This is an optimization exercise on Yosys and OpenROAD, whose aim is small area and a short achievable clock period, not a production implementation. At most, simulation tests tie the RTL to the original design; equivalence was not proved. Not every run is shown, and edits may drop behaviour that the tests do not exercise. Function not checked in runs 1, 2 and 11: the RTL went through the layout flow alone. The clock port is modelled as an ideal driver; clocking choices that lean on that would not hold on a real chip. No activity file was given, so power comes from the tool's default toggle rates.

==> flow/design.v, too long to show whole: its modules and the start of the top module <==
// module fa: 10 lines
// module ha: 9 lines
// module karatsaub: 2793 lines
module karatsaub (
    input             clk,
    input             rst,
    input             in_valid,
    input      [31:0] in_a,
    input      [31:0] in_b,
    output            out_valid,
    output reg [63:0] out_c
);
  // ...
==> flow/flow/run.sh <==
#!/bin/bash
# Layout flow: the standard synthesis unchanged, then the standard ORFS
# layout steps with timing repair aimed below the clock period (a larger
# setup slack margin), and before CTS the port buffers made plain
# buffers (pre_cts.tcl).  Each step's output goes to its own log.
set -e
bash standard.sh synth > synth.log 2>&1
bash standard.sh SETUP_SLACK_MARGIN=6.95 PRE_CTS_TCL=$PWD/flow/pre_cts.tcl HOOK_IN_BUF=sky130_fd_sc_hd__buf_1 HOOK_OUT_BUF=sky130_fd_sc_hd__buf_2 HOOK_FF_SIZE=2 HOOK_R1_SIZE=4  finish > layout.log 2>&1
==> flow/flow/pre_cts.tcl <==
# Port buffers: plain buffers instead of delay cells; output-stage flops
# one size up.  Only drive strengths and buffer types change.
set block [ord::get_db_block]
foreach bterm [$block getBTerms] {
  set net [$bterm getNet]
  if {$net == "NULL"} continue
  set name [$bterm getName]
  if {$name == "clk"} continue
  if {[$bterm getIoType] == "INPUT"} {
    foreach it [$net getITerms] {
      set inst [$it getInst]
      set m [[$inst getMaster] getName]
      if {[string match "*dlybuf*" $m] || [string match "*dlygate*" $m]} {
        replace_cell [$inst getName] $::env(HOOK_IN_BUF)
      }
    }
  } else {
    foreach it [$net getITerms] {
      if {![$it isOutputSignal]} continue
      set inst [$it getInst]
      replace_cell [$inst getName] $::env(HOOK_OUT_BUF)
      # the flop behind the output buffer
      foreach it2 [$inst getITerms] {
        if {![$it2 isInputSignal]} continue
        set n2 [$it2 getNet]
        foreach it3 [$n2 getITerms] {
          if {![$it3 isOutputSignal]} continue
          set f [$it3 getInst]
          set fm [[$f getMaster] getName]
          if {[regsub {_1$} $fm "_$::env(HOOK_FF_SIZE)" nm]} {
            if {[string match "*df*" $fm]} { replace_cell [$f getName] $nm }
          }
        }
      }
    }
  }
}
if {[info exists ::env(HOOK_R1_SIZE)] && $::env(HOOK_R1_SIZE) != ""} {
  foreach inst [$block getInsts] {
    set iname [$inst getName]
    if {![string match "r1_*" $iname]} continue
    set m [[$inst getMaster] getName]
    if {![string match "*dfxtp*" $m]} continue
    foreach it [$inst getITerms] {
      if {![$it isOutputSignal]} continue
      set n [$it getNet]
      if {$n == "NULL"} continue
      if {[llength [$n getITerms]] > 17} { replace_cell $iname sky130_fd_sc_hd__dfxtp_$::env(HOOK_R1_SIZE) }
    }
  }
}
==> flow/standard.sh <==
#!/bin/bash
# synth_recipe.tcl (not shown) runs the flow's synth.tcl, then flattens the netlist and writes it again
# the make line also repeats each setting of config.mk as NAME=value (left out here)
make -C /OpenROAD-flow-scripts/flow DESIGN_CONFIG=/design/flow/config.mk WORK_HOME=/design/flow/orfs CLKGATE_MAP_FILE= SYNTH_SCRIPT=/design/flow/synth_recipe.tcl "${@:-finish}"
==> flow/config.mk <==
export PLATFORM = sky130hd
export DESIGN_NAME = karatsaub
export DESIGN_NICKNAME = karatsaub
export VERILOG_FILES = /design/flow/design.v
export SDC_FILE = /design/flow/constraint.sdc
export NUM_CORES = 4
export LEC_CHECK = 0
export CAP_MARGIN = 20
export CORE_MARGIN = 2
export CORE_UTILIZATION = 60
export CTS_CLUSTER_DIAMETER = 300
export CTS_CLUSTER_SIZE = 25
export SLEW_MARGIN = 20
export SYNTH_HIERARCHICAL = 1
==> flow/constraint.sdc <==
create_clock -name core_clock -period 10.0 [get_ports {clk}]
set_input_delay 2.0000 -clock core_clock [delete_from_list [all_inputs] [get_ports {clk}]]
set_output_delay 2.0000 -clock core_clock [all_outputs]
set_load 0.01 [all_outputs]
Fig. 1: run 1, M4 wires
Supply wires on this layer in gray.
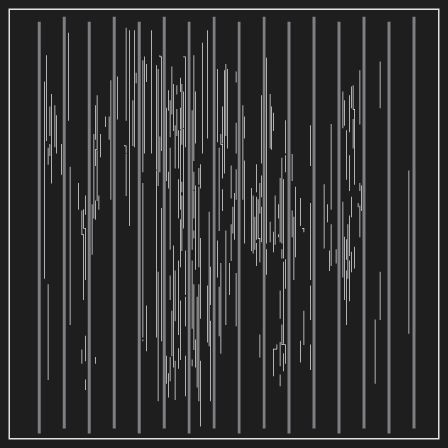
longest straight run: 107 um
share of all routed wire: 6.3%
wire length on this layer: 6,170 um
nets with wire on the layer: 117
main direction: vertical
Total Wirelength: 97,610 um
vias post-DR: 22,480

Fig. 2: run 1, placement density heat map
Scale bar: 50 um. 23 x 23 tiles, from black (low) to pale yellow (high), 0 to 100% covered.
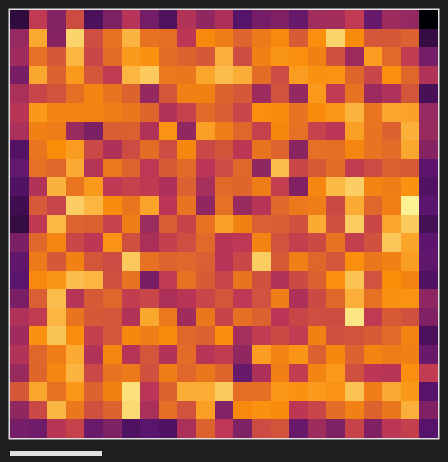
fullest tile: 97%
nearly empty tiles: 0.20%
tiles over 75% full: 20%

Fig. 3: run 1, wires after detailed routing
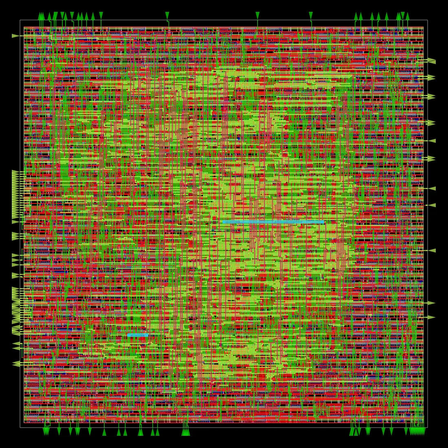
Total GRT Usage: 36.97%
wire length on met2: 41,450 um

==> out/metrics.yaml, run 1 <==
nonClkBufAreaFrac_pct: 3.641
largest_register_ffs: 64
crit_type: "flop to output port"
ctsHoldBuffers: 0
crit_chain: "buf_6"
place.gp.congestion: 0.8726
pin_count: 132
syn_inst: 2737
hpwlAfterDp_um: 60010
core-area_um2: 51410
comb.multi_input.count: 1903
yosysWarningCount: 7
yosys.area_share.simple_pct: 2.350
post-place-ws_ps: 6575
dieArea_um2: 54030
critPathLaunchType: "flop"
rsz0062_at_grt: "yes"
status: "timing/DRC/antenna clean"
fin_hold_ws_ps: 332.1
wl_met3_um: 14230
finalInstanceArea_um2: 33270
wl_per_cell_um: 29.18
wirelength_met1_um: 35700
cp.depth: 1
synthToLayoutAreaGrowth_pct: 6.250
r2r_slack_ps: 6910
top_usage_layer: "met2"
power_density_nw_per_um2: 338.5
ys_types: 43
synth_edf_count: 0
hold_viol: 0
layout_setup_ws_ps: 6881
multi_input_area_share_pct: 61.65
yosysTopAreaCell: "fa_1"
clock_cell_area_share_pct: 1.975
final_common_cell: "xnor2_1"
netlist_area_um2: 31310
fin_cells: 3345
initial_core_util_pct: 60.91
ys_ff_latch: 471
max_freq_ghz: 0.3206
top_layer: "met5"
layout-drive-gt1-share_pct: 9.681
place_area_um2: 32740
end_kind: "output port"
yosys-top-cells-area: "fa_1, dfxtp_1, xnor2_1"
grt_max_degree: 36
worstMarginPinSlew_ps: 846.2
num-clock-buffers: 39
nNonClkInverters: 88
antenna_cells: 0
multiInputGateArea_um2: 20510
avgSynthCellArea_um2: 11.44
design.seq.count: 471
ctsResizeCount: 46
overflow: 0
fin_nets: 3309
maxCapViolCount: 0
cpMaxStageDelayCell: "dfrtp_2"
insertion_delay_ps: 620
seq_area_um2: 9693
relSlewSlack_pct: 43.59
arrival_ps: 1120
hp-class: "flop to flop"
final_max_slew_viol_count: 0
port_buffers: 131
std_cell_rows: 83
yosysTopAreaCellShare_pct: 31.52
[run 1: power breakdown]
part	total (uW)	leakage [uW]	internal, uW	switching [uW]
clock	1060	0.000313	450	610
combinational	6550	0.00795	3150	3390
sequential	3650	0.00399	2960	695
[run 1: synthesized netlist by cell type, types with 2 or more instances]
| master | instances |
|---|---|
| a211oi_2 | 2 |
| a21o_1 | 9 |
| a21oi_1 | 24 |
| a311oi_2 | 2 |
| a31o_1 | 2 |
| a31oi_1 | 10 |
| a41o_1 | 2 |
| and2_1 | 2 |
| and3_1 | 7 |
| buf_1 | 45 |
| clkbuf_1 | 230 |
| dfrtp_1 | 4 |
| dfxtp_1 | 467 |
| fa_1 | 493 |
| ha_1 | 99 |
| inv_1 | 73 |
| inv_2 | 14 |
| nand2_1 | 35 |
| nand2b_1 | 16 |
| nand3_1 | 5 |
| nand4_1 | 5 |
| nor2_1 | 89 |
| nor3_1 | 6 |
| o21ai_0 | 2 |
| o21ai_1 | 3 |
| o21bai_1 | 6 |
| o22ai_1 | 496 |
| o31ai_1 | 2 |
| xnor2_1 | 518 |
| xor2_1 | 56 |
Fig. 4: run 1, nets reached from selected ports
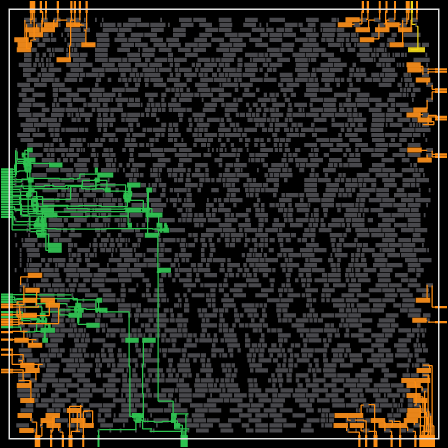

--- run 2 (diff from run 1) ---
--- a/flow/flow/run.sh
+++ b/flow/flow/run.sh
@@ -7,2 +7,2 @@
 bash standard.sh synth > synth.log 2>&1
-bash standard.sh SETUP_SLACK_MARGIN=6.95 PRE_CTS_TCL=$PWD/flow/pre_cts.tcl HOOK_IN_BUF=sky130_fd_sc_hd__buf_1 HOOK_OUT_BUF=sky130_fd_sc_hd__buf_2 HOOK_FF_SIZE=2 HOOK_R1_SIZE=4  finish > layout.log 2>&1
+bash standard.sh SETUP_SLACK_MARGIN=7.05 PRE_CTS_TCL=$PWD/flow/pre_cts.tcl HOOK_IN_BUF=sky130_fd_sc_hd__buf_1 HOOK_OUT_BUF=sky130_fd_sc_hd__buf_2 HOOK_FF_SIZE=2 HOOK_R1_SIZE=4  finish > layout.log 2>&1
--- a/flow/config.mk
+++ b/flow/config.mk
@@ -10,4 +10,4 @@
 export CORE_UTILIZATION = 60
-export CTS_CLUSTER_DIAMETER = 300
-export CTS_CLUSTER_SIZE = 25
+export CTS_CLUSTER_DIAMETER = 200
+export CTS_CLUSTER_SIZE = 15
 export SLEW_MARGIN = 20
Fig. 5: run 2, nets reached from selected ports
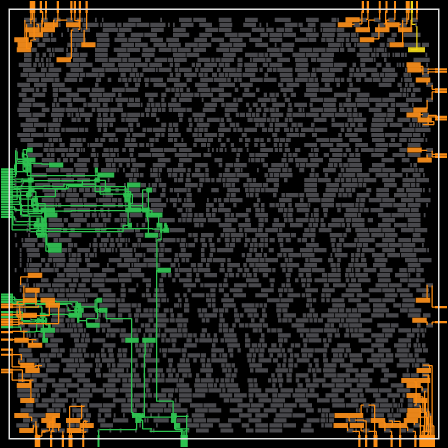
| color | port | bits | direction | edge | end cells | wire |
|---|---|---|---|---|---|---|
| orange | `out_c` | 64 | output | 24 south, 18 north, 12 west, 10 east | 64 | 1,170 um |
| green | `in_b` | 32 | input | 27 west, 5 south | 94 | 1,910 um |
| yellow | `in_valid` | 1 | input | north | 1 | 25.3 um |
number of I/O pins: 132
port buffer count: 131

Fig. 6: run 2, M4 wires
Supply wires on this layer in gray.
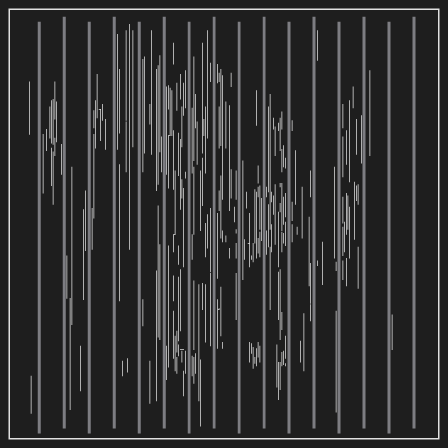
share of all routed wire: 5.6%
wire length on this layer: 5,490 um
Total Wirelength: 98,600 um
vias post-DR: 22,690

Fig. 7: run 2, placement density heat map
Scale bar: 50 um. 23 x 23 tiles, from black (low) to pale yellow (high), 0 to 100% covered.
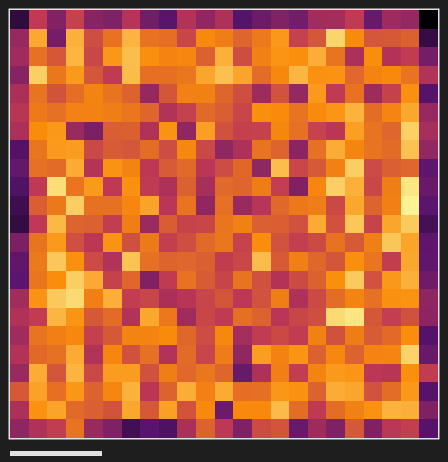
fullest tile: 97%
nearly empty tiles: 0.20%
mean over tiles: 61%
tiles over 75% full: 22%

Fig. 8: run 2, clock wires, drivers and flops
Scale bar: 50 um.
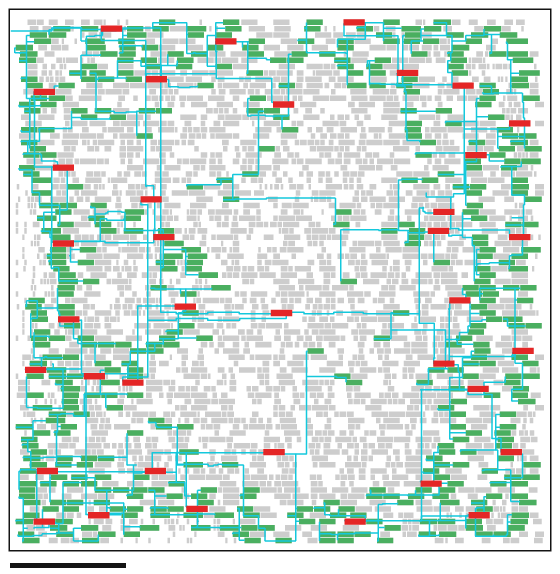
[green] flip-flops | count: 471
[cyan] clock wires | length: 5,540 um
[red] clock drivers | count: 37
routed clock nets: 38
Worst-Skew Late Latency: 600 ps
Final Skew: 47.55 ps
clock share of power: 11.8%

==> run 2 against run 1 <==
- worst hold slack got worse by 4.1 ps
- design area rose by 1.7%
- clock-buffer cell count rose by 15
- sequential power barely moved
- largest power group unchanged
- critical path type unchanged
- non-clock buffer count rose by 4
- highest routed layer unchanged
- sequential share of layout area fell by 0.48 points
- critical endpoint unchanged
- final cell count rose by 0.72%
==> out/metrics.yaml, run 2 <==
status: "timing/DRC/antenna clean"
critPathBufInv: 1
antenna_found_initial: 1
pg_clk_uw: 1370  # +29%
synthToLayoutAreaGrowth_pct: 8.056
crit_type: "flop to output port"
relSlewSlack_pct: 50.30  # +6.7 points
end_kind: "output port"
leakagePower_uw: 0.01252
cpLargestDelayFamily: "flip-flops"
r2r_slack_ps: 7050  # +140 ps
yosys-top-cells-area: "fa_1, dfxtp_1, xnor2_1"
place_area_um2: 32740  # unchanged
ctsHoldBuffers: 0  # unchanged
total_power_uw: 11660
final_common_cell: "xnor2_1"
seq_area_um2: 9697  # about the same
worstMarginPinSlew_ps: 745.5  # -100.7 ps
layout-drive-gt1-share_pct: 10.57  # +0.88 points
switching_share_pct: 41.31  # -0.42 points
yosysTopAreaCellShare_pct: 31.52  # unchanged
synth_common_cells: "xnor2_1, o22ai_1, fa_1, dfxtp_1, clkbuf_1"
max_freq_ghz: 0.3257  # +1.6%
yosysWarningCount: 7  # unchanged
ys_types: 43  # unchanged
fin_nets: 3328  # +0.57%
rsz0062_at_grt: "yes"
reg2regPathDepth: 6
final_max_slew_viol_count: 0  # unchanged
initial_core_util_pct: 60.91  # unchanged
ys_ff_latch: 471  # unchanged
seqPwrFrac_pct: 31.4  # -1.1 points
cpMaxStageDelayCell: "dfrtp_2"
chipWidth_um: 232.4
crit_chain: "buf_6"
tns_ps: 0
yosysMostFrequentCell: "xnor2_1"
syn_inst: 2737  # unchanged
grt_max_degree: 36  # unchanged
fin_cells: 3369  # +0.72%
multiInputGateArea_um2: 20520  # about the same
hp-class: "flop to flop"
finalInstanceArea_um2: 33830  # +1.7%
viasPerCell: 6.735
clk_pin_slew_ps: 60
arrival_ps: 1070  # -50 ps
overflow: 0  # unchanged
power_density_nw_per_um2: 344.7  # +1.8%
powerSeq_uw: 3660  # about the same
slowest_delay_ps: 400
netlist_area_um2: 31310  # unchanged
period_share_pct: 30.70
avgSynthCellArea_um2: 11.44  # unchanged
hpwlAfterDp_um: 60010  # unchanged
grt_pass1_vias: 24220
largestPowerGroup: "combinational logic"
hold_viol: 0  # unchanged
drt-initial-drc-count: 2985
std_cell_rows: 83  # unchanged
critPathLaunchType: "flop"
place_inst: 3306
intPower_uw: 6843  # +4.3%
p_sw_uw: 4817  # +2.5%
place.gp.congestion: 0.8726  # unchanged
cp.depth: 1  # unchanged
ant_nets: 0
core-area_um2: 51410  # unchanged
ctsResizeCount: 83  # +80%
grt_usage_pct: 37.29  # +0.32 points
clock_sinks: 471
yosysTopAreaCell: "fa_1"
synth_edf_count: 0  # unchanged
wl_per_cell_um: 29.27  # +0.29%
maxCapViolCount: 0  # unchanged
cts_tree: "yes"
top_usage_layer: "met2"
pg_comb_uw: 6620  # +1%
p_comb_share_pct: 56.8  # -1.3 points
dieArea_um2: 54030  # unchanged
drc: 0
largest_register_ffs: 64  # unchanged
==> run 2: per-stage QoR <==
| step | util (%) | hold WS [ps] | setup slack, ps |
|---|---|---|---|
| after detailed placement | 63.69 | 313.2 | 6575 |
| final | 65.81 | 328.0 | 6930 |
| after global placement | 63.69 | 316.5 | 6659 |
| after CTS | 65.56 | 331.6 | 6908 |
| after global routing | 65.81 | 336.0 | 6900 |
| after floorplan | - | 309.6 | 7101 |
==> run 2: layout make-up <==
type	instances	area share [%]
Antenna cell	1	0.007396
Timing Repair Buffer	168	4.027
Inverter	88	1.043
Sequential cell	471	28.66
Multi-Input combinational cell	1903	60.67
Tap cell	680	2.515
Clock buffer	54	2.925
Clock inverter	4	0.1553
==> run 2: metal layers <==
layer | part of all wire (%) | vias up
li1 | - | 9029
met1 | 37 | 11200
met2 | 43 | 1944
met3 | 14 | 515
met4 | 5.6 | 2
met5 | 0.018 | -
==> run 2: logic make-up (layout without fill, tap and decap cells) <==
group,count (synthesis),after routing,synth area share (%)
adder cells (fa/ha/maj),592,592,35.48
other,0,1,0
AND/OR/NAND/NOR,168,168,2.350
AO/OA/AOI/OAI,569,569,11.58
XOR/XNOR,574,574,16.06
buffers and inverters,363,314,4.352
flip-flops,471,471,30.18
Fig. 9: run 2, wires after detailed routing
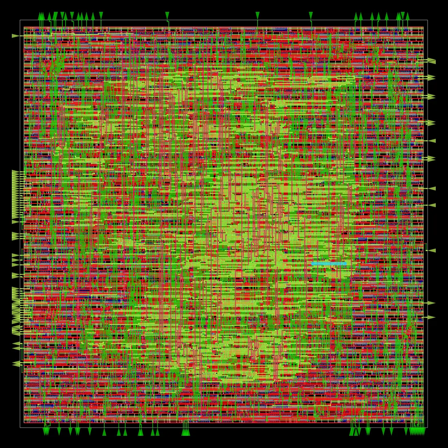

==> run 3: too many edits to list; what changed since run 2 <==
flow/design.v: 2814 -> 2772 lines; modules unchanged: 2
  karatsaub: edited, 2793 -> 2751 lines
--- a/flow/flow/run.sh
+++ b/flow/flow/run.sh
@@ -6,3 +6,3 @@
 set -e
 bash standard.sh synth > synth.log 2>&1
-bash standard.sh SETUP_SLACK_MARGIN=7.05 PRE_CTS_TCL=$PWD/flow/pre_cts.tcl HOOK_IN_BUF=sky130_fd_sc_hd__buf_1 HOOK_OUT_BUF=sky130_fd_sc_hd__buf_2 HOOK_FF_SIZE=2 HOOK_R1_SIZE=4  finish > layout.log 2>&1
+bash standard.sh SETUP_SLACK_MARGIN=6.9 PRE_CTS_TCL=$PWD/flow/pre_cts.tcl HOOK_IN_BUF=sky130_fd_sc_hd__buf_1 HOOK_OUT_BUF=sky130_fd_sc_hd__buf_2 HOOK_FF_SIZE=2 HOOK_R1_SIZE=4  finish > layout.log 2>&1
Fig. 10: run 3, wires after detailed routing
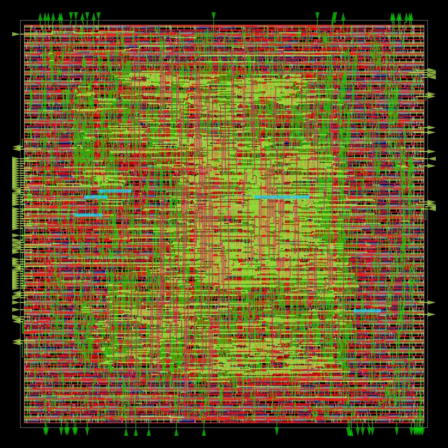
Total Wirelength: 94,860 um
mean routed wirelength per cell: 28.56 um

Fig. 11: run 3, M4 wires
Supply wires on this layer in gray.
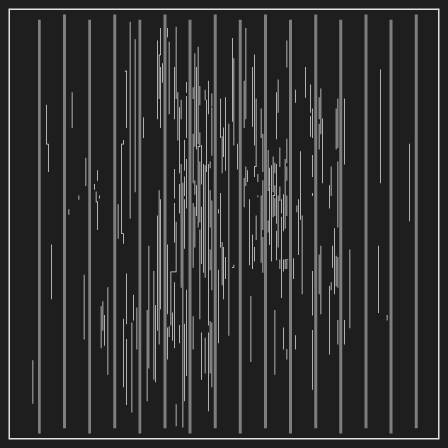
share of all routed wire: 5.8%
main direction: vertical
nets with wire on the layer: 114
longest straight run: 132 um
wire length on this layer: 5,480 um
vias post-DR: 21,930

Fig. 12: run 3, placement density heat map
Scale bar: 50 um. 23 x 23 tiles, from black (low) to pale yellow (high), 0 to 100% covered.
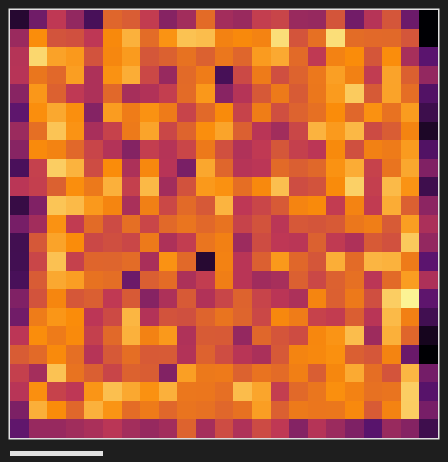
tiles over 75% full: 20%
nearly empty tiles: 0.60%
mean over tiles: 60%
initial core utilization: 60.50%
Core ar.: 51,200 um2

Fig. 13: run 3, clock wires, drivers and flops
Scale bar: 50 um.
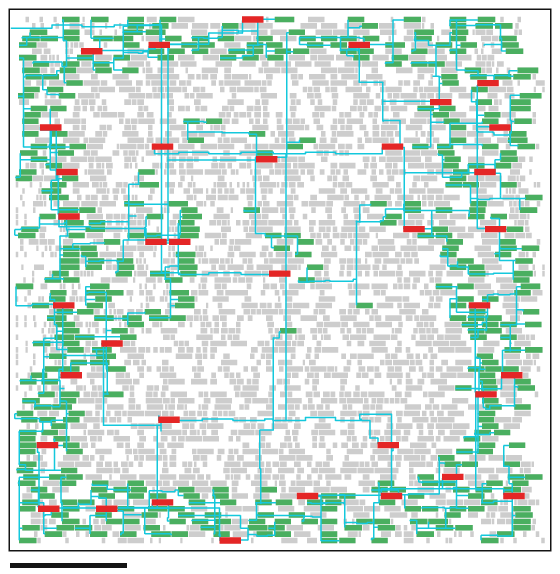
[green] flip-flops | count: 462
[cyan] clock wires | length: 5,330 um
[red] clock drivers | count: 36
routed clock nets: 37
Worst-Skew Late Latency: 590 ps
clock group total power: 1340 uW
Final Skew: 31.38 ps
clock share of power: 12.5%

==> run 3 against run 2 <==
- still clean on timing, DRC and antenna
- utilization down 1.4 points
- synthesized area down 1.1%
- power down 8.3%
- wire length down 3.8%
==> out/metrics.yaml, run 3 <==
status: "timing/DRC/antenna clean"
yosys.area_share.xor_xnor_pct: 16.23  # +0.18 points
place.gp.congestion: 0.8785  # +0.68%
cpMaxStageDelayCell: "dfrtp_2"
syn_nets: 3345
ys_types: 43  # unchanged
critPathBufInv: 1  # unchanged
wl_met3_um: 13820  # -2.1%
yosys-top-cells-area: "fa_1, dfxtp_1, xnor2_1"
cp.depth: 1  # unchanged
pin_count: 132  # unchanged
place_inst: 3258  # -1.5%
synth_fa_ha_area_share_pct: 35.72  # +0.24 points
critPathLaunchType: "flop"
period_share_pct: 30.72  # about the same
antenna_found_initial: 4  # +3
hpwlAfterDp_um: 59300  # -1.2%
dr.pass1.iters: 7
final_common_cell: "xnor2_1"
fin_cells: 3321  # -1.4%
grt_pass1_wl_um: 145100
reg2regPathDepth: 13  # +7
yosysWarningCount: 7  # unchanged
grtUsageMet3_pct: 13.52
dieArea_um2: 53450  # -1.1%
cp_max_fo: 1
ant_nets: 0  # unchanged
cpLargestDelayFamily: "flip-flops"
tns_ps: 0  # unchanged
synth_top_family_by_area: "adder cells"
clock_sinks: 462  # -1.9%
end_kind: "output port"
top_usage_layer: "met2"
max-vdd-ir-drop_uv: 218.2
dieHeight_um: 231.2
synth_compound_gate_area_share_pct: 11.46  # -0.13 points
yosysTopAreaCell: "fa_1"
fin_crit_ps: 3072
crit_type: "flop to output port"
overflow: 0  # unchanged
ys_ff_latch: 462  # -1.9%
postCtsSetupRepairBufs: 3
drt-initial-drc-count: 2736  # -8.3%
yosysTopAreaCellShare_pct: 32.45  # +0.93 points
std_cell_rows: 83  # unchanged
cts_tree: "yes"
clk_pin_slew_ps: 70  # about the same
hp-class: "flop to flop"
slowest_delay_ps: 400  # about the same
avgSynthCellArea_um2: 11.49  # +0.46%
drc: 0  # unchanged
worstPathRequired_ps: 8000
crit_chain: "buf_6"
layout-drive-gt1-share_pct: 10.87  # +0.30 points
largest_register_ffs: 64  # unchanged
synth_common_cells: "xnor2_1, fa_1, o22ai_1, dfxtp_1, clkbuf_1"
yosys.area_share.simple_pct: 2.266  # -0.083 points
setup_viol: 0
use_met2_pct: 52.37
r2r_slack_ps: 6940  # -110 ps
fin_nets: 3270  # -1.7%
top_layer: "met5"
ys_seq_area_share_pct: 29.93
final_max_slew_viol_count: 0  # unchanged
grt_usage_pct: 36.36  # -0.93 points
leakagePower_uw: 0.01208  # -3.5%
power_density_nw_per_um2: 324.4  # -5.9%
max_freq_ghz: 0.3256  # about the same
chipWidth_um: 231.2  # -0.53%
grt_pass1_vias: 23750  # -1.9%
hold_depth: 0
muxShareOfSynthArea_pct: 0  # unchanged
async_flop_share_pct: 0.8658
yosysMostFrequentCell: "xnor2_1"
grt_max_degree: 35  # -2.8%
cts-buffers-inserted: 36
grt.met1_usage_pct: 48.70
ctsHoldBuffers: 0  # unchanged
synth_edf_count: 0  # unchanged
synthToLayoutAreaGrowth_pct: 6.488
worstMarginPinSlew_ps: 825.6  # +80.17 ps
wl_met2_um: 39790  # -6.6%
syn_inst: 2695  # -1.5%
netlist_area_um2: 30970  # -1.1%
rsz0062_at_grt: "yes"
viasPerCell: 6.605  # -1.9%
wirelength_met1_um: 35690  # -1.9%
arrival_ps: 1070  # about the same
relSlewSlack_pct: 44.96  # -5.3 points
antenna_cells: 0  # -1
ctsResizeCount: 8  # -90%
hold_viol: 0  # unchanged
synth_top_flop_cell: "dfxtp_1"
maxCapViolCount: 0  # unchanged
layout_common_cells: "xnor2_1, fa_1, o22ai_1"
port_buffers: 131  # unchanged
==> run 3: changes by cell type after synthesis, moves of 3 or more <==
cell,delta
o21bai_1,-4
a31oi_1,-3
nor3_1,-4
a31o_2,+4
a21o_1,-8
dfxtp_1,-9
fa_1,+9
nor2b_1,+3
nand2_1,-10
ha_1,-18
==> run 3: stage by stage <==
step	power [uW]	utilization (%)	worst slack (ps)	hold WS, ps	cell area [um2]
after floorplan	7164	-	7101	309.6	30970
final	10700	64.42	6928	324.0	32980
after global routing	11750	64.42	6851	332.4	32980
after detailed placement	9491	63.26	6563	312.8	32390
after CTS	10790	64.34	6848	326.5	32940
after global placement	9292	63.21	6672	315.3	32360
==> run 3: where the power goes <==
| group | switching, uW | internal (uW) |
|---|---|---|
| logic | 3070 | 2740 |
| clock network | 651 | 688 |
| registers | 663 | 2890 |
| total | 4390 | 6310 |
==> run 3: area by class of cell <==
type                    count  area (um2)
clock buffers              56       997.2
clock inverters             3       22.52
repair buffers            162       859.6
multi-input cells        1870       20370
well taps                 680       850.8
flip-flops and latches    462        9538
inverters                  88       345.3
fillers                  4019       18220
Fig. 14: run 3, nets reached from selected ports
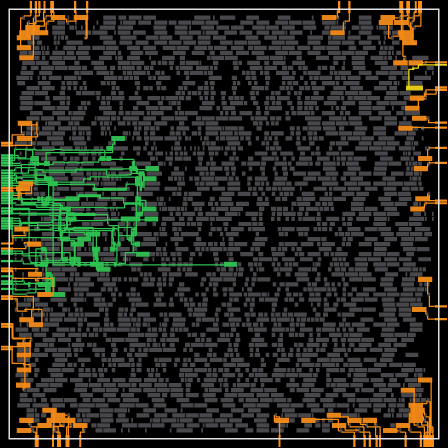

--- run 4 (diff from run 3) ---
--- a/flow/flow/run.sh
+++ b/flow/flow/run.sh
@@ -7,2 +7,2 @@
 bash standard.sh synth > synth.log 2>&1
-bash standard.sh SETUP_SLACK_MARGIN=6.9 PRE_CTS_TCL=$PWD/flow/pre_cts.tcl HOOK_IN_BUF=sky130_fd_sc_hd__buf_1 HOOK_OUT_BUF=sky130_fd_sc_hd__buf_2 HOOK_FF_SIZE=2 HOOK_R1_SIZE=4  finish > layout.log 2>&1
+bash standard.sh SETUP_SLACK_MARGIN=6.95 PRE_CTS_TCL=$PWD/flow/pre_cts.tcl HOOK_IN_BUF=sky130_fd_sc_hd__buf_1 HOOK_OUT_BUF=sky130_fd_sc_hd__buf_2 HOOK_FF_SIZE=2 HOOK_R1_SIZE=4  finish > layout.log 2>&1
Fig. 15: run 4, nets reached from selected ports
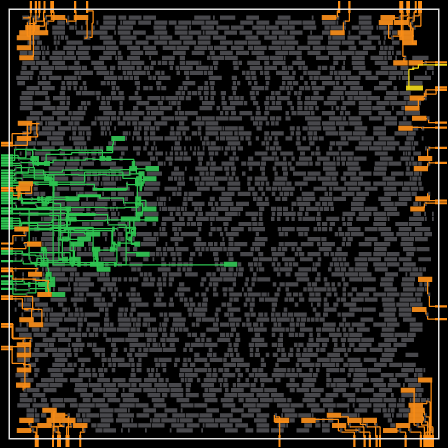
| color | port | bits | direction | edge | end cells | wire |
|---|---|---|---|---|---|---|
| green | `in_b` | 32 | input | west | 94 | 2,270 um |
| yellow | `in_valid` | 1 | input | east | 1 | 28.3 um |
| orange | `out_c` | 64 | output | 22 south, 17 north, 14 west, 11 east | 64 | 1,130 um |

Fig. 16: run 4, M4 wires
Supply wires on this layer in gray.
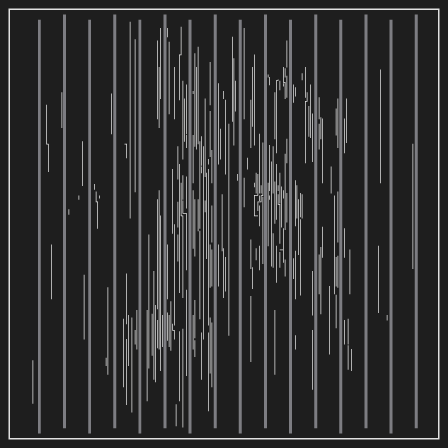
wire length on this layer: 5,510 um
share of all routed wire: 5.8%
vias post-DR: 22,110
Total Wirelength: 95,390 um

Fig. 17: run 4, clock wires, drivers and flops
Scale bar: 50 um.
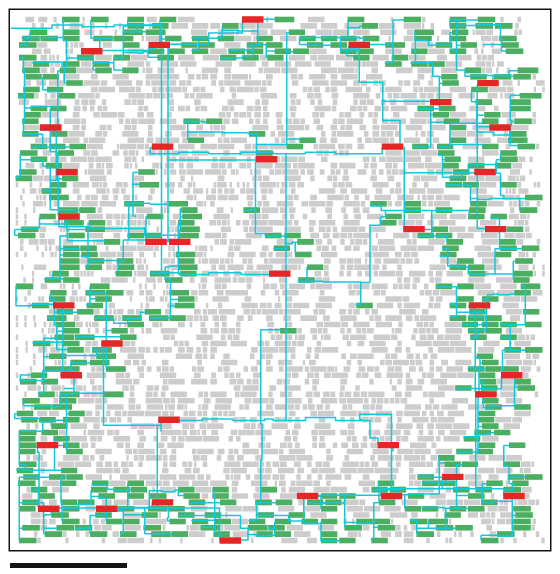
[green] flip-flops | count: 462
[cyan] clock wires | length: 5,360 um
[red] clock drivers | count: 36
routed clock nets: 37

Fig. 18: run 4, wires after detailed routing
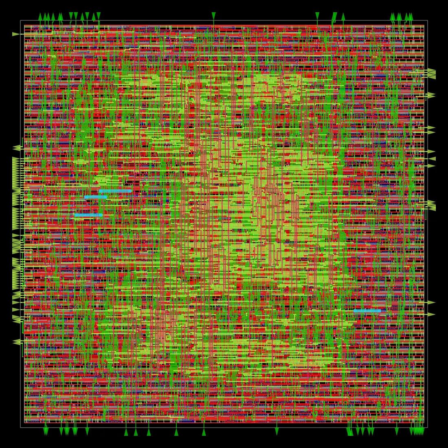
highest metal used: met5
wl on met1: 36,050 um

==> run 4 against run 3 <==
- synthesized cell count unchanged
- critical path depth did not move
- die area did not move
- sequential cell count unchanged
- combinational power barely moved
==> out/metrics.yaml, run 4 <==
clock_cell_area_share_pct: 3.082  # -0.0098 points
grt_usage_pct: 36.40  # +0.043 points
n_all_buffers: 164  # +1.2%
layout-drive-gt1-share_pct: 11.09  # +0.22 points
wl_met2_um: 40210  # +1.1%
syn_inst: 2695  # unchanged
cp.depth: 1  # unchanged
port_buffers: 131  # unchanged
avgSynthCellArea_um2: 11.49  # unchanged
critPathBufInv: 1  # unchanged
cpLargestDelayFamily: "flip-flops"
total_power_uw: 10740  # +0.37%
antenna_cells: 0  # unchanged
yosysWarningCount: 7  # unchanged
chipWidth_um: 231.2  # unchanged
status: "timing/DRC/antenna clean"
design.seq.count: 462  # unchanged
max_freq_ghz: 0.3254  # about the same
rsz0062_at_grt: "yes"
arrival_ps: 1070  # about the same
wl_per_cell_um: 28.71  # +0.50%
dieHeight_um: 231.2  # unchanged
synth_top_flop_cell: "dfxtp_1"
reg2regPathDepth: 6  # -7
worstPathRequired_ps: 8000  # about the same
nNonClkInverters: 88  # unchanged
fin_crit_ps: 3073  # +1.310 ps
crit_type: "flop to output port"
maxCapViolCount: 0  # unchanged
syn_nets: 3345  # unchanged
ant_nets: 0  # unchanged
place_inst: 3258  # unchanged
place.gp.congestion: 0.8785  # unchanged
yosys-top-cells-area: "fa_1, dfxtp_1, xnor2_1"
fin_nets: 3272  # +0.061%
std_cell_rows: 83  # unchanged
synth_edf_count: 0  # unchanged
insertion_delay_ps: 590  # about the same
sh_seq_area_pct: 28.83  # -0.088 points
leakagePower_uw: 0.01212  # +0.32%
clk_pin_slew_ps: 70  # about the same
synthToLayoutAreaGrowth_pct: 6.827
critPathLaunchType: "flop"
drt-initial-drc-count: 2850  # +4.2%
cts_tree: "yes"
fillers: 4002  # -0.42%
worstMarginPinSlew_ps: 835.0  # +9.368 ps
clock_skew_ps: 30.10  # -1.282 ps
cts-buffers-inserted: 36  # unchanged
layout_common_cells: "xnor2_1, fa_1, o22ai_1"
slowest_delay_ps: 400  # about the same
multi_input_area_share_pct: 61.64  # -0.11 points
multiInputGateArea_um2: 20400  # +0.14%
nonClkBufAreaFrac_pct: 2.821  # +0.21 points
grt_pass1_vias: 23810  # +0.23%
wl_met3_um: 13560  # -1.9%
ys_ff_latch: 462  # unchanged
crit_chain: "buf_6"
largest_register_ffs: 64  # unchanged
async_flop_share_pct: 0.8658  # unchanged
run 4: cell counts after synthesis:
No cell type changed its count.
run 4: where the power goes:
group / switching, uW / internal (uW)
Sequential: 668 / 2890
Combinational: 3080 / 2760
Clock: 653 / 688
run 4: repair_timing:
action | in CTS | in global routing
buffers inserted | 3 | 3
gates resized for setup | 11 | 27
endpoints found under the setup margin | 74 | 30
pin swaps | 4 | 9
hold buffers | 0 | 0
run 4: stage by stage:
stage | instance area [um2] | util (%) | setup slack [ps]
2_1_floorplan | 30970 | - | 7101
3_3_place_gp | 32360 | 63.21 | 6672
3_5_place_dp | 32390 | 63.26 | 6563
4_1_cts | 32950 | 64.37 | 6886
5_1_grt | 33090 | 64.63 | 6899
6_report | 33090 | 64.63 | 6927
run 4: cells by family (layout without fill, tap and decap cells):
| kind of cell | Yosys count | count (layout) | synth area share [%] |
|---|---|---|---|
| fa+ha+maj | 583 | 583 | 35.72 |
| xor+xnor | 574 | 574 | 16.23 |
| compound gates | 554 | 554 | 11.46 |
| flops | 462 | 462 | 29.93 |
| buf+inv | 363 | 311 | 4.399 |
| simple gates | 159 | 159 | 2.266 |
Fig. 19: run 4, placement density heat map
Scale bar: 50 um. 23 x 23 tiles, from black (low) to pale yellow (high), 0 to 100% covered.
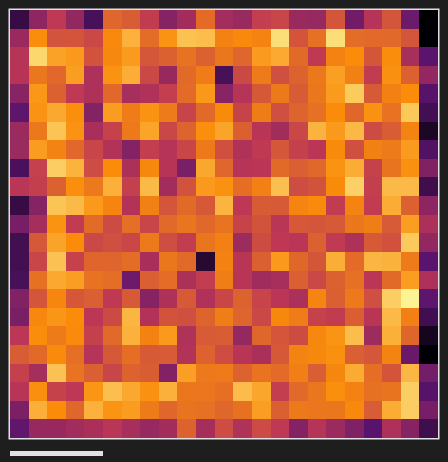

--- run 5 (diff from run 4) ---
--- a/flow/flow/run.sh
+++ b/flow/flow/run.sh
@@ -7,2 +7,2 @@
 bash standard.sh synth > synth.log 2>&1
-bash standard.sh SETUP_SLACK_MARGIN=6.95 PRE_CTS_TCL=$PWD/flow/pre_cts.tcl HOOK_IN_BUF=sky130_fd_sc_hd__buf_1 HOOK_OUT_BUF=sky130_fd_sc_hd__buf_2 HOOK_FF_SIZE=2 HOOK_R1_SIZE=4  finish > layout.log 2>&1
+bash standard.sh SETUP_SLACK_MARGIN=6.95 PRE_CTS_TCL=$PWD/flow/pre_cts.tcl HOOK_IN_BUF=sky130_fd_sc_hd__buf_1 HOOK_OUT_BUF=sky130_fd_sc_hd__buf_2 HOOK_FF_SIZE=1 HOOK_R1_SIZE=4  finish > layout.log 2>&1
--- a/flow/flow/pre_cts.tcl
+++ b/flow/flow/pre_cts.tcl
@@ -1,3 +1,4 @@
 # Port buffers: plain buffers instead of delay cells; output-stage flops
-# one size up.  Only drive strengths and buffer types change.
+# optionally one size up (HOOK_FF_SIZE).  Only drive strengths and buffer
+# types change.
 set block [ord::get_db_block]
@@ -29,3 +30,3 @@
           set fm [[$f getMaster] getName]
-          if {[regsub {_1$} $fm "_$::env(HOOK_FF_SIZE)" nm]} {
+          if {$::env(HOOK_FF_SIZE) != 1 && [regsub {_1$} $fm "_$::env(HOOK_FF_SIZE)" nm]} {
             if {[string match "*df*" $fm]} { replace_cell [$f getName] $nm }
Fig. 20: run 5, placement density heat map
Scale bar: 50 um. 23 x 23 tiles, from black (low) to pale yellow (high), 0 to 100% covered.
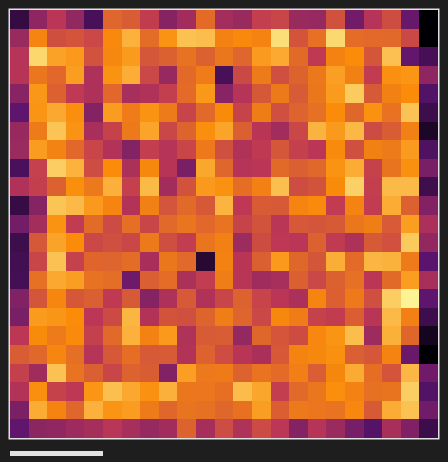
mean over tiles: 60%
tiles over 75% full: 20%
nearly empty tiles: 0.60%
fullest tile: 97%

Fig. 21: run 5, nets reached from selected ports
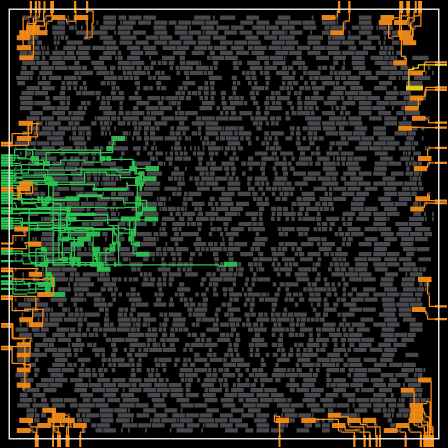
| color | port | bits | direction | edge | end cells | wire |
|---|---|---|---|---|---|---|
| orange | `out_c` | 64 | output | 22 south, 17 north, 14 west, 11 east | 64 | 1,140 um |
| green | `in_b` | 32 | input | west | 94 | 2,270 um |
| yellow | `in_valid` | 1 | input | east | 1 | 27.6 um |

Fig. 22: run 5, wires after detailed routing
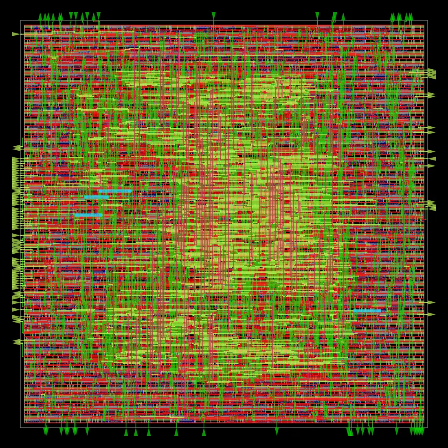
Total GRT Usage: 36.39%
met3 WL: 13,320 um
wire length on met2: 39,870 um
Total Wirelength: 95,230 um

Fig. 23: run 5, clock wires, drivers and flops
Scale bar: 50 um.
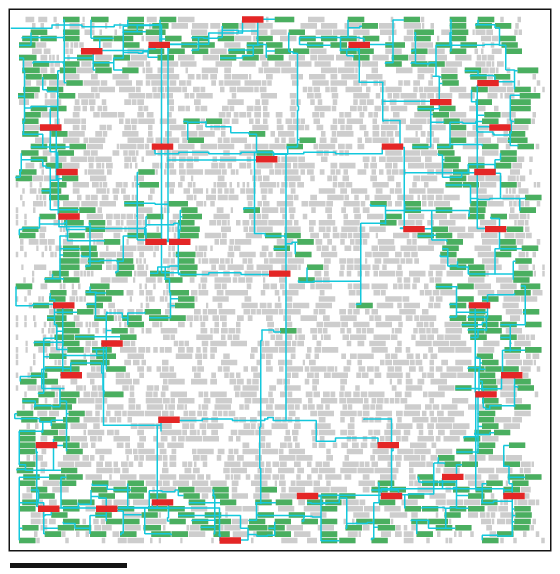
[red] clock drivers | count: 36
[cyan] clock wires | length: 5,310 um
[green] flip-flops | count: 462
routed clock nets: 37
Final Skew: 29.88 ps

==> run 5 against run 4 <==
- still clean
- clock-buffer cell count unchanged
- first-iteration DRC count down 7.3%
- global-route usage about the same
- synthesized area unchanged
- power down 0.23%
- worst setup slack better by 24 ps
- combinational power about the same
- sequential cell count unchanged
- die area unchanged
- non-clock buffer count up 1
- critical endpoint unchanged
- largest cell class unchanged
- largest power group unchanged
- highest routed layer unchanged
==> out/metrics.yaml, run 5 <==
status: "timing/DRC/antenna clean"
place_area_um2: 32390  # unchanged
grt_pass1_vias: 23790  # -0.063%
multi_input_area_share_pct: 61.76  # +0.12 points
biggestCellCategory: "multi-input combinational cells"
cpMaxStageDelayCell: "dfrtp_1"
yosysWarningCount: 7  # unchanged
seq_area_um2: 9468
cts_tree: "yes"
ys_types: 43
nonClkBufAreaFrac_pct: 2.849  # +0.028 points
crit_type: "flop to output port"
tap_cells: 680
cts-buffers-inserted: 36  # unchanged
ys_ff_latch: 462  # unchanged
clk_pin_slew_ps: 70  # about the same
layout_common_cells: "xnor2_1, fa_1, o22ai_1"
critPathLaunchType: "flop"
place.gp.congestion: 0.8785  # unchanged
arrival_ps: 1050  # -20 ps
ctsHoldBuffers: 0  # unchanged
dieArea_um2: 53450
dieHeight_um: 231.2  # unchanged
grt_pass1_wl_um: 145300
max-vdd-ir-drop_uv: 217.8
worstPathRequired_ps: 8000  # about the same
nNonClkInverters: 88  # unchanged
leakagePower_uw: 0.01212  # about the same
avgSynthCellArea_um2: 11.49  # unchanged
port_buffers: 131  # unchanged
crit_chain: "buf_2"
core-area_um2: 51200
async_flop_share_pct: 0.8658  # unchanged
yosysTopAreaCell: "fa_1"
final_max_slew_viol_count: 0
synth_edf_count: 0  # unchanged
pin_count: 132
syn_inst: 2695  # unchanged
initial_core_util_pct: 60.50
yosys-top-cells-area: "fa_1, dfxtp_1, xnor2_1"
hp-class: "flop to flop"
n_all_buffers: 165  # +0.61%
multiInputGateArea_um2: 20400  # about the same
comb.multi_input.count: 1870
critPathBufInv: 1  # unchanged
largest_register_ffs: 64  # unchanged
synthToLayoutAreaGrowth_pct: 6.641
drt-initial-drc-count: 2642  # -7.3%
fillers: 4017  # +0.37%
chipWidth_um: 231.2  # unchanged
synth_top_flop_cell: "dfxtp_1"
sh_seq_area_pct: 28.67  # -0.17 points
wl_per_cell_um: 28.64  # -0.23%
reg2regPathDepth: 6  # unchanged
postCtsSetupRepairBufs: 3  # unchanged
dr_total_vias: 21980  # -0.60%
fin_nets: 3273  # +0.031%
clock_cell_area_share_pct: 3.087  # +0.0054 points
fin_crit_ps: 3049  # -23.89 ps
tns_ps: 0
netlist_area_um2: 30970
yosysMostFrequentCell: "xnor2_1"
rsz0062_at_grt: "yes"
finalInstanceArea_um2: 33030  # -0.17%
fin_hold_ws_ps: 326.4
insertion_delay_ps: 590  # about the same
dr.pass1.iters: 6
worstMarginPinSlew_ps: 851.7  # +16.68 ps
std_cell_rows: 83  # unchanged
max_freq_ghz: 0.3280  # +0.78%
num-clock-buffers: 56
cpLargestDelayFamily: "flip-flops"
place_inst: 3258  # unchanged
layout_setup_ws_ps: 6951  # +23.89 ps
ant_nets: 0  # unchanged
layout-drive-gt1-share_pct: 9.002  # -2.1 points
syn_nets: 3345  # unchanged
end_kind: "output port"
maxCapViolCount: 0  # unchanged
post-place-ws_ps: 6563  # unchanged
cp.depth: 1  # unchanged
viasPerCell: 6.611
antenna_cells: 1  # +1
utilization_pct: 64.51  # -0.11 points
power_density_nw_per_um2: 324.3
design.seq.count: 462  # unchanged
ctsResizeCount: 12  # +1
total_power_uw: 10710  # -0.23%
slowest_delay_ps: 360  # -40 ps
## run 5: changes by cell type in the layout (fill, tap and decap cells not counted)
cell | before | now
dfxtp_2 | 68 | 12
diode_2 | 0 | 1
dfxtp_1 | 341 | 397
dfrtp_2 | 1 | 0
dfrtp_1 | 3 | 4
o21ai_1 | 1 | 0
buf_4 | 24 | 25
o21ai_2 | 0 | 1
## run 5: kinds of logic (layout without fill, tap and decap cells)
group	Yosys count	count (layout)	share of synthesized area (%)
simple gates	159	159	2.266
other cells	0	1	0
flops	462	462	29.93
compound gates	554	554	11.46
buf+inv	363	312	4.399
xor+xnor	574	574	16.23
fa+ha+maj	583	583	35.72
## run 5: report_power, final
part	internal (uW)	switching, uW	total (uW)
Clock	688	650	1340
Sequential	2860	669	3530
Combinational	2760	3080	5840
## run 5: layer usage
layer | share of wire (%) | global-route usage [%] | up-vias
met5 | 0.059 | 0 | -
met1 | 38 | 48.87 | 10890
met2 | 42 | 52.30 | 1789
met3 | 14 | 13.45 | 458
met4 | 6.0 | 17.48 | 8
li1 | - | - | 8837
Fig. 24: run 5, M4 wires
Supply wires on this layer in gray.
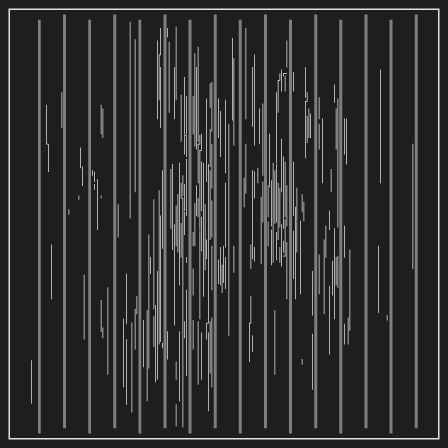

--- run 6 (diff from run 5) ---
==> flow/run.sh (new file) <==
#!/bin/bash
# synth_recipe.tcl (not shown) runs the flow's synth.tcl, then flattens the netlist and writes it again
# the make line also repeats each setting of config.mk as NAME=value (left out here)
make -C /OpenROAD-flow-scripts/flow DESIGN_CONFIG=/design/flow/config.mk WORK_HOME=/design/flow/orfs CLKGATE_MAP_FILE= SYNTH_SCRIPT=/design/flow/synth_recipe.tcl finish
--- a/flow/config.mk
+++ b/flow/config.mk
@@ -12,2 +12,3 @@
 export CTS_CLUSTER_SIZE = 15
+export SETUP_SLACK_MARGIN = 5
 export SLEW_MARGIN = 20
removed: flow/flow/run.sh
removed: flow/flow/pre_cts.tcl
removed: flow/standard.sh
Fig. 25: run 6, M4 wires
Supply wires on this layer in gray.
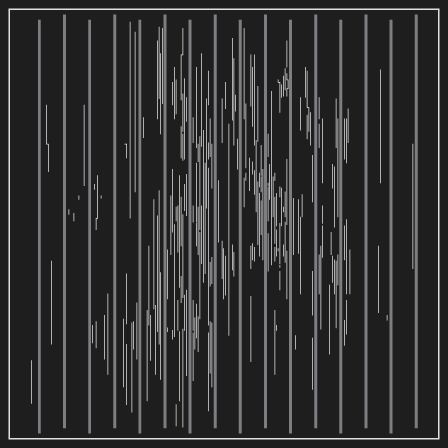
wire length on this layer: 5,480 um
share of all routed wire: 5.8%

Fig. 26: run 6, wires after detailed routing
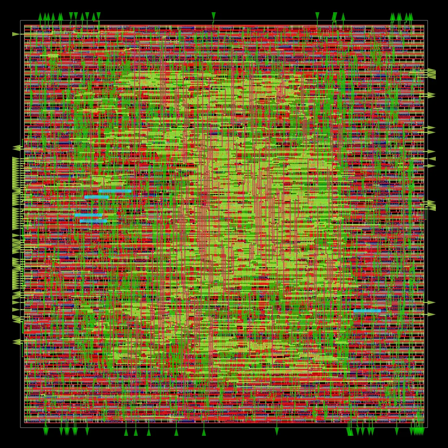
mean routed wirelength per cell: 28.69 um
wl on met1: 35,880 um

Fig. 27: run 6, nets reached from selected ports
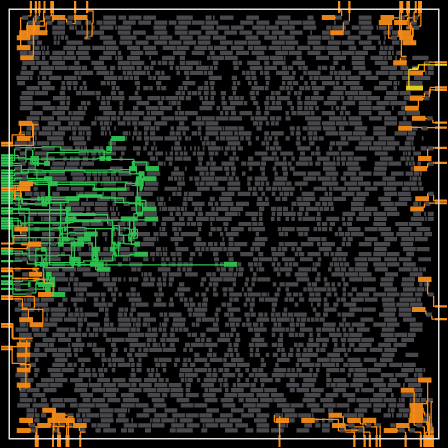
| color | port | bits | direction | edge | end cells | wire |
|---|---|---|---|---|---|---|
| yellow | `in_valid` | 1 | input | east | 1 | 29.9 um |
| orange | `out_c` | 64 | output | 22 south, 17 north, 14 west, 11 east | 64 | 1,090 um |
| green | `in_b` | 32 | input | west | 94 | 2,170 um |

Fig. 28: run 6, placement density heat map
Scale bar: 50 um. 23 x 23 tiles, from black (low) to pale yellow (high), 0 to 100% covered.
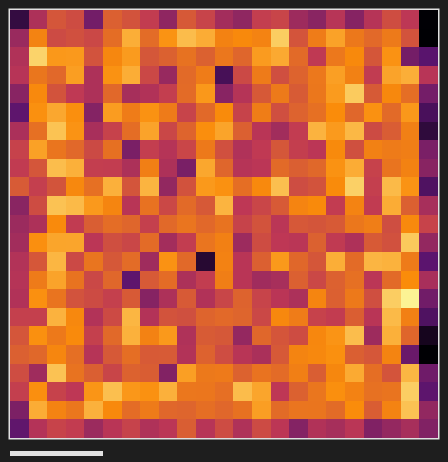
tiles over 75% full: 19%
fullest tile: 97%
mean over tiles: 61%
nearly empty tiles: 0.60%

==> run 6 against run 5 <==
- via count down 0.30%
- utilization up 0.62 points
- critical path depth up 4
- global-route usage down 0.14 points
- sequential share of layout area down 0.68 points
- worst hold slack better by 2.0 ps
- wire length down 0.57%
- sequential cell count unchanged
- critical endpoint is now r2_n924_0
- largest power group unchanged
==> out/metrics.yaml, run 6 <==
pg_clk_uw: 1300  # -3%
pin_count: 132  # unchanged
yosysTopAreaCell: "fa_1"
yosysMostFrequentCell: "xnor2_1"
reg2regPathDepth: 5  # -1
yosys.area_share.simple_pct: 2.266  # unchanged
worstMarginPinSlew_ps: 1200  # +348.0 ps
place.gp.congestion: 0.8785  # unchanged
ys_types: 43  # unchanged
core-area_um2: 51200  # unchanged
synth_top_family_by_area: "adder cells"
ctsHoldBuffers: 0  # unchanged
synth_compound_gate_area_share_pct: 11.46  # unchanged
maxCapViolCount: 0  # unchanged
async_flop_share_pct: 0.8658  # unchanged
leakagePower_uw: 0.01219  # +0.53%
insertion_delay_ps: 590  # about the same
synth_edf_count: 0  # unchanged
yosysWarningCount: 7  # unchanged
netlist_area_um2: 30970  # unchanged
utilization_pct: 65.13  # +0.62 points
dr.pass1.iters: 7  # +1
fillers: 3961  # -1.4%
hold_viol: 0
wl_um: 94680  # -0.57%
final_common_cell: "xnor2_1"
worstPathRequired_ps: 10430  # +2430 ps
synthToLayoutAreaGrowth_pct: 7.659
place_inst: 3258  # unchanged
max_freq_ghz: 0.2877  # -12%
synth_common_cells: "xnor2_1, fa_1, o22ai_1, dfxtp_1, clkbuf_1"
antenna_cells: 0  # -1
max-vdd-ir-drop_uv: 219.4  # +0.77%
p_sw_uw: 4365  # -0.80%
final_max_slew_viol_count: 0  # unchanged
grt_pass1_wl_um: 144600  # -0.43%
fin_cells: 3300
pg_comb_uw: 5930  # +2%
syn_nets: 3345  # unchanged
avgSynthCellArea_um2: 11.49  # unchanged
hp-class: "flop to flop"
ys_ff_latch: 462  # unchanged
viasPerCell: 6.640  # +0.45%
layout-drive-gt1-share_pct: 5.649  # -3.4 points
ys_seq_area_share_pct: 29.93
powerSeq_uw: 3530  # about the same
initial_core_util_pct: 60.50  # unchanged
use_met2_pct: 52.36  # +0.056 points
muxShareOfSynthArea_pct: 0  # unchanged
seqPwrFrac_pct: 32.8  # -0.2 points
clock_skew_ps: 35.97  # +6.091 ps
synth_fa_ha_area_share_pct: 35.72  # unchanged
arrival_ps: 3910  # +2860 ps
grt_usage_pct: 36.24  # -0.14 points
power_density_nw_per_um2: 322.6  # -0.55%
ctsResizeCount: 0  # -12
switching_share_pct: 40.58  # -0.49 points
end_kind: "flop"
synth_top_flop_cell: "dfxtp_1"
top_usage_layer: "met2"
clk_pin_slew_ps: 70  # about the same
rsz0062_at_grt: "no"
grt_pass1_vias: 23630  # -0.68%
syn_inst: 2695  # unchanged
fin_nets: 3266  # -0.21%
p_clk_share_pct: 12.1  # -0.4 points
largest_register_ffs: 64  # unchanged
port_buffers: 131  # unchanged
cts_root_buf: "clkbuf_16"
std_cell_rows: 83  # unchanged
p_comb_share_pct: 55.1  # +0.6 points
largestPowerGroup: "combinational logic"
tns_ps: 0  # unchanged
status: "timing/DRC/antenna clean"
dieHeight_um: 231.2  # unchanged
dieArea_um2: 53450  # unchanged
grt_max_degree: 35
drt-initial-drc-count: 2770  # +4.8%
grt.met1_usage_pct: 48.52  # -0.36 points
drc: 0
yosys-top-cells-area: "fa_1, dfxtp_1, xnor2_1"
cp_max_fo: 33
cts-buffers-inserted: 36  # unchanged
postCtsSetupRepairBufs: 0  # -3
intPower_uw: 6390  # +1.2%
dr_total_vias: 21910  # -0.30%
grtUsageMet3_pct: 13.57  # +0.12 points
clockBufferDepth: 3
chipWidth_um: 231.2  # unchanged
critPathLaunchType: "flop"
yosys.area_share.xor_xnor_pct: 16.23  # unchanged
ant_nets: 0  # unchanged
crit_type: "flop to flop"
layout_common_cells: "xnor2_1, fa_1, o22ai_1"
fin_crit_ps: 3476  # +426.9 ps
cts_tree: "yes"
hold_depth: 0
-- run 6: worst max-delay path: stages (launching register included) --
cell	delay (ps)
dfxtp_1	420
clkinv_2	810
xnor2_1	550
fa_1	570
fa_1	550
fa_1	430
-- run 6: cell type report --
class	count	area (um2)	area share, %
multi-input combinational	1870	20340	61.00
clock buffer	39	933.4	2.799
clock inverter	3	22.52	0.06754
timing repair buffer	158	1534	4.600
sequential	462	9331	27.98
inverter	88	331.6	0.9944
tap	680	850.8	2.552
-- run 6: cells by family after synthesis --
family	Yosys count
AOI/OAI and AO/OA	554
xor gates and xnor gates	574
buffers and inverters	363
adders and majority gates	583
and+or+nand+nor	159
DFF	462
-- run 6: layer usage --
layer  routed length (um)  vias up
met2                39760     1794
li1                     -     8819
met1                35880    10830
met4                 5476       10
met5                   69        -
met3                13500      465
-- run 6: metrics by stage --
stage	setup WS (ps)	hold WS [ps]	instance area [um2]	power, uW
3_5_place_dp	6563	312.8	32390	9491
5_1_grt	6368	331.6	33340	11810
2_1_floorplan	7101	309.6	30970	7164
3_3_place_gp	6672	315.3	32360	9292
6_report	6524	328.4	33340	10760
4_1_cts	6534	330.5	33340	10860
Fig. 29: run 6, clock wires, drivers and flops
Scale bar: 50 um.
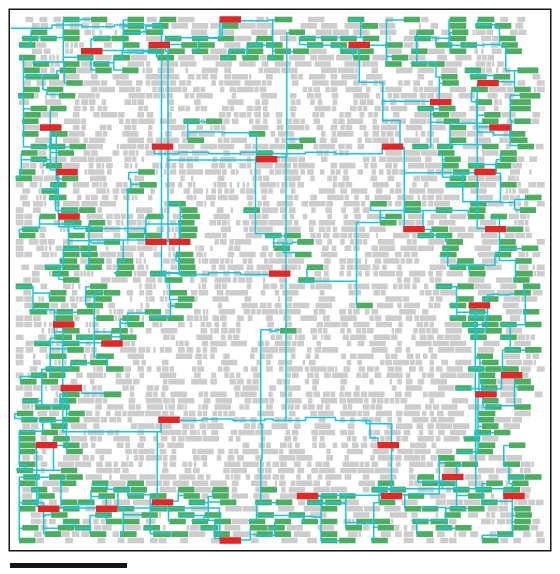

==> run 7: too many edits to list; what changed since run 6 <==
flow/design.v: 2772 -> 2788 lines; modules unchanged: 2
  karatsaub: edited, 2751 -> 2767 lines
==> flow/flow/run.sh (new file) <==
#!/bin/bash
# Layout flow: the standard synthesis unchanged, then the standard ORFS
# layout steps with timing repair aimed below the clock period (a larger
# setup slack margin), and before CTS the port buffers made plain
# buffers (pre_cts.tcl).  Each step's output goes to its own log.
set -e
bash standard.sh synth > synth.log 2>&1
bash standard.sh SETUP_SLACK_MARGIN=6.95 PRE_CTS_TCL=$PWD/flow/pre_cts.tcl HOOK_IN_BUF=sky130_fd_sc_hd__buf_1 HOOK_OUT_BUF=sky130_fd_sc_hd__buf_2 HOOK_FF_SIZE=2 HOOK_R1_SIZE=4  finish > layout.log 2>&1
==> flow/flow/pre_cts.tcl (new file) <==
# Port buffers: plain buffers instead of delay cells; output-stage flops
# optionally one size up (HOOK_FF_SIZE).  Only drive strengths and buffer
# types change.
set block [ord::get_db_block]
foreach bterm [$block getBTerms] {
  set net [$bterm getNet]
  if {$net == "NULL"} continue
  set name [$bterm getName]
  if {$name == "clk"} continue
  if {[$bterm getIoType] == "INPUT"} {
    foreach it [$net getITerms] {
      set inst [$it getInst]
      set m [[$inst getMaster] getName]
      if {[string match "*dlybuf*" $m] || [string match "*dlygate*" $m]} {
        replace_cell [$inst getName] $::env(HOOK_IN_BUF)
      }
    }
  } else {
    foreach it [$net getITerms] {
      if {![$it isOutputSignal]} continue
      set inst [$it getInst]
      replace_cell [$inst getName] $::env(HOOK_OUT_BUF)
      # the flop behind the output buffer
      foreach it2 [$inst getITerms] {
        if {![$it2 isInputSignal]} continue
        set n2 [$it2 getNet]
        foreach it3 [$n2 getITerms] {
          if {![$it3 isOutputSignal]} continue
          set f [$it3 getInst]
          set fm [[$f getMaster] getName]
          if {$::env(HOOK_FF_SIZE) != 1 && [regsub {_1$} $fm "_$::env(HOOK_FF_SIZE)" nm]} {
            if {[string match "*df*" $fm]} { replace_cell [$f getName] $nm }
          }
        }
      }
    }
  }
}
if {[info exists ::env(HOOK_R1_SIZE)] && $::env(HOOK_R1_SIZE) != ""} {
  foreach inst [$block getInsts] {
    set iname [$inst getName]
    if {![string match "r1_*" $iname]} continue
    set m [[$inst getMaster] getName]
    if {![string match "*dfxtp*" $m]} continue
    foreach it [$inst getITerms] {
      if {![$it isOutputSignal]} continue
      set n [$it getNet]
      if {$n == "NULL"} continue
      if {[llength [$n getITerms]] > 17} { replace_cell $iname sky130_fd_sc_hd__dfxtp_$::env(HOOK_R1_SIZE) }
    }
  }
}
==> flow/standard.sh (new file) <==
#!/bin/bash
# synth_recipe.tcl (not shown) runs the flow's synth.tcl, then flattens the netlist and writes it again
# the make line also repeats each setting of config.mk as NAME=value (left out here)
make -C /OpenROAD-flow-scripts/flow DESIGN_CONFIG=/design/flow/config.mk WORK_HOME=/design/flow/orfs CLKGATE_MAP_FILE= SYNTH_SCRIPT=/design/flow/synth_recipe.tcl "${@:-finish}"
--- a/flow/config.mk
+++ b/flow/config.mk
@@ -11,5 +11,4 @@
 export CTS_CLUSTER_DIAMETER = 200
 export CTS_CLUSTER_SIZE = 15
-export SETUP_SLACK_MARGIN = 5
 export SLEW_MARGIN = 20
 export SYNTH_HIERARCHICAL = 1
removed: flow/run.sh
Fig. 30: run 7, clock wires, drivers and flops
Scale bar: 50 um.
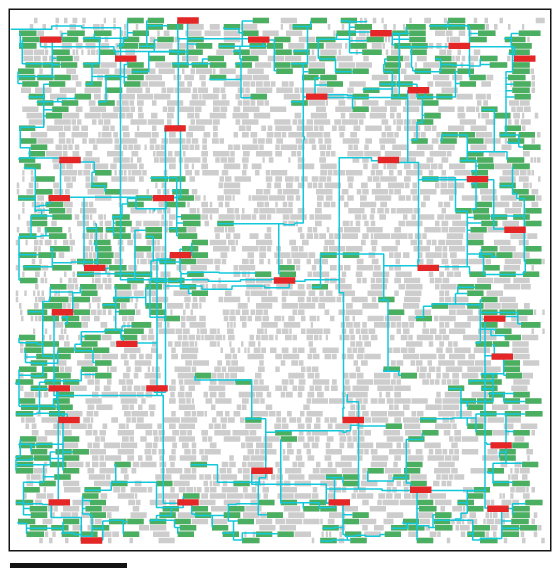
[red] clock drivers | count: 36
[cyan] clock wires | length: 5,570 um
[green] flip-flops | count: 462
flops lie: spread over the die
clock group total power: 1330 uW
Worst-Skew Late Latency: 580 ps
Final Skew: 30.06 ps
clock share of power: 11.8%

Fig. 31: run 7, placement density heat map
Scale bar: 50 um. 23 x 23 tiles, from black (low) to pale yellow (high), 0 to 100% covered.
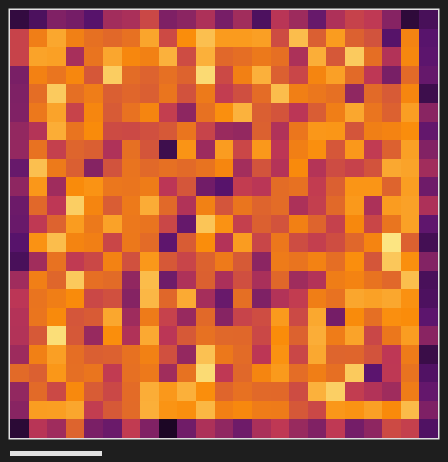
tiles over 75% full: 21%
fullest tile: 94%
mean over tiles: 60%

Fig. 32: run 7, M4 wires
Supply wires on this layer in gray.
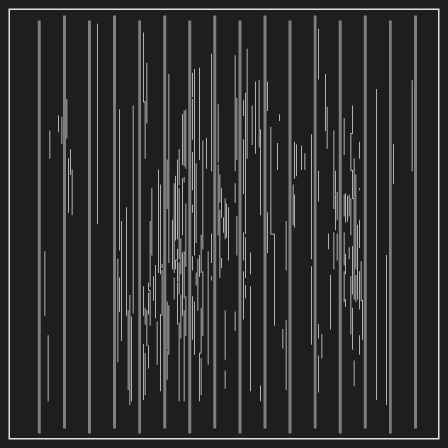
share of all routed wire: 5.7%
main direction: vertical
nets with wire on the layer: 105
longest straight run: 168 um
Total Wirelength: 95,010 um
vias post-DR: 22,050

Fig. 33: run 7, wires after detailed routing
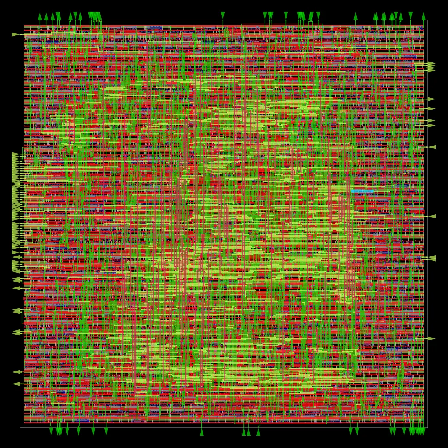
wl on met1: 36,570 um
met3 WL: 12,350 um
wire length on met2: 40,650 um

==> run 7 against run 6 <==
- still clean on timing, DRC and antenna
- utilization decreased by 0.65 points
- power increased by 4.2%
- sequential power decreased by 2%
- sequential cell count unchanged
- non-clock buffer count increased by 32
- critical path type is now flop to output port
- highest routed layer unchanged
==> out/metrics.yaml, run 7 <==
status: "timing/DRC/antenna clean"
place_area_um2: 32660  # +0.83%
worstPathRequired_ps: 8000  # -2430 ps
postCtsSetupRepairBufs: 0  # unchanged
critPathLaunchType: "flop"
wl_per_cell_um: 28.39  # -1.0%
nNonClkInverters: 102  # +16%
use_met2_pct: 53.33  # +0.98 points
fin_nets: 3305  # +1.2%
chipWidth_um: 231.6  # +0.19%
synth_top_flop_cell: "dfxtp_1"
yosys-top-cells-area: "fa_1, dfxtp_1, xnor2_1"
antenna_cells: 1  # +1
dieHeight_um: 231.6  # +0.19%
cts_tree: "yes"
hold_depth: 0  # unchanged
yosysMostFrequentCell: "xnor2_1"
std_cell_rows: 83  # unchanged
worstMarginPinSlew_ps: 797.3  # -402.4 ps
ant_nets: 0  # unchanged
grt.met1_usage_pct: 50.16  # +1.6 points
drt-initial-drc-count: 2462  # -11%
largest_register_ffs: 64  # unchanged
arrival_ps: 1070  # -2840 ps
ys_types: 44  # +2.3%
yosys.area_share.xor_xnor_pct: 16.17  # -0.062 points
synth_common_cells: "xnor2_1, fa_1, o22ai_1, dfxtp_1, clkbuf_1"
clk_pin_slew_ps: 60  # about the same
crit_type: "flop to output port"
yosysWarningCount: 7  # unchanged
multi_input_area_share_pct: 61.53  # +0.53 points
max-vdd-ir-drop_uv: 220.8  # +0.62%
tap_cells: 680  # unchanged
syn_inst: 2717  # +0.82%
finalInstanceArea_um2: 33080  # -0.79%
clock_cell_area_share_pct: 2.927  # +0.061 points
top_usage_layer: "met2"
design.seq.count: 462  # unchanged
nonClkBufAreaFrac_pct: 3.234  # -1.4 points
clock_sinks: 462
grt_pass1_wl_um: 145800  # +0.84%
seq_area_um2: 9450  # +1.3%
power_density_nw_per_um2: 338.7  # +5.0%
n_all_buffers: 190  # +20%
viasPerCell: 6.591  # -0.74%
yosys.area_share.simple_pct: 2.411  # +0.14 points
synth_fa_ha_area_share_pct: 35.58  # -0.14 points
slowest_delay_ps: 400  # -410 ps
synth_edf_count: 0  # unchanged
r2r_slack_ps: 6970
ctsResizeCount: 5  # +5
grt_pass1_vias: 23610  # -0.076%
total_power_uw: 11200  # +4.2%
period_share_pct: 30.72
rsz0062_at_grt: "yes"
final_common_cell: "xnor2_1"
biggestCellCategory: "multi-input combinational cells"
hold_viol: 0  # unchanged
end_kind: "output port"
port_buffers: 131  # unchanged
cp_max_fo: 1  # -97%
initial_core_util_pct: 60.60  # +0.11 points
dieArea_um2: 53650  # +0.38%
cpMaxStageDelayCell: "dfrtp_2"
synth_compound_gate_area_share_pct: 11.29  # -0.16 points
cts-buffers-inserted: 36  # unchanged
max_freq_ghz: 0.3256  # +13%
sh_seq_area_pct: 28.57  # +0.58 points
multiInputGateArea_um2: 20360  # about the same
fin_crit_ps: 3072  # -404.3 ps
tns_ps: 0  # unchanged
ctsHoldBuffers: 0  # unchanged
synth_top_family_by_area: "adder cells"
core-area_um2: 51300  # +0.20%
async_flop_share_pct: 0.8658  # unchanged
leakagePower_uw: 0.01216  # -0.21%
cp.depth: 1  # -4
drc: 0  # unchanged
antenna_found_initial: 2
grt_usage_pct: 36.58  # +0.33 points
ys_ff_latch: 462  # unchanged
crit_chain: "buf_6"
muxShareOfSynthArea_pct: 0  # unchanged
synthToLayoutAreaGrowth_pct: 6.399
yosysTopAreaCell: "fa_1"
maxCapViolCount: 0  # unchanged
layout-drive-gt1-share_pct: 11.07  # +5.4 points
critPathBufInv: 1  # unchanged
dr.pass1.iters: 7  # unchanged
cpLargestDelayFamily: "flip-flops"
layout_common_cells: "xnor2_1, fa_1, o22ai_1"
final_max_slew_viol_count: 0  # unchanged
avgSynthCellArea_um2: 11.44  # -0.43%
top_layer: "met5"
grt_max_degree: 66  # +89%
pin_count: 132  # unchanged
ys_seq_area_share_pct: 29.81  # -0.11 points
num-clock-buffers: 47  # +21%
netlist_area_um2: 31090  # +0.38%
hp-class: "flop to flop"
fillers: 4118  # +4.0%
comb.multi_input.count: 1863  # -0.37%
place.gp.congestion: 0.8638  # -1.7%
syn_nets: 3367  # +0.66%
grtUsageMet3_pct: 10.78  # -2.8 points
reg2regPathDepth: 7  # +2
run 7: cell types whose count changed in the layout (fill, tap and decap cells not counted), sizes merged, moves of 16 or more:
cell	previous run	this run
clkdlybuf4s50	131	0
or2	1	17
nor2	90	68
xnor2	516	549
xor2	58	25
buf	27	190
nand2b	17	1
run 7: report_power, final:
part,leakage (uW),internal [uW],switching (uW),total (uW)
Sequential,0.00391,2900,567,3470
Combinational,0.00778,2960,3450,6410
Clock,0.000472,670,656,1330
run 7: kinds of logic (layout without fill, tap and decap cells):
group / Yosys count / in the layout
and+or+nand+nor: 153 / 153
DFF: 462 / 462
AOI/OAI and AO/OA: 553 / 553
other: 0 / 1
buffers and inverters: 392 / 340
adders and majority gates: 583 / 583
xor gates and xnor gates: 574 / 574
run 7: metrics by stage:
step,utilization [%],setup WS (ps),hold slack (ps),instances
after global placement,63.65,6695,315.3,3297
after CTS,64.41,6902,330.9,3345
final,64.48,6928,330.0,3346
after detailed placement,63.65,6724,312.1,3297
after floorplan,-,6972,309.6,2717
after global routing,64.48,6901,342.1,3345
Fig. 34: run 7, nets reached from selected ports
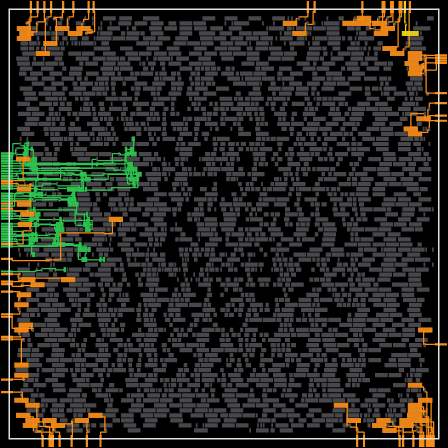

--- run 8 (diff from run 7) ---
--- a/flow/flow/run.sh
+++ b/flow/flow/run.sh
@@ -7,2 +7,2 @@
 bash standard.sh synth > synth.log 2>&1
-bash standard.sh SETUP_SLACK_MARGIN=6.95 PRE_CTS_TCL=$PWD/flow/pre_cts.tcl HOOK_IN_BUF=sky130_fd_sc_hd__buf_1 HOOK_OUT_BUF=sky130_fd_sc_hd__buf_2 HOOK_FF_SIZE=2 HOOK_R1_SIZE=4  finish > layout.log 2>&1
+bash standard.sh SETUP_SLACK_MARGIN=6.95 PRE_CTS_TCL=$PWD/flow/pre_cts.tcl HOOK_IN_BUF=sky130_fd_sc_hd__buf_1 HOOK_OUT_BUF=sky130_fd_sc_hd__buf_2 HOOK_FF_SIZE=1 HOOK_R1_SIZE=4  finish > layout.log 2>&1
--- a/flow/config.mk
+++ b/flow/config.mk
@@ -9,3 +9,3 @@
 export CORE_MARGIN = 2
-export CORE_UTILIZATION = 60
+export CORE_UTILIZATION = 65
 export CTS_CLUSTER_DIAMETER = 200
Fig. 35: run 8, nets reached from selected ports
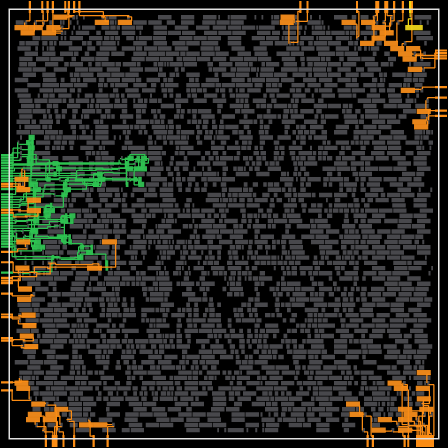
| color | port | bits | direction | edge | end cells | wire |
|---|---|---|---|---|---|---|
| green | `in_b` | 32 | input | west | 78 | 1,540 um |
| yellow | `in_valid` | 1 | input | north | 1 | 9.20 um |
| orange | `out_c` | 64 | output | 22 south, 18 north, 16 west, 8 east | 64 | 1,220 um |

Fig. 36: run 8, M4 wires
Supply wires on this layer in gray.
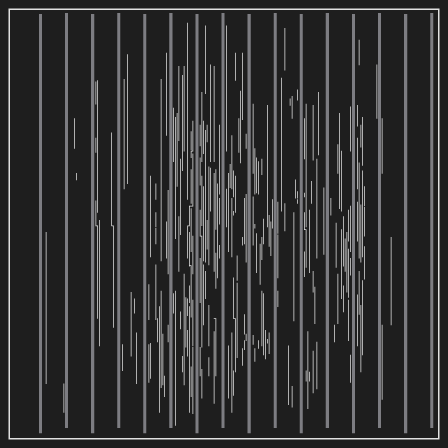
main direction: vertical
nets with wire on the layer: 125
share of all routed wire: 6.1%
longest straight run: 94.5 um

Fig. 37: run 8, clock wires, drivers and flops
Scale bar: 50 um.
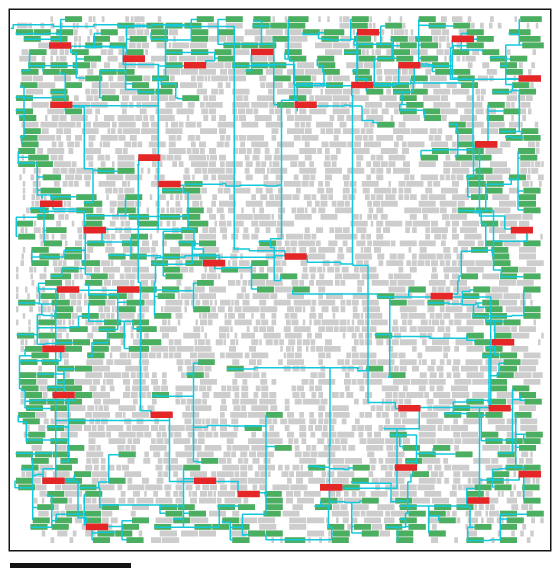
[green] flip-flops | count: 462
[red] clock drivers | count: 36
[cyan] clock wires | length: 5,600 um
routed clock nets: 37
clock share of power: 12.0%
Final Skew: 27.76 ps

Fig. 38: run 8, wires after detailed routing
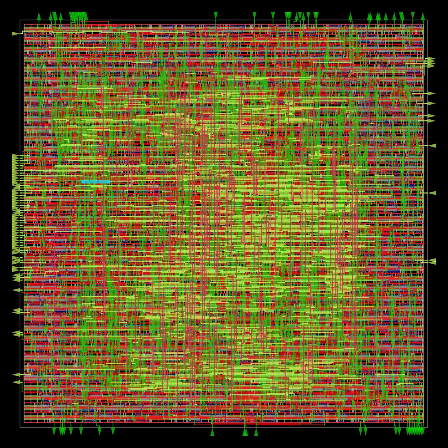
Total Wirelength: 94,640 um
Total GRT Usage: 39.23%
wl on met1: 35,400 um
wire length on met2: 40,210 um
met3 WL: 13,280 um

==> run 8 against run 7 <==
- worst hold slack got worse by 1.8 ps
- worst setup slack improved by 15 ps
- maximum frequency rose by 0.48%
- global-route usage rose by 2.7 points
- utilization rose by 4.9 points
- die area fell by 7.6%
- sequential power barely moved
- non-clock buffer count rose by 3
==> out/metrics.yaml, run 8 <==
status: "timing/DRC/antenna clean"
fin_nets: 3308  # +0.091%
hold_viol: 0  # unchanged
post-place-ws_ps: 6798  # +73.61 ps
fin_hold_ws_ps: 328.2  # -1.835 ps
async_flop_share_pct: 0.8658  # unchanged
viasPerCell: 6.828  # +3.6%
largest_register_ffs: 64  # unchanged
std_cell_rows: 80  # -3.6%
ys_ff_latch: 462  # unchanged
grt.met1_usage_pct: 53.00  # +2.8 points
reg2regPathDepth: 5  # -2
maxCapViolCount: 0  # unchanged
yosysWarningCount: 7  # unchanged
hp-class: "flop to flop"
yosysTopAreaCell: "fa_1"
insertion_delay_ps: 580  # about the same
tns_ps: 0  # unchanged
seqPwrFrac_pct: 31.1  # about the same
synth_edf_count: 0  # unchanged
cts-buffers-inserted: 36  # unchanged
p_sw_uw: 4619  # -1.1%
fin_cells: 3283  # -1.9%
synth_top_flop_cell: "dfxtp_1"
max-vdd-ir-drop_uv: 219.6  # -0.56%
synth_common_cells: "xnor2_1, fa_1, o22ai_1, dfxtp_1, clkbuf_1"
dr.pass1.iters: 6  # -1
dieArea_um2: 49600  # -7.6%
ys_seq_area_share_pct: 29.81  # unchanged
finalInstanceArea_um2: 32930  # -0.45%
cpLargestDelayFamily: "flip-flops"
place_inst: 3235  # -1.9%
worstPathRequired_ps: 8000  # about the same
drc: 0  # unchanged
postCtsSetupRepairBufs: 0  # unchanged
syn_inst: 2717  # unchanged
seq_area_um2: 9360  # -0.95%
multiInputGateArea_um2: 20360  # about the same
cp_max_fo: 1  # unchanged
dr_total_vias: 22420  # +1.6%
ant_nets: 0  # unchanged
yosysMostFrequentCell: "xnor2_1"
worstMarginPinSlew_ps: 800.8  # +3.564 ps
syn_nets: 3367  # unchanged
[run 8: area by class of cell]
type	count	share of cell area, %
inverters	102	1.163
repair buffers	193	3.313
multi-input cells	1863	61.83
flip-flops and latches	462	28.42
diodes	2	0.01520
well taps	615	2.337
clock inverters	1	0.01520
clock buffers	45	2.903
[run 8: power groups by stage]
stage                     Combinational, uW  Clock [uW]  Sequential, uW
after floorplan                        4030           0            3340
final                                  6310        1330            3450
after global placement                 6260           0            3450
after detailed placement               6450           0            3480
after global routing                   7290        1410            3530
after CTS                              6400        1350            3440
[run 8: cell families (layout without fill, tap and decap cells)]
family          Yosys count  in the layout  synth area share, %
simple gates            153            153                2.411
buf+inv                 392            341                4.733
other cells               0              2                    0
fa+ha+maj               583            583                35.58
flops                   462            462                29.81
xor+xnor                574            574                16.17
compound gates          553            553                11.29
[run 8: per-layer routing]
layer | routed length (um) | share of wire [%]
met5 | 13 | 0.014
met4 | 5743 | 6.1
met3 | 13280 | 14
met2 | 40210 | 42
met1 | 35400 | 37
[run 8: what timing repair did]
| item | CTS | global route |
|---|---|---|
| endpoints found under the setup margin | 15 | 32 |
| pin swaps | 0 | 0 |
| resized for setup | 10 | 8 |
Fig. 39: run 8, placement density heat map
Scale bar: 50 um. 22 x 22 tiles, from black (low) to pale yellow (high), 0 to 100% covered.
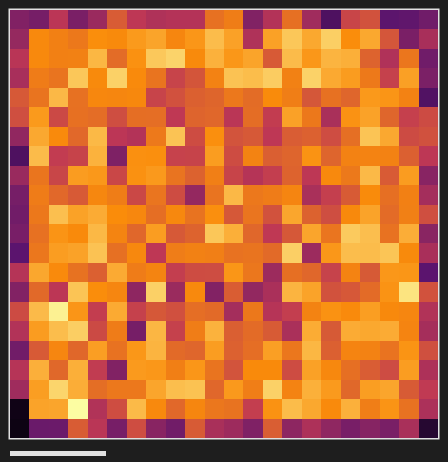

--- run 9 (diff from run 8) ---
--- a/flow/config.mk
+++ b/flow/config.mk
@@ -9,3 +9,3 @@
 export CORE_MARGIN = 2
-export CORE_UTILIZATION = 65
+export CORE_UTILIZATION = 60
 export CTS_CLUSTER_DIAMETER = 200
@@ -14 +14,2 @@
 export SYNTH_HIERARCHICAL = 1
+export TNS_END_PERCENT = 50
Fig. 40: run 9, placement density heat map
Scale bar: 50 um. 23 x 23 tiles, from black (low) to pale yellow (high), 0 to 100% covered.
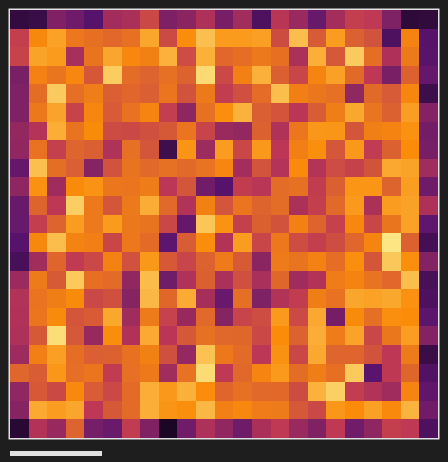
tiles over 75% full: 20%
mean over tiles: 60%
fullest tile: 94%

Fig. 41: run 9, wires after detailed routing
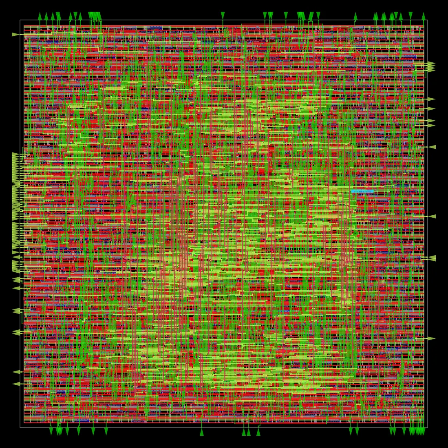
Total Wirelength: 94,950 um
wire length on met2: 40,880 um
mean routed wirelength per cell: 28.38 um
Total GRT Usage: 36.55%
wl on met1: 36,880 um

==> run 9 against run 8 <==
- utilization fell by 5.1 points
- clock skew rose by 2.4 ps
- clock-buffer cell count rose by 2
- worst hold slack improved by 2.4 ps
- sequential cell count did not move
- register-to-register slack got worse by 80 ps
- critical path depth rose by 6
- wire length rose by 0.33%
- via count fell by 1.9%
- maximum frequency fell by 2.0%
- clock power barely moved
- critical path type is now flop to flop
- critical endpoint is now r2_n1238_0
- largest cell class unchanged
==> out/metrics.yaml, run 9 <==
maxCapViolCount: 0  # unchanged
total_power_uw: 11180
ys_ff_latch: 462  # unchanged
hp-class: "flop to flop"
std_cell_rows: 83  # +3.8%
clk_pin_slew_ps: 70
largestPowerGroup: "combinational logic"
fillers: 4133
postCtsSetupRepairBufs: 0  # unchanged
period_share_pct: 31.19
layout_common_cells: "xnor2_1, fa_1, o22ai_1"
insertion_delay_ps: 580  # about the same
antenna_found_initial: 2
dieArea_um2: 53650  # +8.2%
place_inst: 3297  # +1.9%
synth_edf_count: 0  # unchanged
critPathLaunchType: "flop"
ctsResizeCount: 3  # -7
chipWidth_um: 231.6
utilization_pct: 64.28
grt_pass1_wl_um: 145700
worstPathRequired_ps: 10440  # +2440 ps
fin_crit_ps: 3119
powerSeq_uw: 3440  # about the same
hold_viol: 0  # unchanged
ant_nets: 0  # unchanged
place_area_um2: 32660
fin_nets: 3305  # -0.091%
core-area_um2: 51300
tns_ps: 0  # unchanged
max_freq_ghz: 0.3206
p_comb_share_pct: 57.3
ctsHoldBuffers: 0
reg2regPathDepth: 7  # +2
status: "timing/DRC/antenna clean"
layout-drive-gt1-share_pct: 8.668
drc: 0  # unchanged
cts_tree: "yes"
pg_clk_uw: 1330  # about the same
grt_pass1_vias: 23590
final_common_cell: "xnor2_1"
viasPerCell: 6.573  # -3.7%
yosysTopAreaCell: "fa_1"
max-vdd-ir-drop_uv: 220.8  # +0.55%
rsz0062_at_grt: "yes"
seqPwrFrac_pct: 30.8  # -0.3 points
dr.pass1.iters: 8  # +2
p_clk_share_pct: 11.9  # about the same
finalInstanceArea_um2: 32980  # +0.13%
yosysTopAreaCellShare_pct: 32.32
ys_seq_area_share_pct: 29.81  # unchanged
pin_count: 132
place.gp.congestion: 0.8638
largest_register_ffs: 64  # unchanged
post-place-ws_ps: 6724  # -73.61 ps
grt_max_degree: 66
async_flop_share_pct: 0.8658  # unchanged
end_kind: "flop"
synth_top_flop_cell: "dfxtp_1"
setup_viol: 0
syn_nets: 3367  # unchanged
p_sw_uw: 4672  # +1.1%
relSlewSlack_pct: 46.45
synth_common_cells: "xnor2_1, fa_1, o22ai_1, dfxtp_1, clkbuf_1"
hold_depth: 0
fin_hold_ws_ps: 330.6  # +2.434 ps
final_max_slew_viol_count: 0
cts-buffers-inserted: 36  # unchanged
syn_inst: 2717  # unchanged
dieHeight_um: 231.6
hpwlAfterDp_um: 60660
crit_type: "flop to flop"
overflow: 0
yosysWarningCount: 7  # unchanged
switching_share_pct: 41.79
drt-initial-drc-count: 2532
clock_sinks: 462
arrival_ps: 3560
worstMarginPinSlew_ps: 803.3  # +2.446 ps
ys_types: 44
pg_comb_uw: 6410  # +2%
intPower_uw: 6509
layout_setup_ws_ps: 6881
yosysMostFrequentCell: "xnor2_1"
fin_cells: 3346  # +1.9%
leakagePower_uw: 0.01215
netlist_area_um2: 31090
cp_max_fo: 34  # +33
initial_core_util_pct: 60.60
yosys-top-cells-area: "fa_1, dfxtp_1, xnor2_1"
clock_skew_ps: 30.18  # +2.424 ps
synthToLayoutAreaGrowth_pct: 6.065
avgSynthCellArea_um2: 11.44
power_density_nw_per_um2: 339.1
r2r_slack_ps: 6880
port_buffers: 131
Fig. 42: run 9, nets reached from selected ports
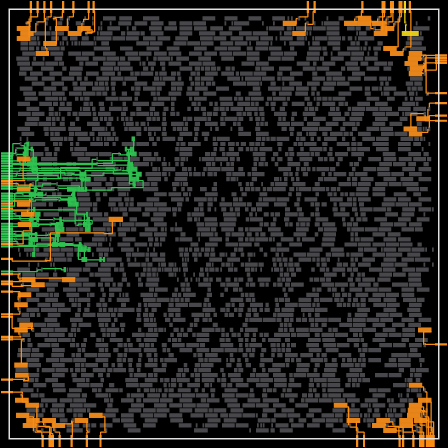
| color | port | bits | direction | edge | end cells | wire |
|---|---|---|---|---|---|---|
| orange | `out_c` | 64 | output | 21 south, 18 north, 16 west, 9 east | 64 | 1,140 um |
| yellow | `in_valid` | 1 | input | north | 1 | 11.8 um |
| green | `in_b` | 32 | input | west | 78 | 1,530 um |

Fig. 43: run 9, M4 wires
Supply wires on this layer in gray.
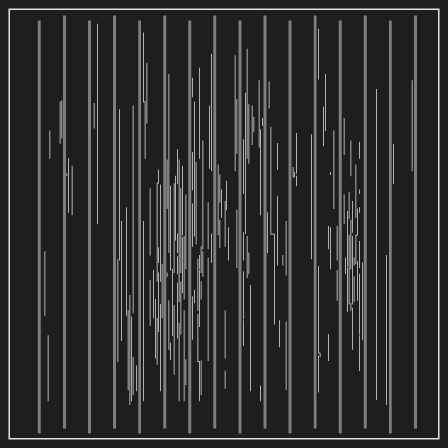
main direction: vertical
nets with wire on the layer: 98
wire length on this layer: 5,170 um
share of all routed wire: 5.5%
vias post-DR: 21,990

run 9: cell count changes in the layout (fill, tap and decap cells not counted), sizes merged:
| cell | before | now |
|---|---|---|
| buf | 192 | 190 |
| clkbuf | 46 | 47 |
| diode | 2 | 1 |
run 9: cells by family after synthesis:
group	Yosys count	synth area share (%)
compound gates	553	11.29
xor+xnor	574	16.17
fa+ha+maj	583	35.58
buf+inv	392	4.733
flops	462	29.81
simple gates	153	2.411
run 9: worst max-delay path, cell delays in order, from the launching register on:
cell	delay (ps)
dfxtp_2	310
buf_4	610
inv_1	350
xnor2_1	410
ha_1	300
inv_1	130
fa_1	420
fa_1	450
run 9: final cells by class:
cell class	count	area, um2	area share (%)
Clock inverter	1	5.005	0.01518
Tap cell	680	850.8	2.580
Multi-Input combinational cell	1863	20360	61.73
Inverter	102	382.9	1.161
Clock buffer	47	963.4	2.922
Antenna cell	1	2.502	0.007588
Sequential cell	462	9370	28.41
Timing Repair Buffer	190	1046	3.172
run 9: layer usage:
layer / global-route usage [%] / vias to the layer above / wire [um]
met4: 17.89 / 2 / 5170
met2: 53.26 / 1568 / 40880
met5: 0 / - / 11
met3: 10.78 / 376 / 12000
li1: - / 8924 / -
met1: 50.16 / 11120 / 36880
Fig. 44: run 9, clock wires, drivers and flops
Scale bar: 50 um.
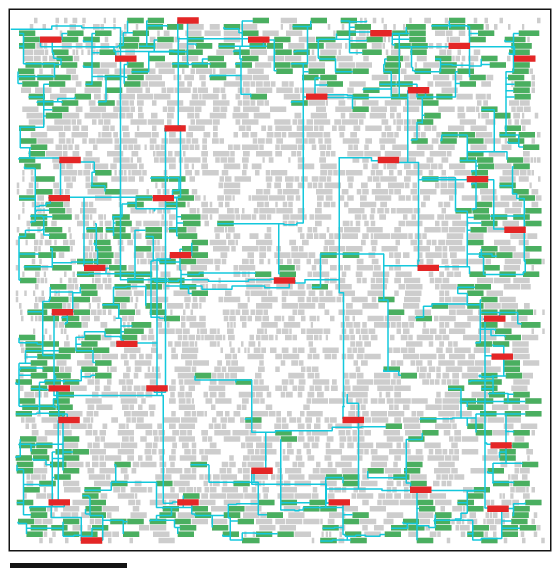

--- run 10 (diff from run 9) ---
--- a/flow/config.mk
+++ b/flow/config.mk
@@ -14,2 +14 @@
 export SYNTH_HIERARCHICAL = 1
-export TNS_END_PERCENT = 50
Fig. 45: run 10, clock wires, drivers and flops
Scale bar: 50 um.
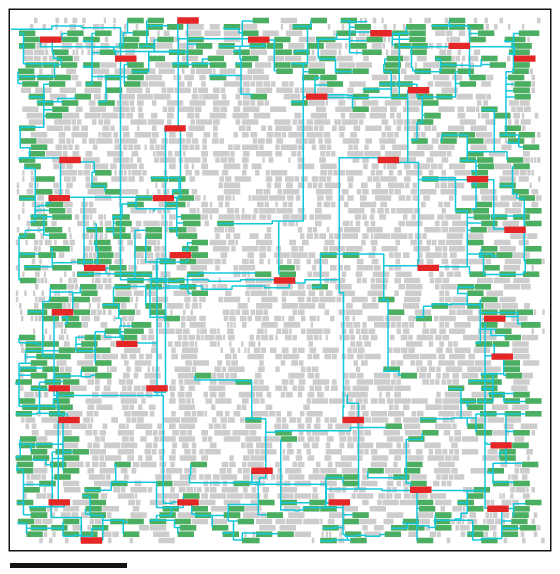
[cyan] clock wires | length: 5,600 um
[red] clock drivers | count: 36
[green] flip-flops | count: 462
routed clock nets: 37
clock share of power: 11.9%
Final Skew: 25.86 ps

Fig. 46: run 10, wires after detailed routing
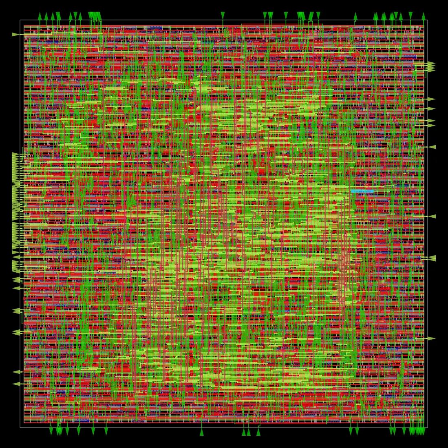
vias post-DR: 21,920
met3 WL: 12,170 um
mean routed wirelength per cell: 28.38 um
wire length on met2: 40,760 um
Total Wirelength: 94,950 um

Fig. 47: run 10, nets reached from selected ports
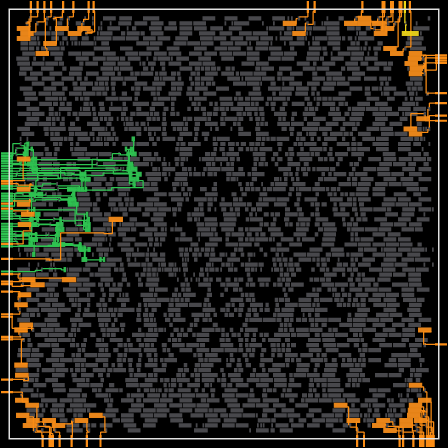
| color | port | bits | direction | edge | end cells | wire |
|---|---|---|---|---|---|---|
| yellow | `in_valid` | 1 | input | north | 1 | 11.8 um |
| green | `in_b` | 32 | input | west | 78 | 1,530 um |
| orange | `out_c` | 64 | output | 21 south, 18 north, 16 west, 9 east | 64 | 1,140 um |

Fig. 48: run 10, placement density heat map
Scale bar: 50 um. 23 x 23 tiles, from black (low) to pale yellow (high), 0 to 100% covered.
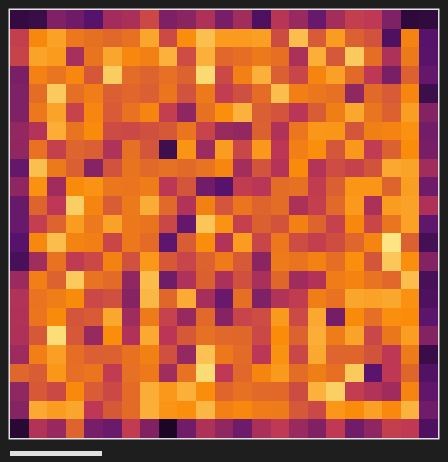
mean over tiles: 60%
tiles over 75% full: 20%
fullest tile: 94%
Core ar.: 51,300 um2
initial core utilization: 60.60%
Final Util: 64.32%

==> run 10 against run 9 <==
- via count fell by 0.32%
- utilization hardly changed
- largest cell class unchanged
- sequential cell count unchanged
- final cell count did not move
- largest power group unchanged
==> out/metrics.yaml, run 10 <==
crit_type: "flop to output port"
yosysTopAreaCellShare_pct: 32.32  # unchanged
end_kind: "output port"
hp-class: "flop to flop"
layout_common_cells: "xnor2_1, fa_1, o22ai_1"
leakagePower_uw: 0.01216  # about the same
cts-buffers-inserted: 36  # unchanged
drc: 0  # unchanged
relSlewSlack_pct: 46.78  # +0.33 points
chipWidth_um: 231.6  # unchanged
ctsHoldBuffers: 0  # unchanged
syn_nets: 3367  # unchanged
reg2regPathDepth: 7  # unchanged
grt_usage_pct: 36.55  # unchanged
fin_hold_ws_ps: 331.1  # +0.4520 ps
ctsResizeCount: 5  # +2
slowest_delay_ps: 350  # -260 ps
arrival_ps: 1040  # -2520 ps
fillers: 4134  # +0.024%
final_common_cell: "xnor2_1"
final_max_slew_viol_count: 0  # unchanged
ys_ff_latch: 462  # unchanged
critPathLaunchType: "flop"
crit_chain: "buf_2"
wirelength_met1_um: 36810  # -0.19%
maxCapViolCount: 0  # unchanged
grt_pass1_wl_um: 145700  # unchanged
fin_crit_ps: 3044  # -74.83 ps
seqPwrFrac_pct: 30.8  # about the same
post-place-ws_ps: 6724  # unchanged
hold_viol: 0  # unchanged
clk_pin_slew_ps: 60  # about the same
status: "timing/DRC/antenna clean"
power_density_nw_per_um2: 338.9  # about the same
max-vdd-ir-drop_uv: 220.7  # about the same
netlist_area_um2: 31090  # unchanged
intPower_uw: 6511  # about the same
worstPathRequired_ps: 8000  # -2440 ps
postCtsSetupRepairBufs: 0  # unchanged
std_cell_rows: 83  # unchanged
cp.depth: 1  # -6
total_power_uw: 11180  # about the same
==> run 10: cells by family after synthesis <==
family | share of synthesized area (%)
compound gates | 11.29
xor+xnor | 16.17
fa+ha+maj | 35.58
buf+inv | 4.733
flops | 29.81
simple gates | 2.411
==> run 10: layout make-up <==
cell class / count / area (um2) / share of cell area (%)
Antenna cell: 1 / 2.502 / 0.007584
Clock buffer: 47 / 963.4 / 2.920
Clock inverter: 1 / 5.005 / 0.01517
Inverter: 102 / 382.9 / 1.160
Multi-Input combinational cell: 1863 / 20360 / 61.69
Sequential cell: 462 / 9373 / 28.41
Tap cell: 680 / 850.8 / 2.578
Timing Repair Buffer: 190 / 1064 / 3.223
==> run 10: per-layer routing <==
layer | up-vias | global-route usage (%)
met3 | 369 | 10.78
met2 | 1609 | 53.26
met5 | - | 0
met4 | 2 | 17.89
met1 | 11030 | 50.16
li1 | 8916 | -
==> run 10: power groups by stage <==
stage                     Sequential [uW]  Combinational [uW]  Clock, uW
after floorplan                      3340                4030          0
after global placement               3460                6330          0
after detailed placement             3480                6560          0
after CTS                            3440                6540       1360
after global routing                 3530                7370       1420
final                                3450                6410       1330
Fig. 49: run 10, M4 wires
Supply wires on this layer in gray.
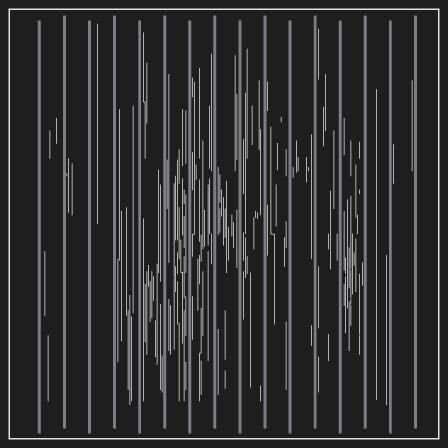

## Run 11: large edit since run 10, in outline
flow/design.v: 2788 -> 2780 lines; modules unchanged: 2
  karatsaub: edited, 2767 -> 2759 lines
Fig. 50: run 11, M4 wires
Supply wires on this layer in gray.
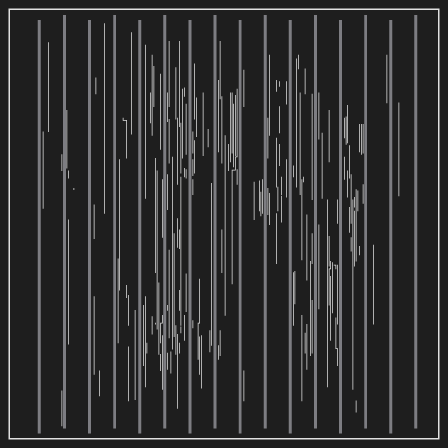
main direction: vertical
wire length on this layer: 4,680 um
share of all routed wire: 5.0%
longest straight run: 104 um

Fig. 51: run 11, clock wires, drivers and flops
Scale bar: 50 um.
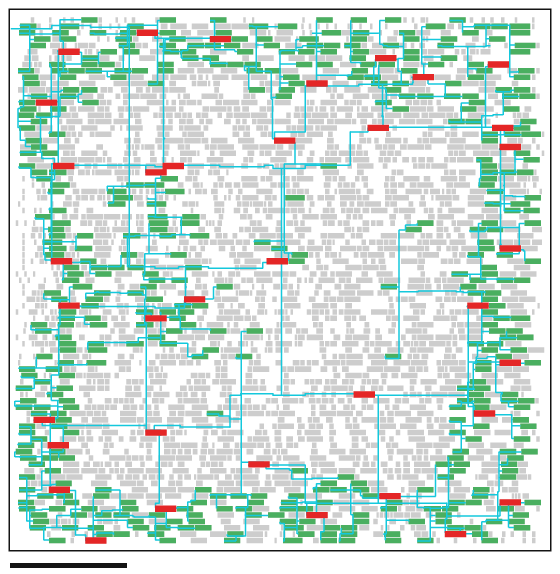
[red] clock drivers | count: 36
[green] flip-flops | count: 460
[cyan] clock wires | length: 5,300 um
flops lie: spread over the die
routed clock nets: 37

Fig. 52: run 11, wires after detailed routing
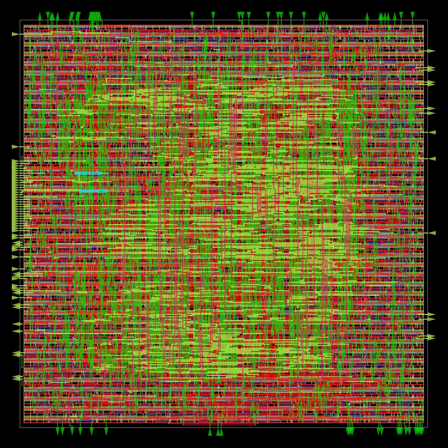
Total Wirelength: 94,450 um
met3 WL: 12,380 um
wire length on met2: 41,530 um

Fig. 53: run 11, nets reached from selected ports
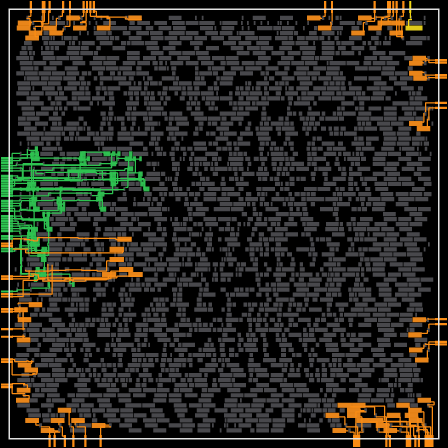
| color | port | bits | direction | edge | end cells | wire |
|---|---|---|---|---|---|---|
| orange | `out_c` | 64 | output | 22 south, 18 north, 14 west, 10 east | 64 | 1,360 um |
| green | `in_b` | 32 | input | west | 78 | 1,570 um |
| yellow | `in_valid` | 1 | input | north | 1 | 10.5 um |

==> run 11 against run 10 <==
- register-to-register slack improved by 30 ps
- critical path depth did not move
- design area barely moved
- clock skew rose by 3.8 ps
- sequential power barely moved
- worst hold slack got worse by 3.2 ps
- final cell count fell by 0.18%
- largest power group unchanged
==> out/metrics.yaml, run 11 <==
status: "timing/DRC/antenna clean"
reg2regPathDepth: 7  # unchanged
final_max_slew_viol_count: 0  # unchanged
ctsResizeCount: 18  # +13
dr_total_vias: 21800  # -0.55%
grt_pass1_wl_um: 144800  # -0.68%
tns_ps: 0
ys_seq_area_share_pct: 29.74
relSlewSlack_pct: 44.58  # -2.2 points
period_share_pct: 30.43
dr.pass1.iters: 9
end_kind: "output port"
initial_core_util_pct: 60.61  # about the same
r2r_slack_ps: 6990
finalInstanceArea_um2: 33000
hold_viol: 0  # unchanged
yosysTopAreaCellShare_pct: 32.51  # +0.19 points
synthToLayoutAreaGrowth_pct: 6.338
crit_chain: "buf_6"
ys_ff_latch: 460  # -0.43%
cts_tree: "yes"
largest_register_ffs: 64
dieHeight_um: 231.4
ctsHoldBuffers: 0  # unchanged
fin_crit_ps: 3043  # -1.300 ps
slowest_delay_ps: 370  # +20 ps
layout-drive-gt1-share_pct: 8.951
grt_pass1_vias: 23230
hpwlAfterDp_um: 60170
drc: 0  # unchanged
max_freq_ghz: 0.3286
fin_hold_ws_ps: 327.8  # -3.242 ps
port_buffers: 131
rsz0062_at_grt: "yes"
place.gp.congestion: 0.8824
antenna_found_initial: 4
hold_depth: 0
max-vdd-ir-drop_uv: 226.2  # +2.5%
grt_max_degree: 66
setup_viol: 0
post-place-ws_ps: 6774  # +49.71 ps
clock_sinks: 460
crit_type: "flop to output port"
arrival_ps: 1040  # about the same
chipWidth_um: 231.4  # about the same
power_density_nw_per_um2: 332.4  # -1.9%
place_area_um2: 32560
syn_nets: 3358  # -0.27%
layout_common_cells: "xnor2_1, fa_1, o22ai_1"
critPathLaunchType: "flop"
yosysTopAreaCell: "fa_1"
grt_usage_pct: 36.28  # -0.28 points
ant_nets: 0
cp.depth: 1  # unchanged
core-area_um2: 51200  # -0.20%
async_flop_share_pct: 0.8696
clock_skew_ps: 29.67  # +3.801 ps
fin_nets: 3291
yosysMostFrequentCell: "xnor2_1"
worstMarginPinSlew_ps: 831.2
maxCapViolCount: 0  # unchanged
top_layer: "met5"
postCtsSetupRepairBufs: 0  # unchanged
fin_cells: 3340
wl_per_cell_um: 28.28  # -0.35%
hp-class: "flop to flop"
pin_count: 132
wirelength_met1_um: 35830  # -2.7%
std_cell_rows: 83  # unchanged
utilization_pct: 64.46  # +0.14 points
cpLargestDelayFamily: "flip-flops"
clk_pin_slew_ps: 70  # about the same
synth_edf_count: 0
avgSynthCellArea_um2: 11.45
leakagePower_uw: 0.01209  # -0.59%
worstPathRequired_ps: 8000  # about the same
cts-buffers-inserted: 36  # unchanged
total_power_uw: 10970  # -1.9%
drt-initial-drc-count: 2809
place_inst: 3284
final_common_cell: "xnor2_1"
layout_setup_ws_ps: 6957
netlist_area_um2: 31030  # -0.19%
-- run 11: changes by cell type after synthesis, sizes merged, moves of 4 or more --
cell	change
buf	+5
clkbuf	-5
a31o	-6
nand2	+6
nor2	-8
ha	-4
o21bai	+4
-- run 11: per-layer routing --
| layer | GRT usage (%) | vias up |
|---|---|---|
| li1 | - | 8870 |
| met1 | 49.54 | 10950 |
| met2 | 53.93 | 1611 |
| met3 | 10.67 | 369 |
| met4 | 15.97 | 4 |
| met5 | 0 | - |
-- run 11: cell families after synthesis --
group | synth area share [%]
xor+xnor | 16.20
flops | 29.74
compound gates | 11.27
buf+inv | 4.753
simple gates | 2.423
fa+ha+maj | 35.62
-- run 11: report_power, final --
part | switching (uW) | leakage [uW] | internal, uW | total [uW]
Clock | 644 | 0.000475 | 679 | 1320
Combinational | 3320 | 0.00772 | 2890 | 6210
Sequential | 571 | 0.00390 | 2860 | 3440
-- run 11: area by class of cell --
type | count | area, um2
inverters | 103 | 386.6
fillers | 4047 | 18200
repair buffers | 185 | 1046
multi-input cells | 1857 | 20360
well taps | 680 | 850.8
clock inverters | 1 | 7.507
flip-flops and latches | 460 | 9364
clock buffers | 53 | 985.9
diodes | 1 | 2.502

-- static timing again, ports no longer ideal --
In the flow no input, the clock included, has a driving cell. The finished layouts below were timed again as built, in two steps. Step 1 sets driving cells, clkbuf_16 on the clock port and buf_2 on the other inputs (assumed; they add their load-dependent delay and slew). Step 2 adds t to the input delays and takes it off the output delays; t is the mean of the earliest and latest rising clock arrival at the registers after step 1. Input paths then give back, and output paths get back, about the clock's delay inside the block. Slacks: ideal / step 1 / step 2; pairs: ideal / step 1.
run	t (ns)	setup slack, ns	hold slack, ns	worst data-port slew with drivers (ns)
run 1	0.651	6.881 / 6.820 / 6.913	0.332 / 0.332 / 0.332	0.06
run 2	0.643	6.930 / 6.864 / 7.046	0.328 / 0.328 / 0.328	0.07
run 3	0.632	6.928 / 6.867 / 6.935	0.324 / 0.324 / 0.324	0.08
run 4	0.633	6.927 / 6.864 / 6.995	0.324 / 0.324 / 0.324	0.08
run 5	0.633	6.951 / 6.887 / 6.958	0.326 / 0.326 / 0.326	0.08
run 6	0.633	6.524 / 6.495 / 6.524	0.328 / 0.328 / 0.328	0.08
run 7	0.630	6.928 / 6.865 / 6.974	0.330 / 0.330 / 0.330	0.08
run 8	0.629	6.943 / 6.884 / 6.960	0.328 / 0.328 / 0.328	0.09
run 9	0.631	6.881 / 6.879 / 6.881	0.331 / 0.331 / 0.331	0.08
run 10	0.631	6.956 / 6.892 / 6.958	0.331 / 0.331 / 0.331	0.09
run 11	0.623	6.957 / 6.896 / 6.986	0.328 / 0.328 / 0.328	0.08
After both steps every run listed still meets setup and hold.
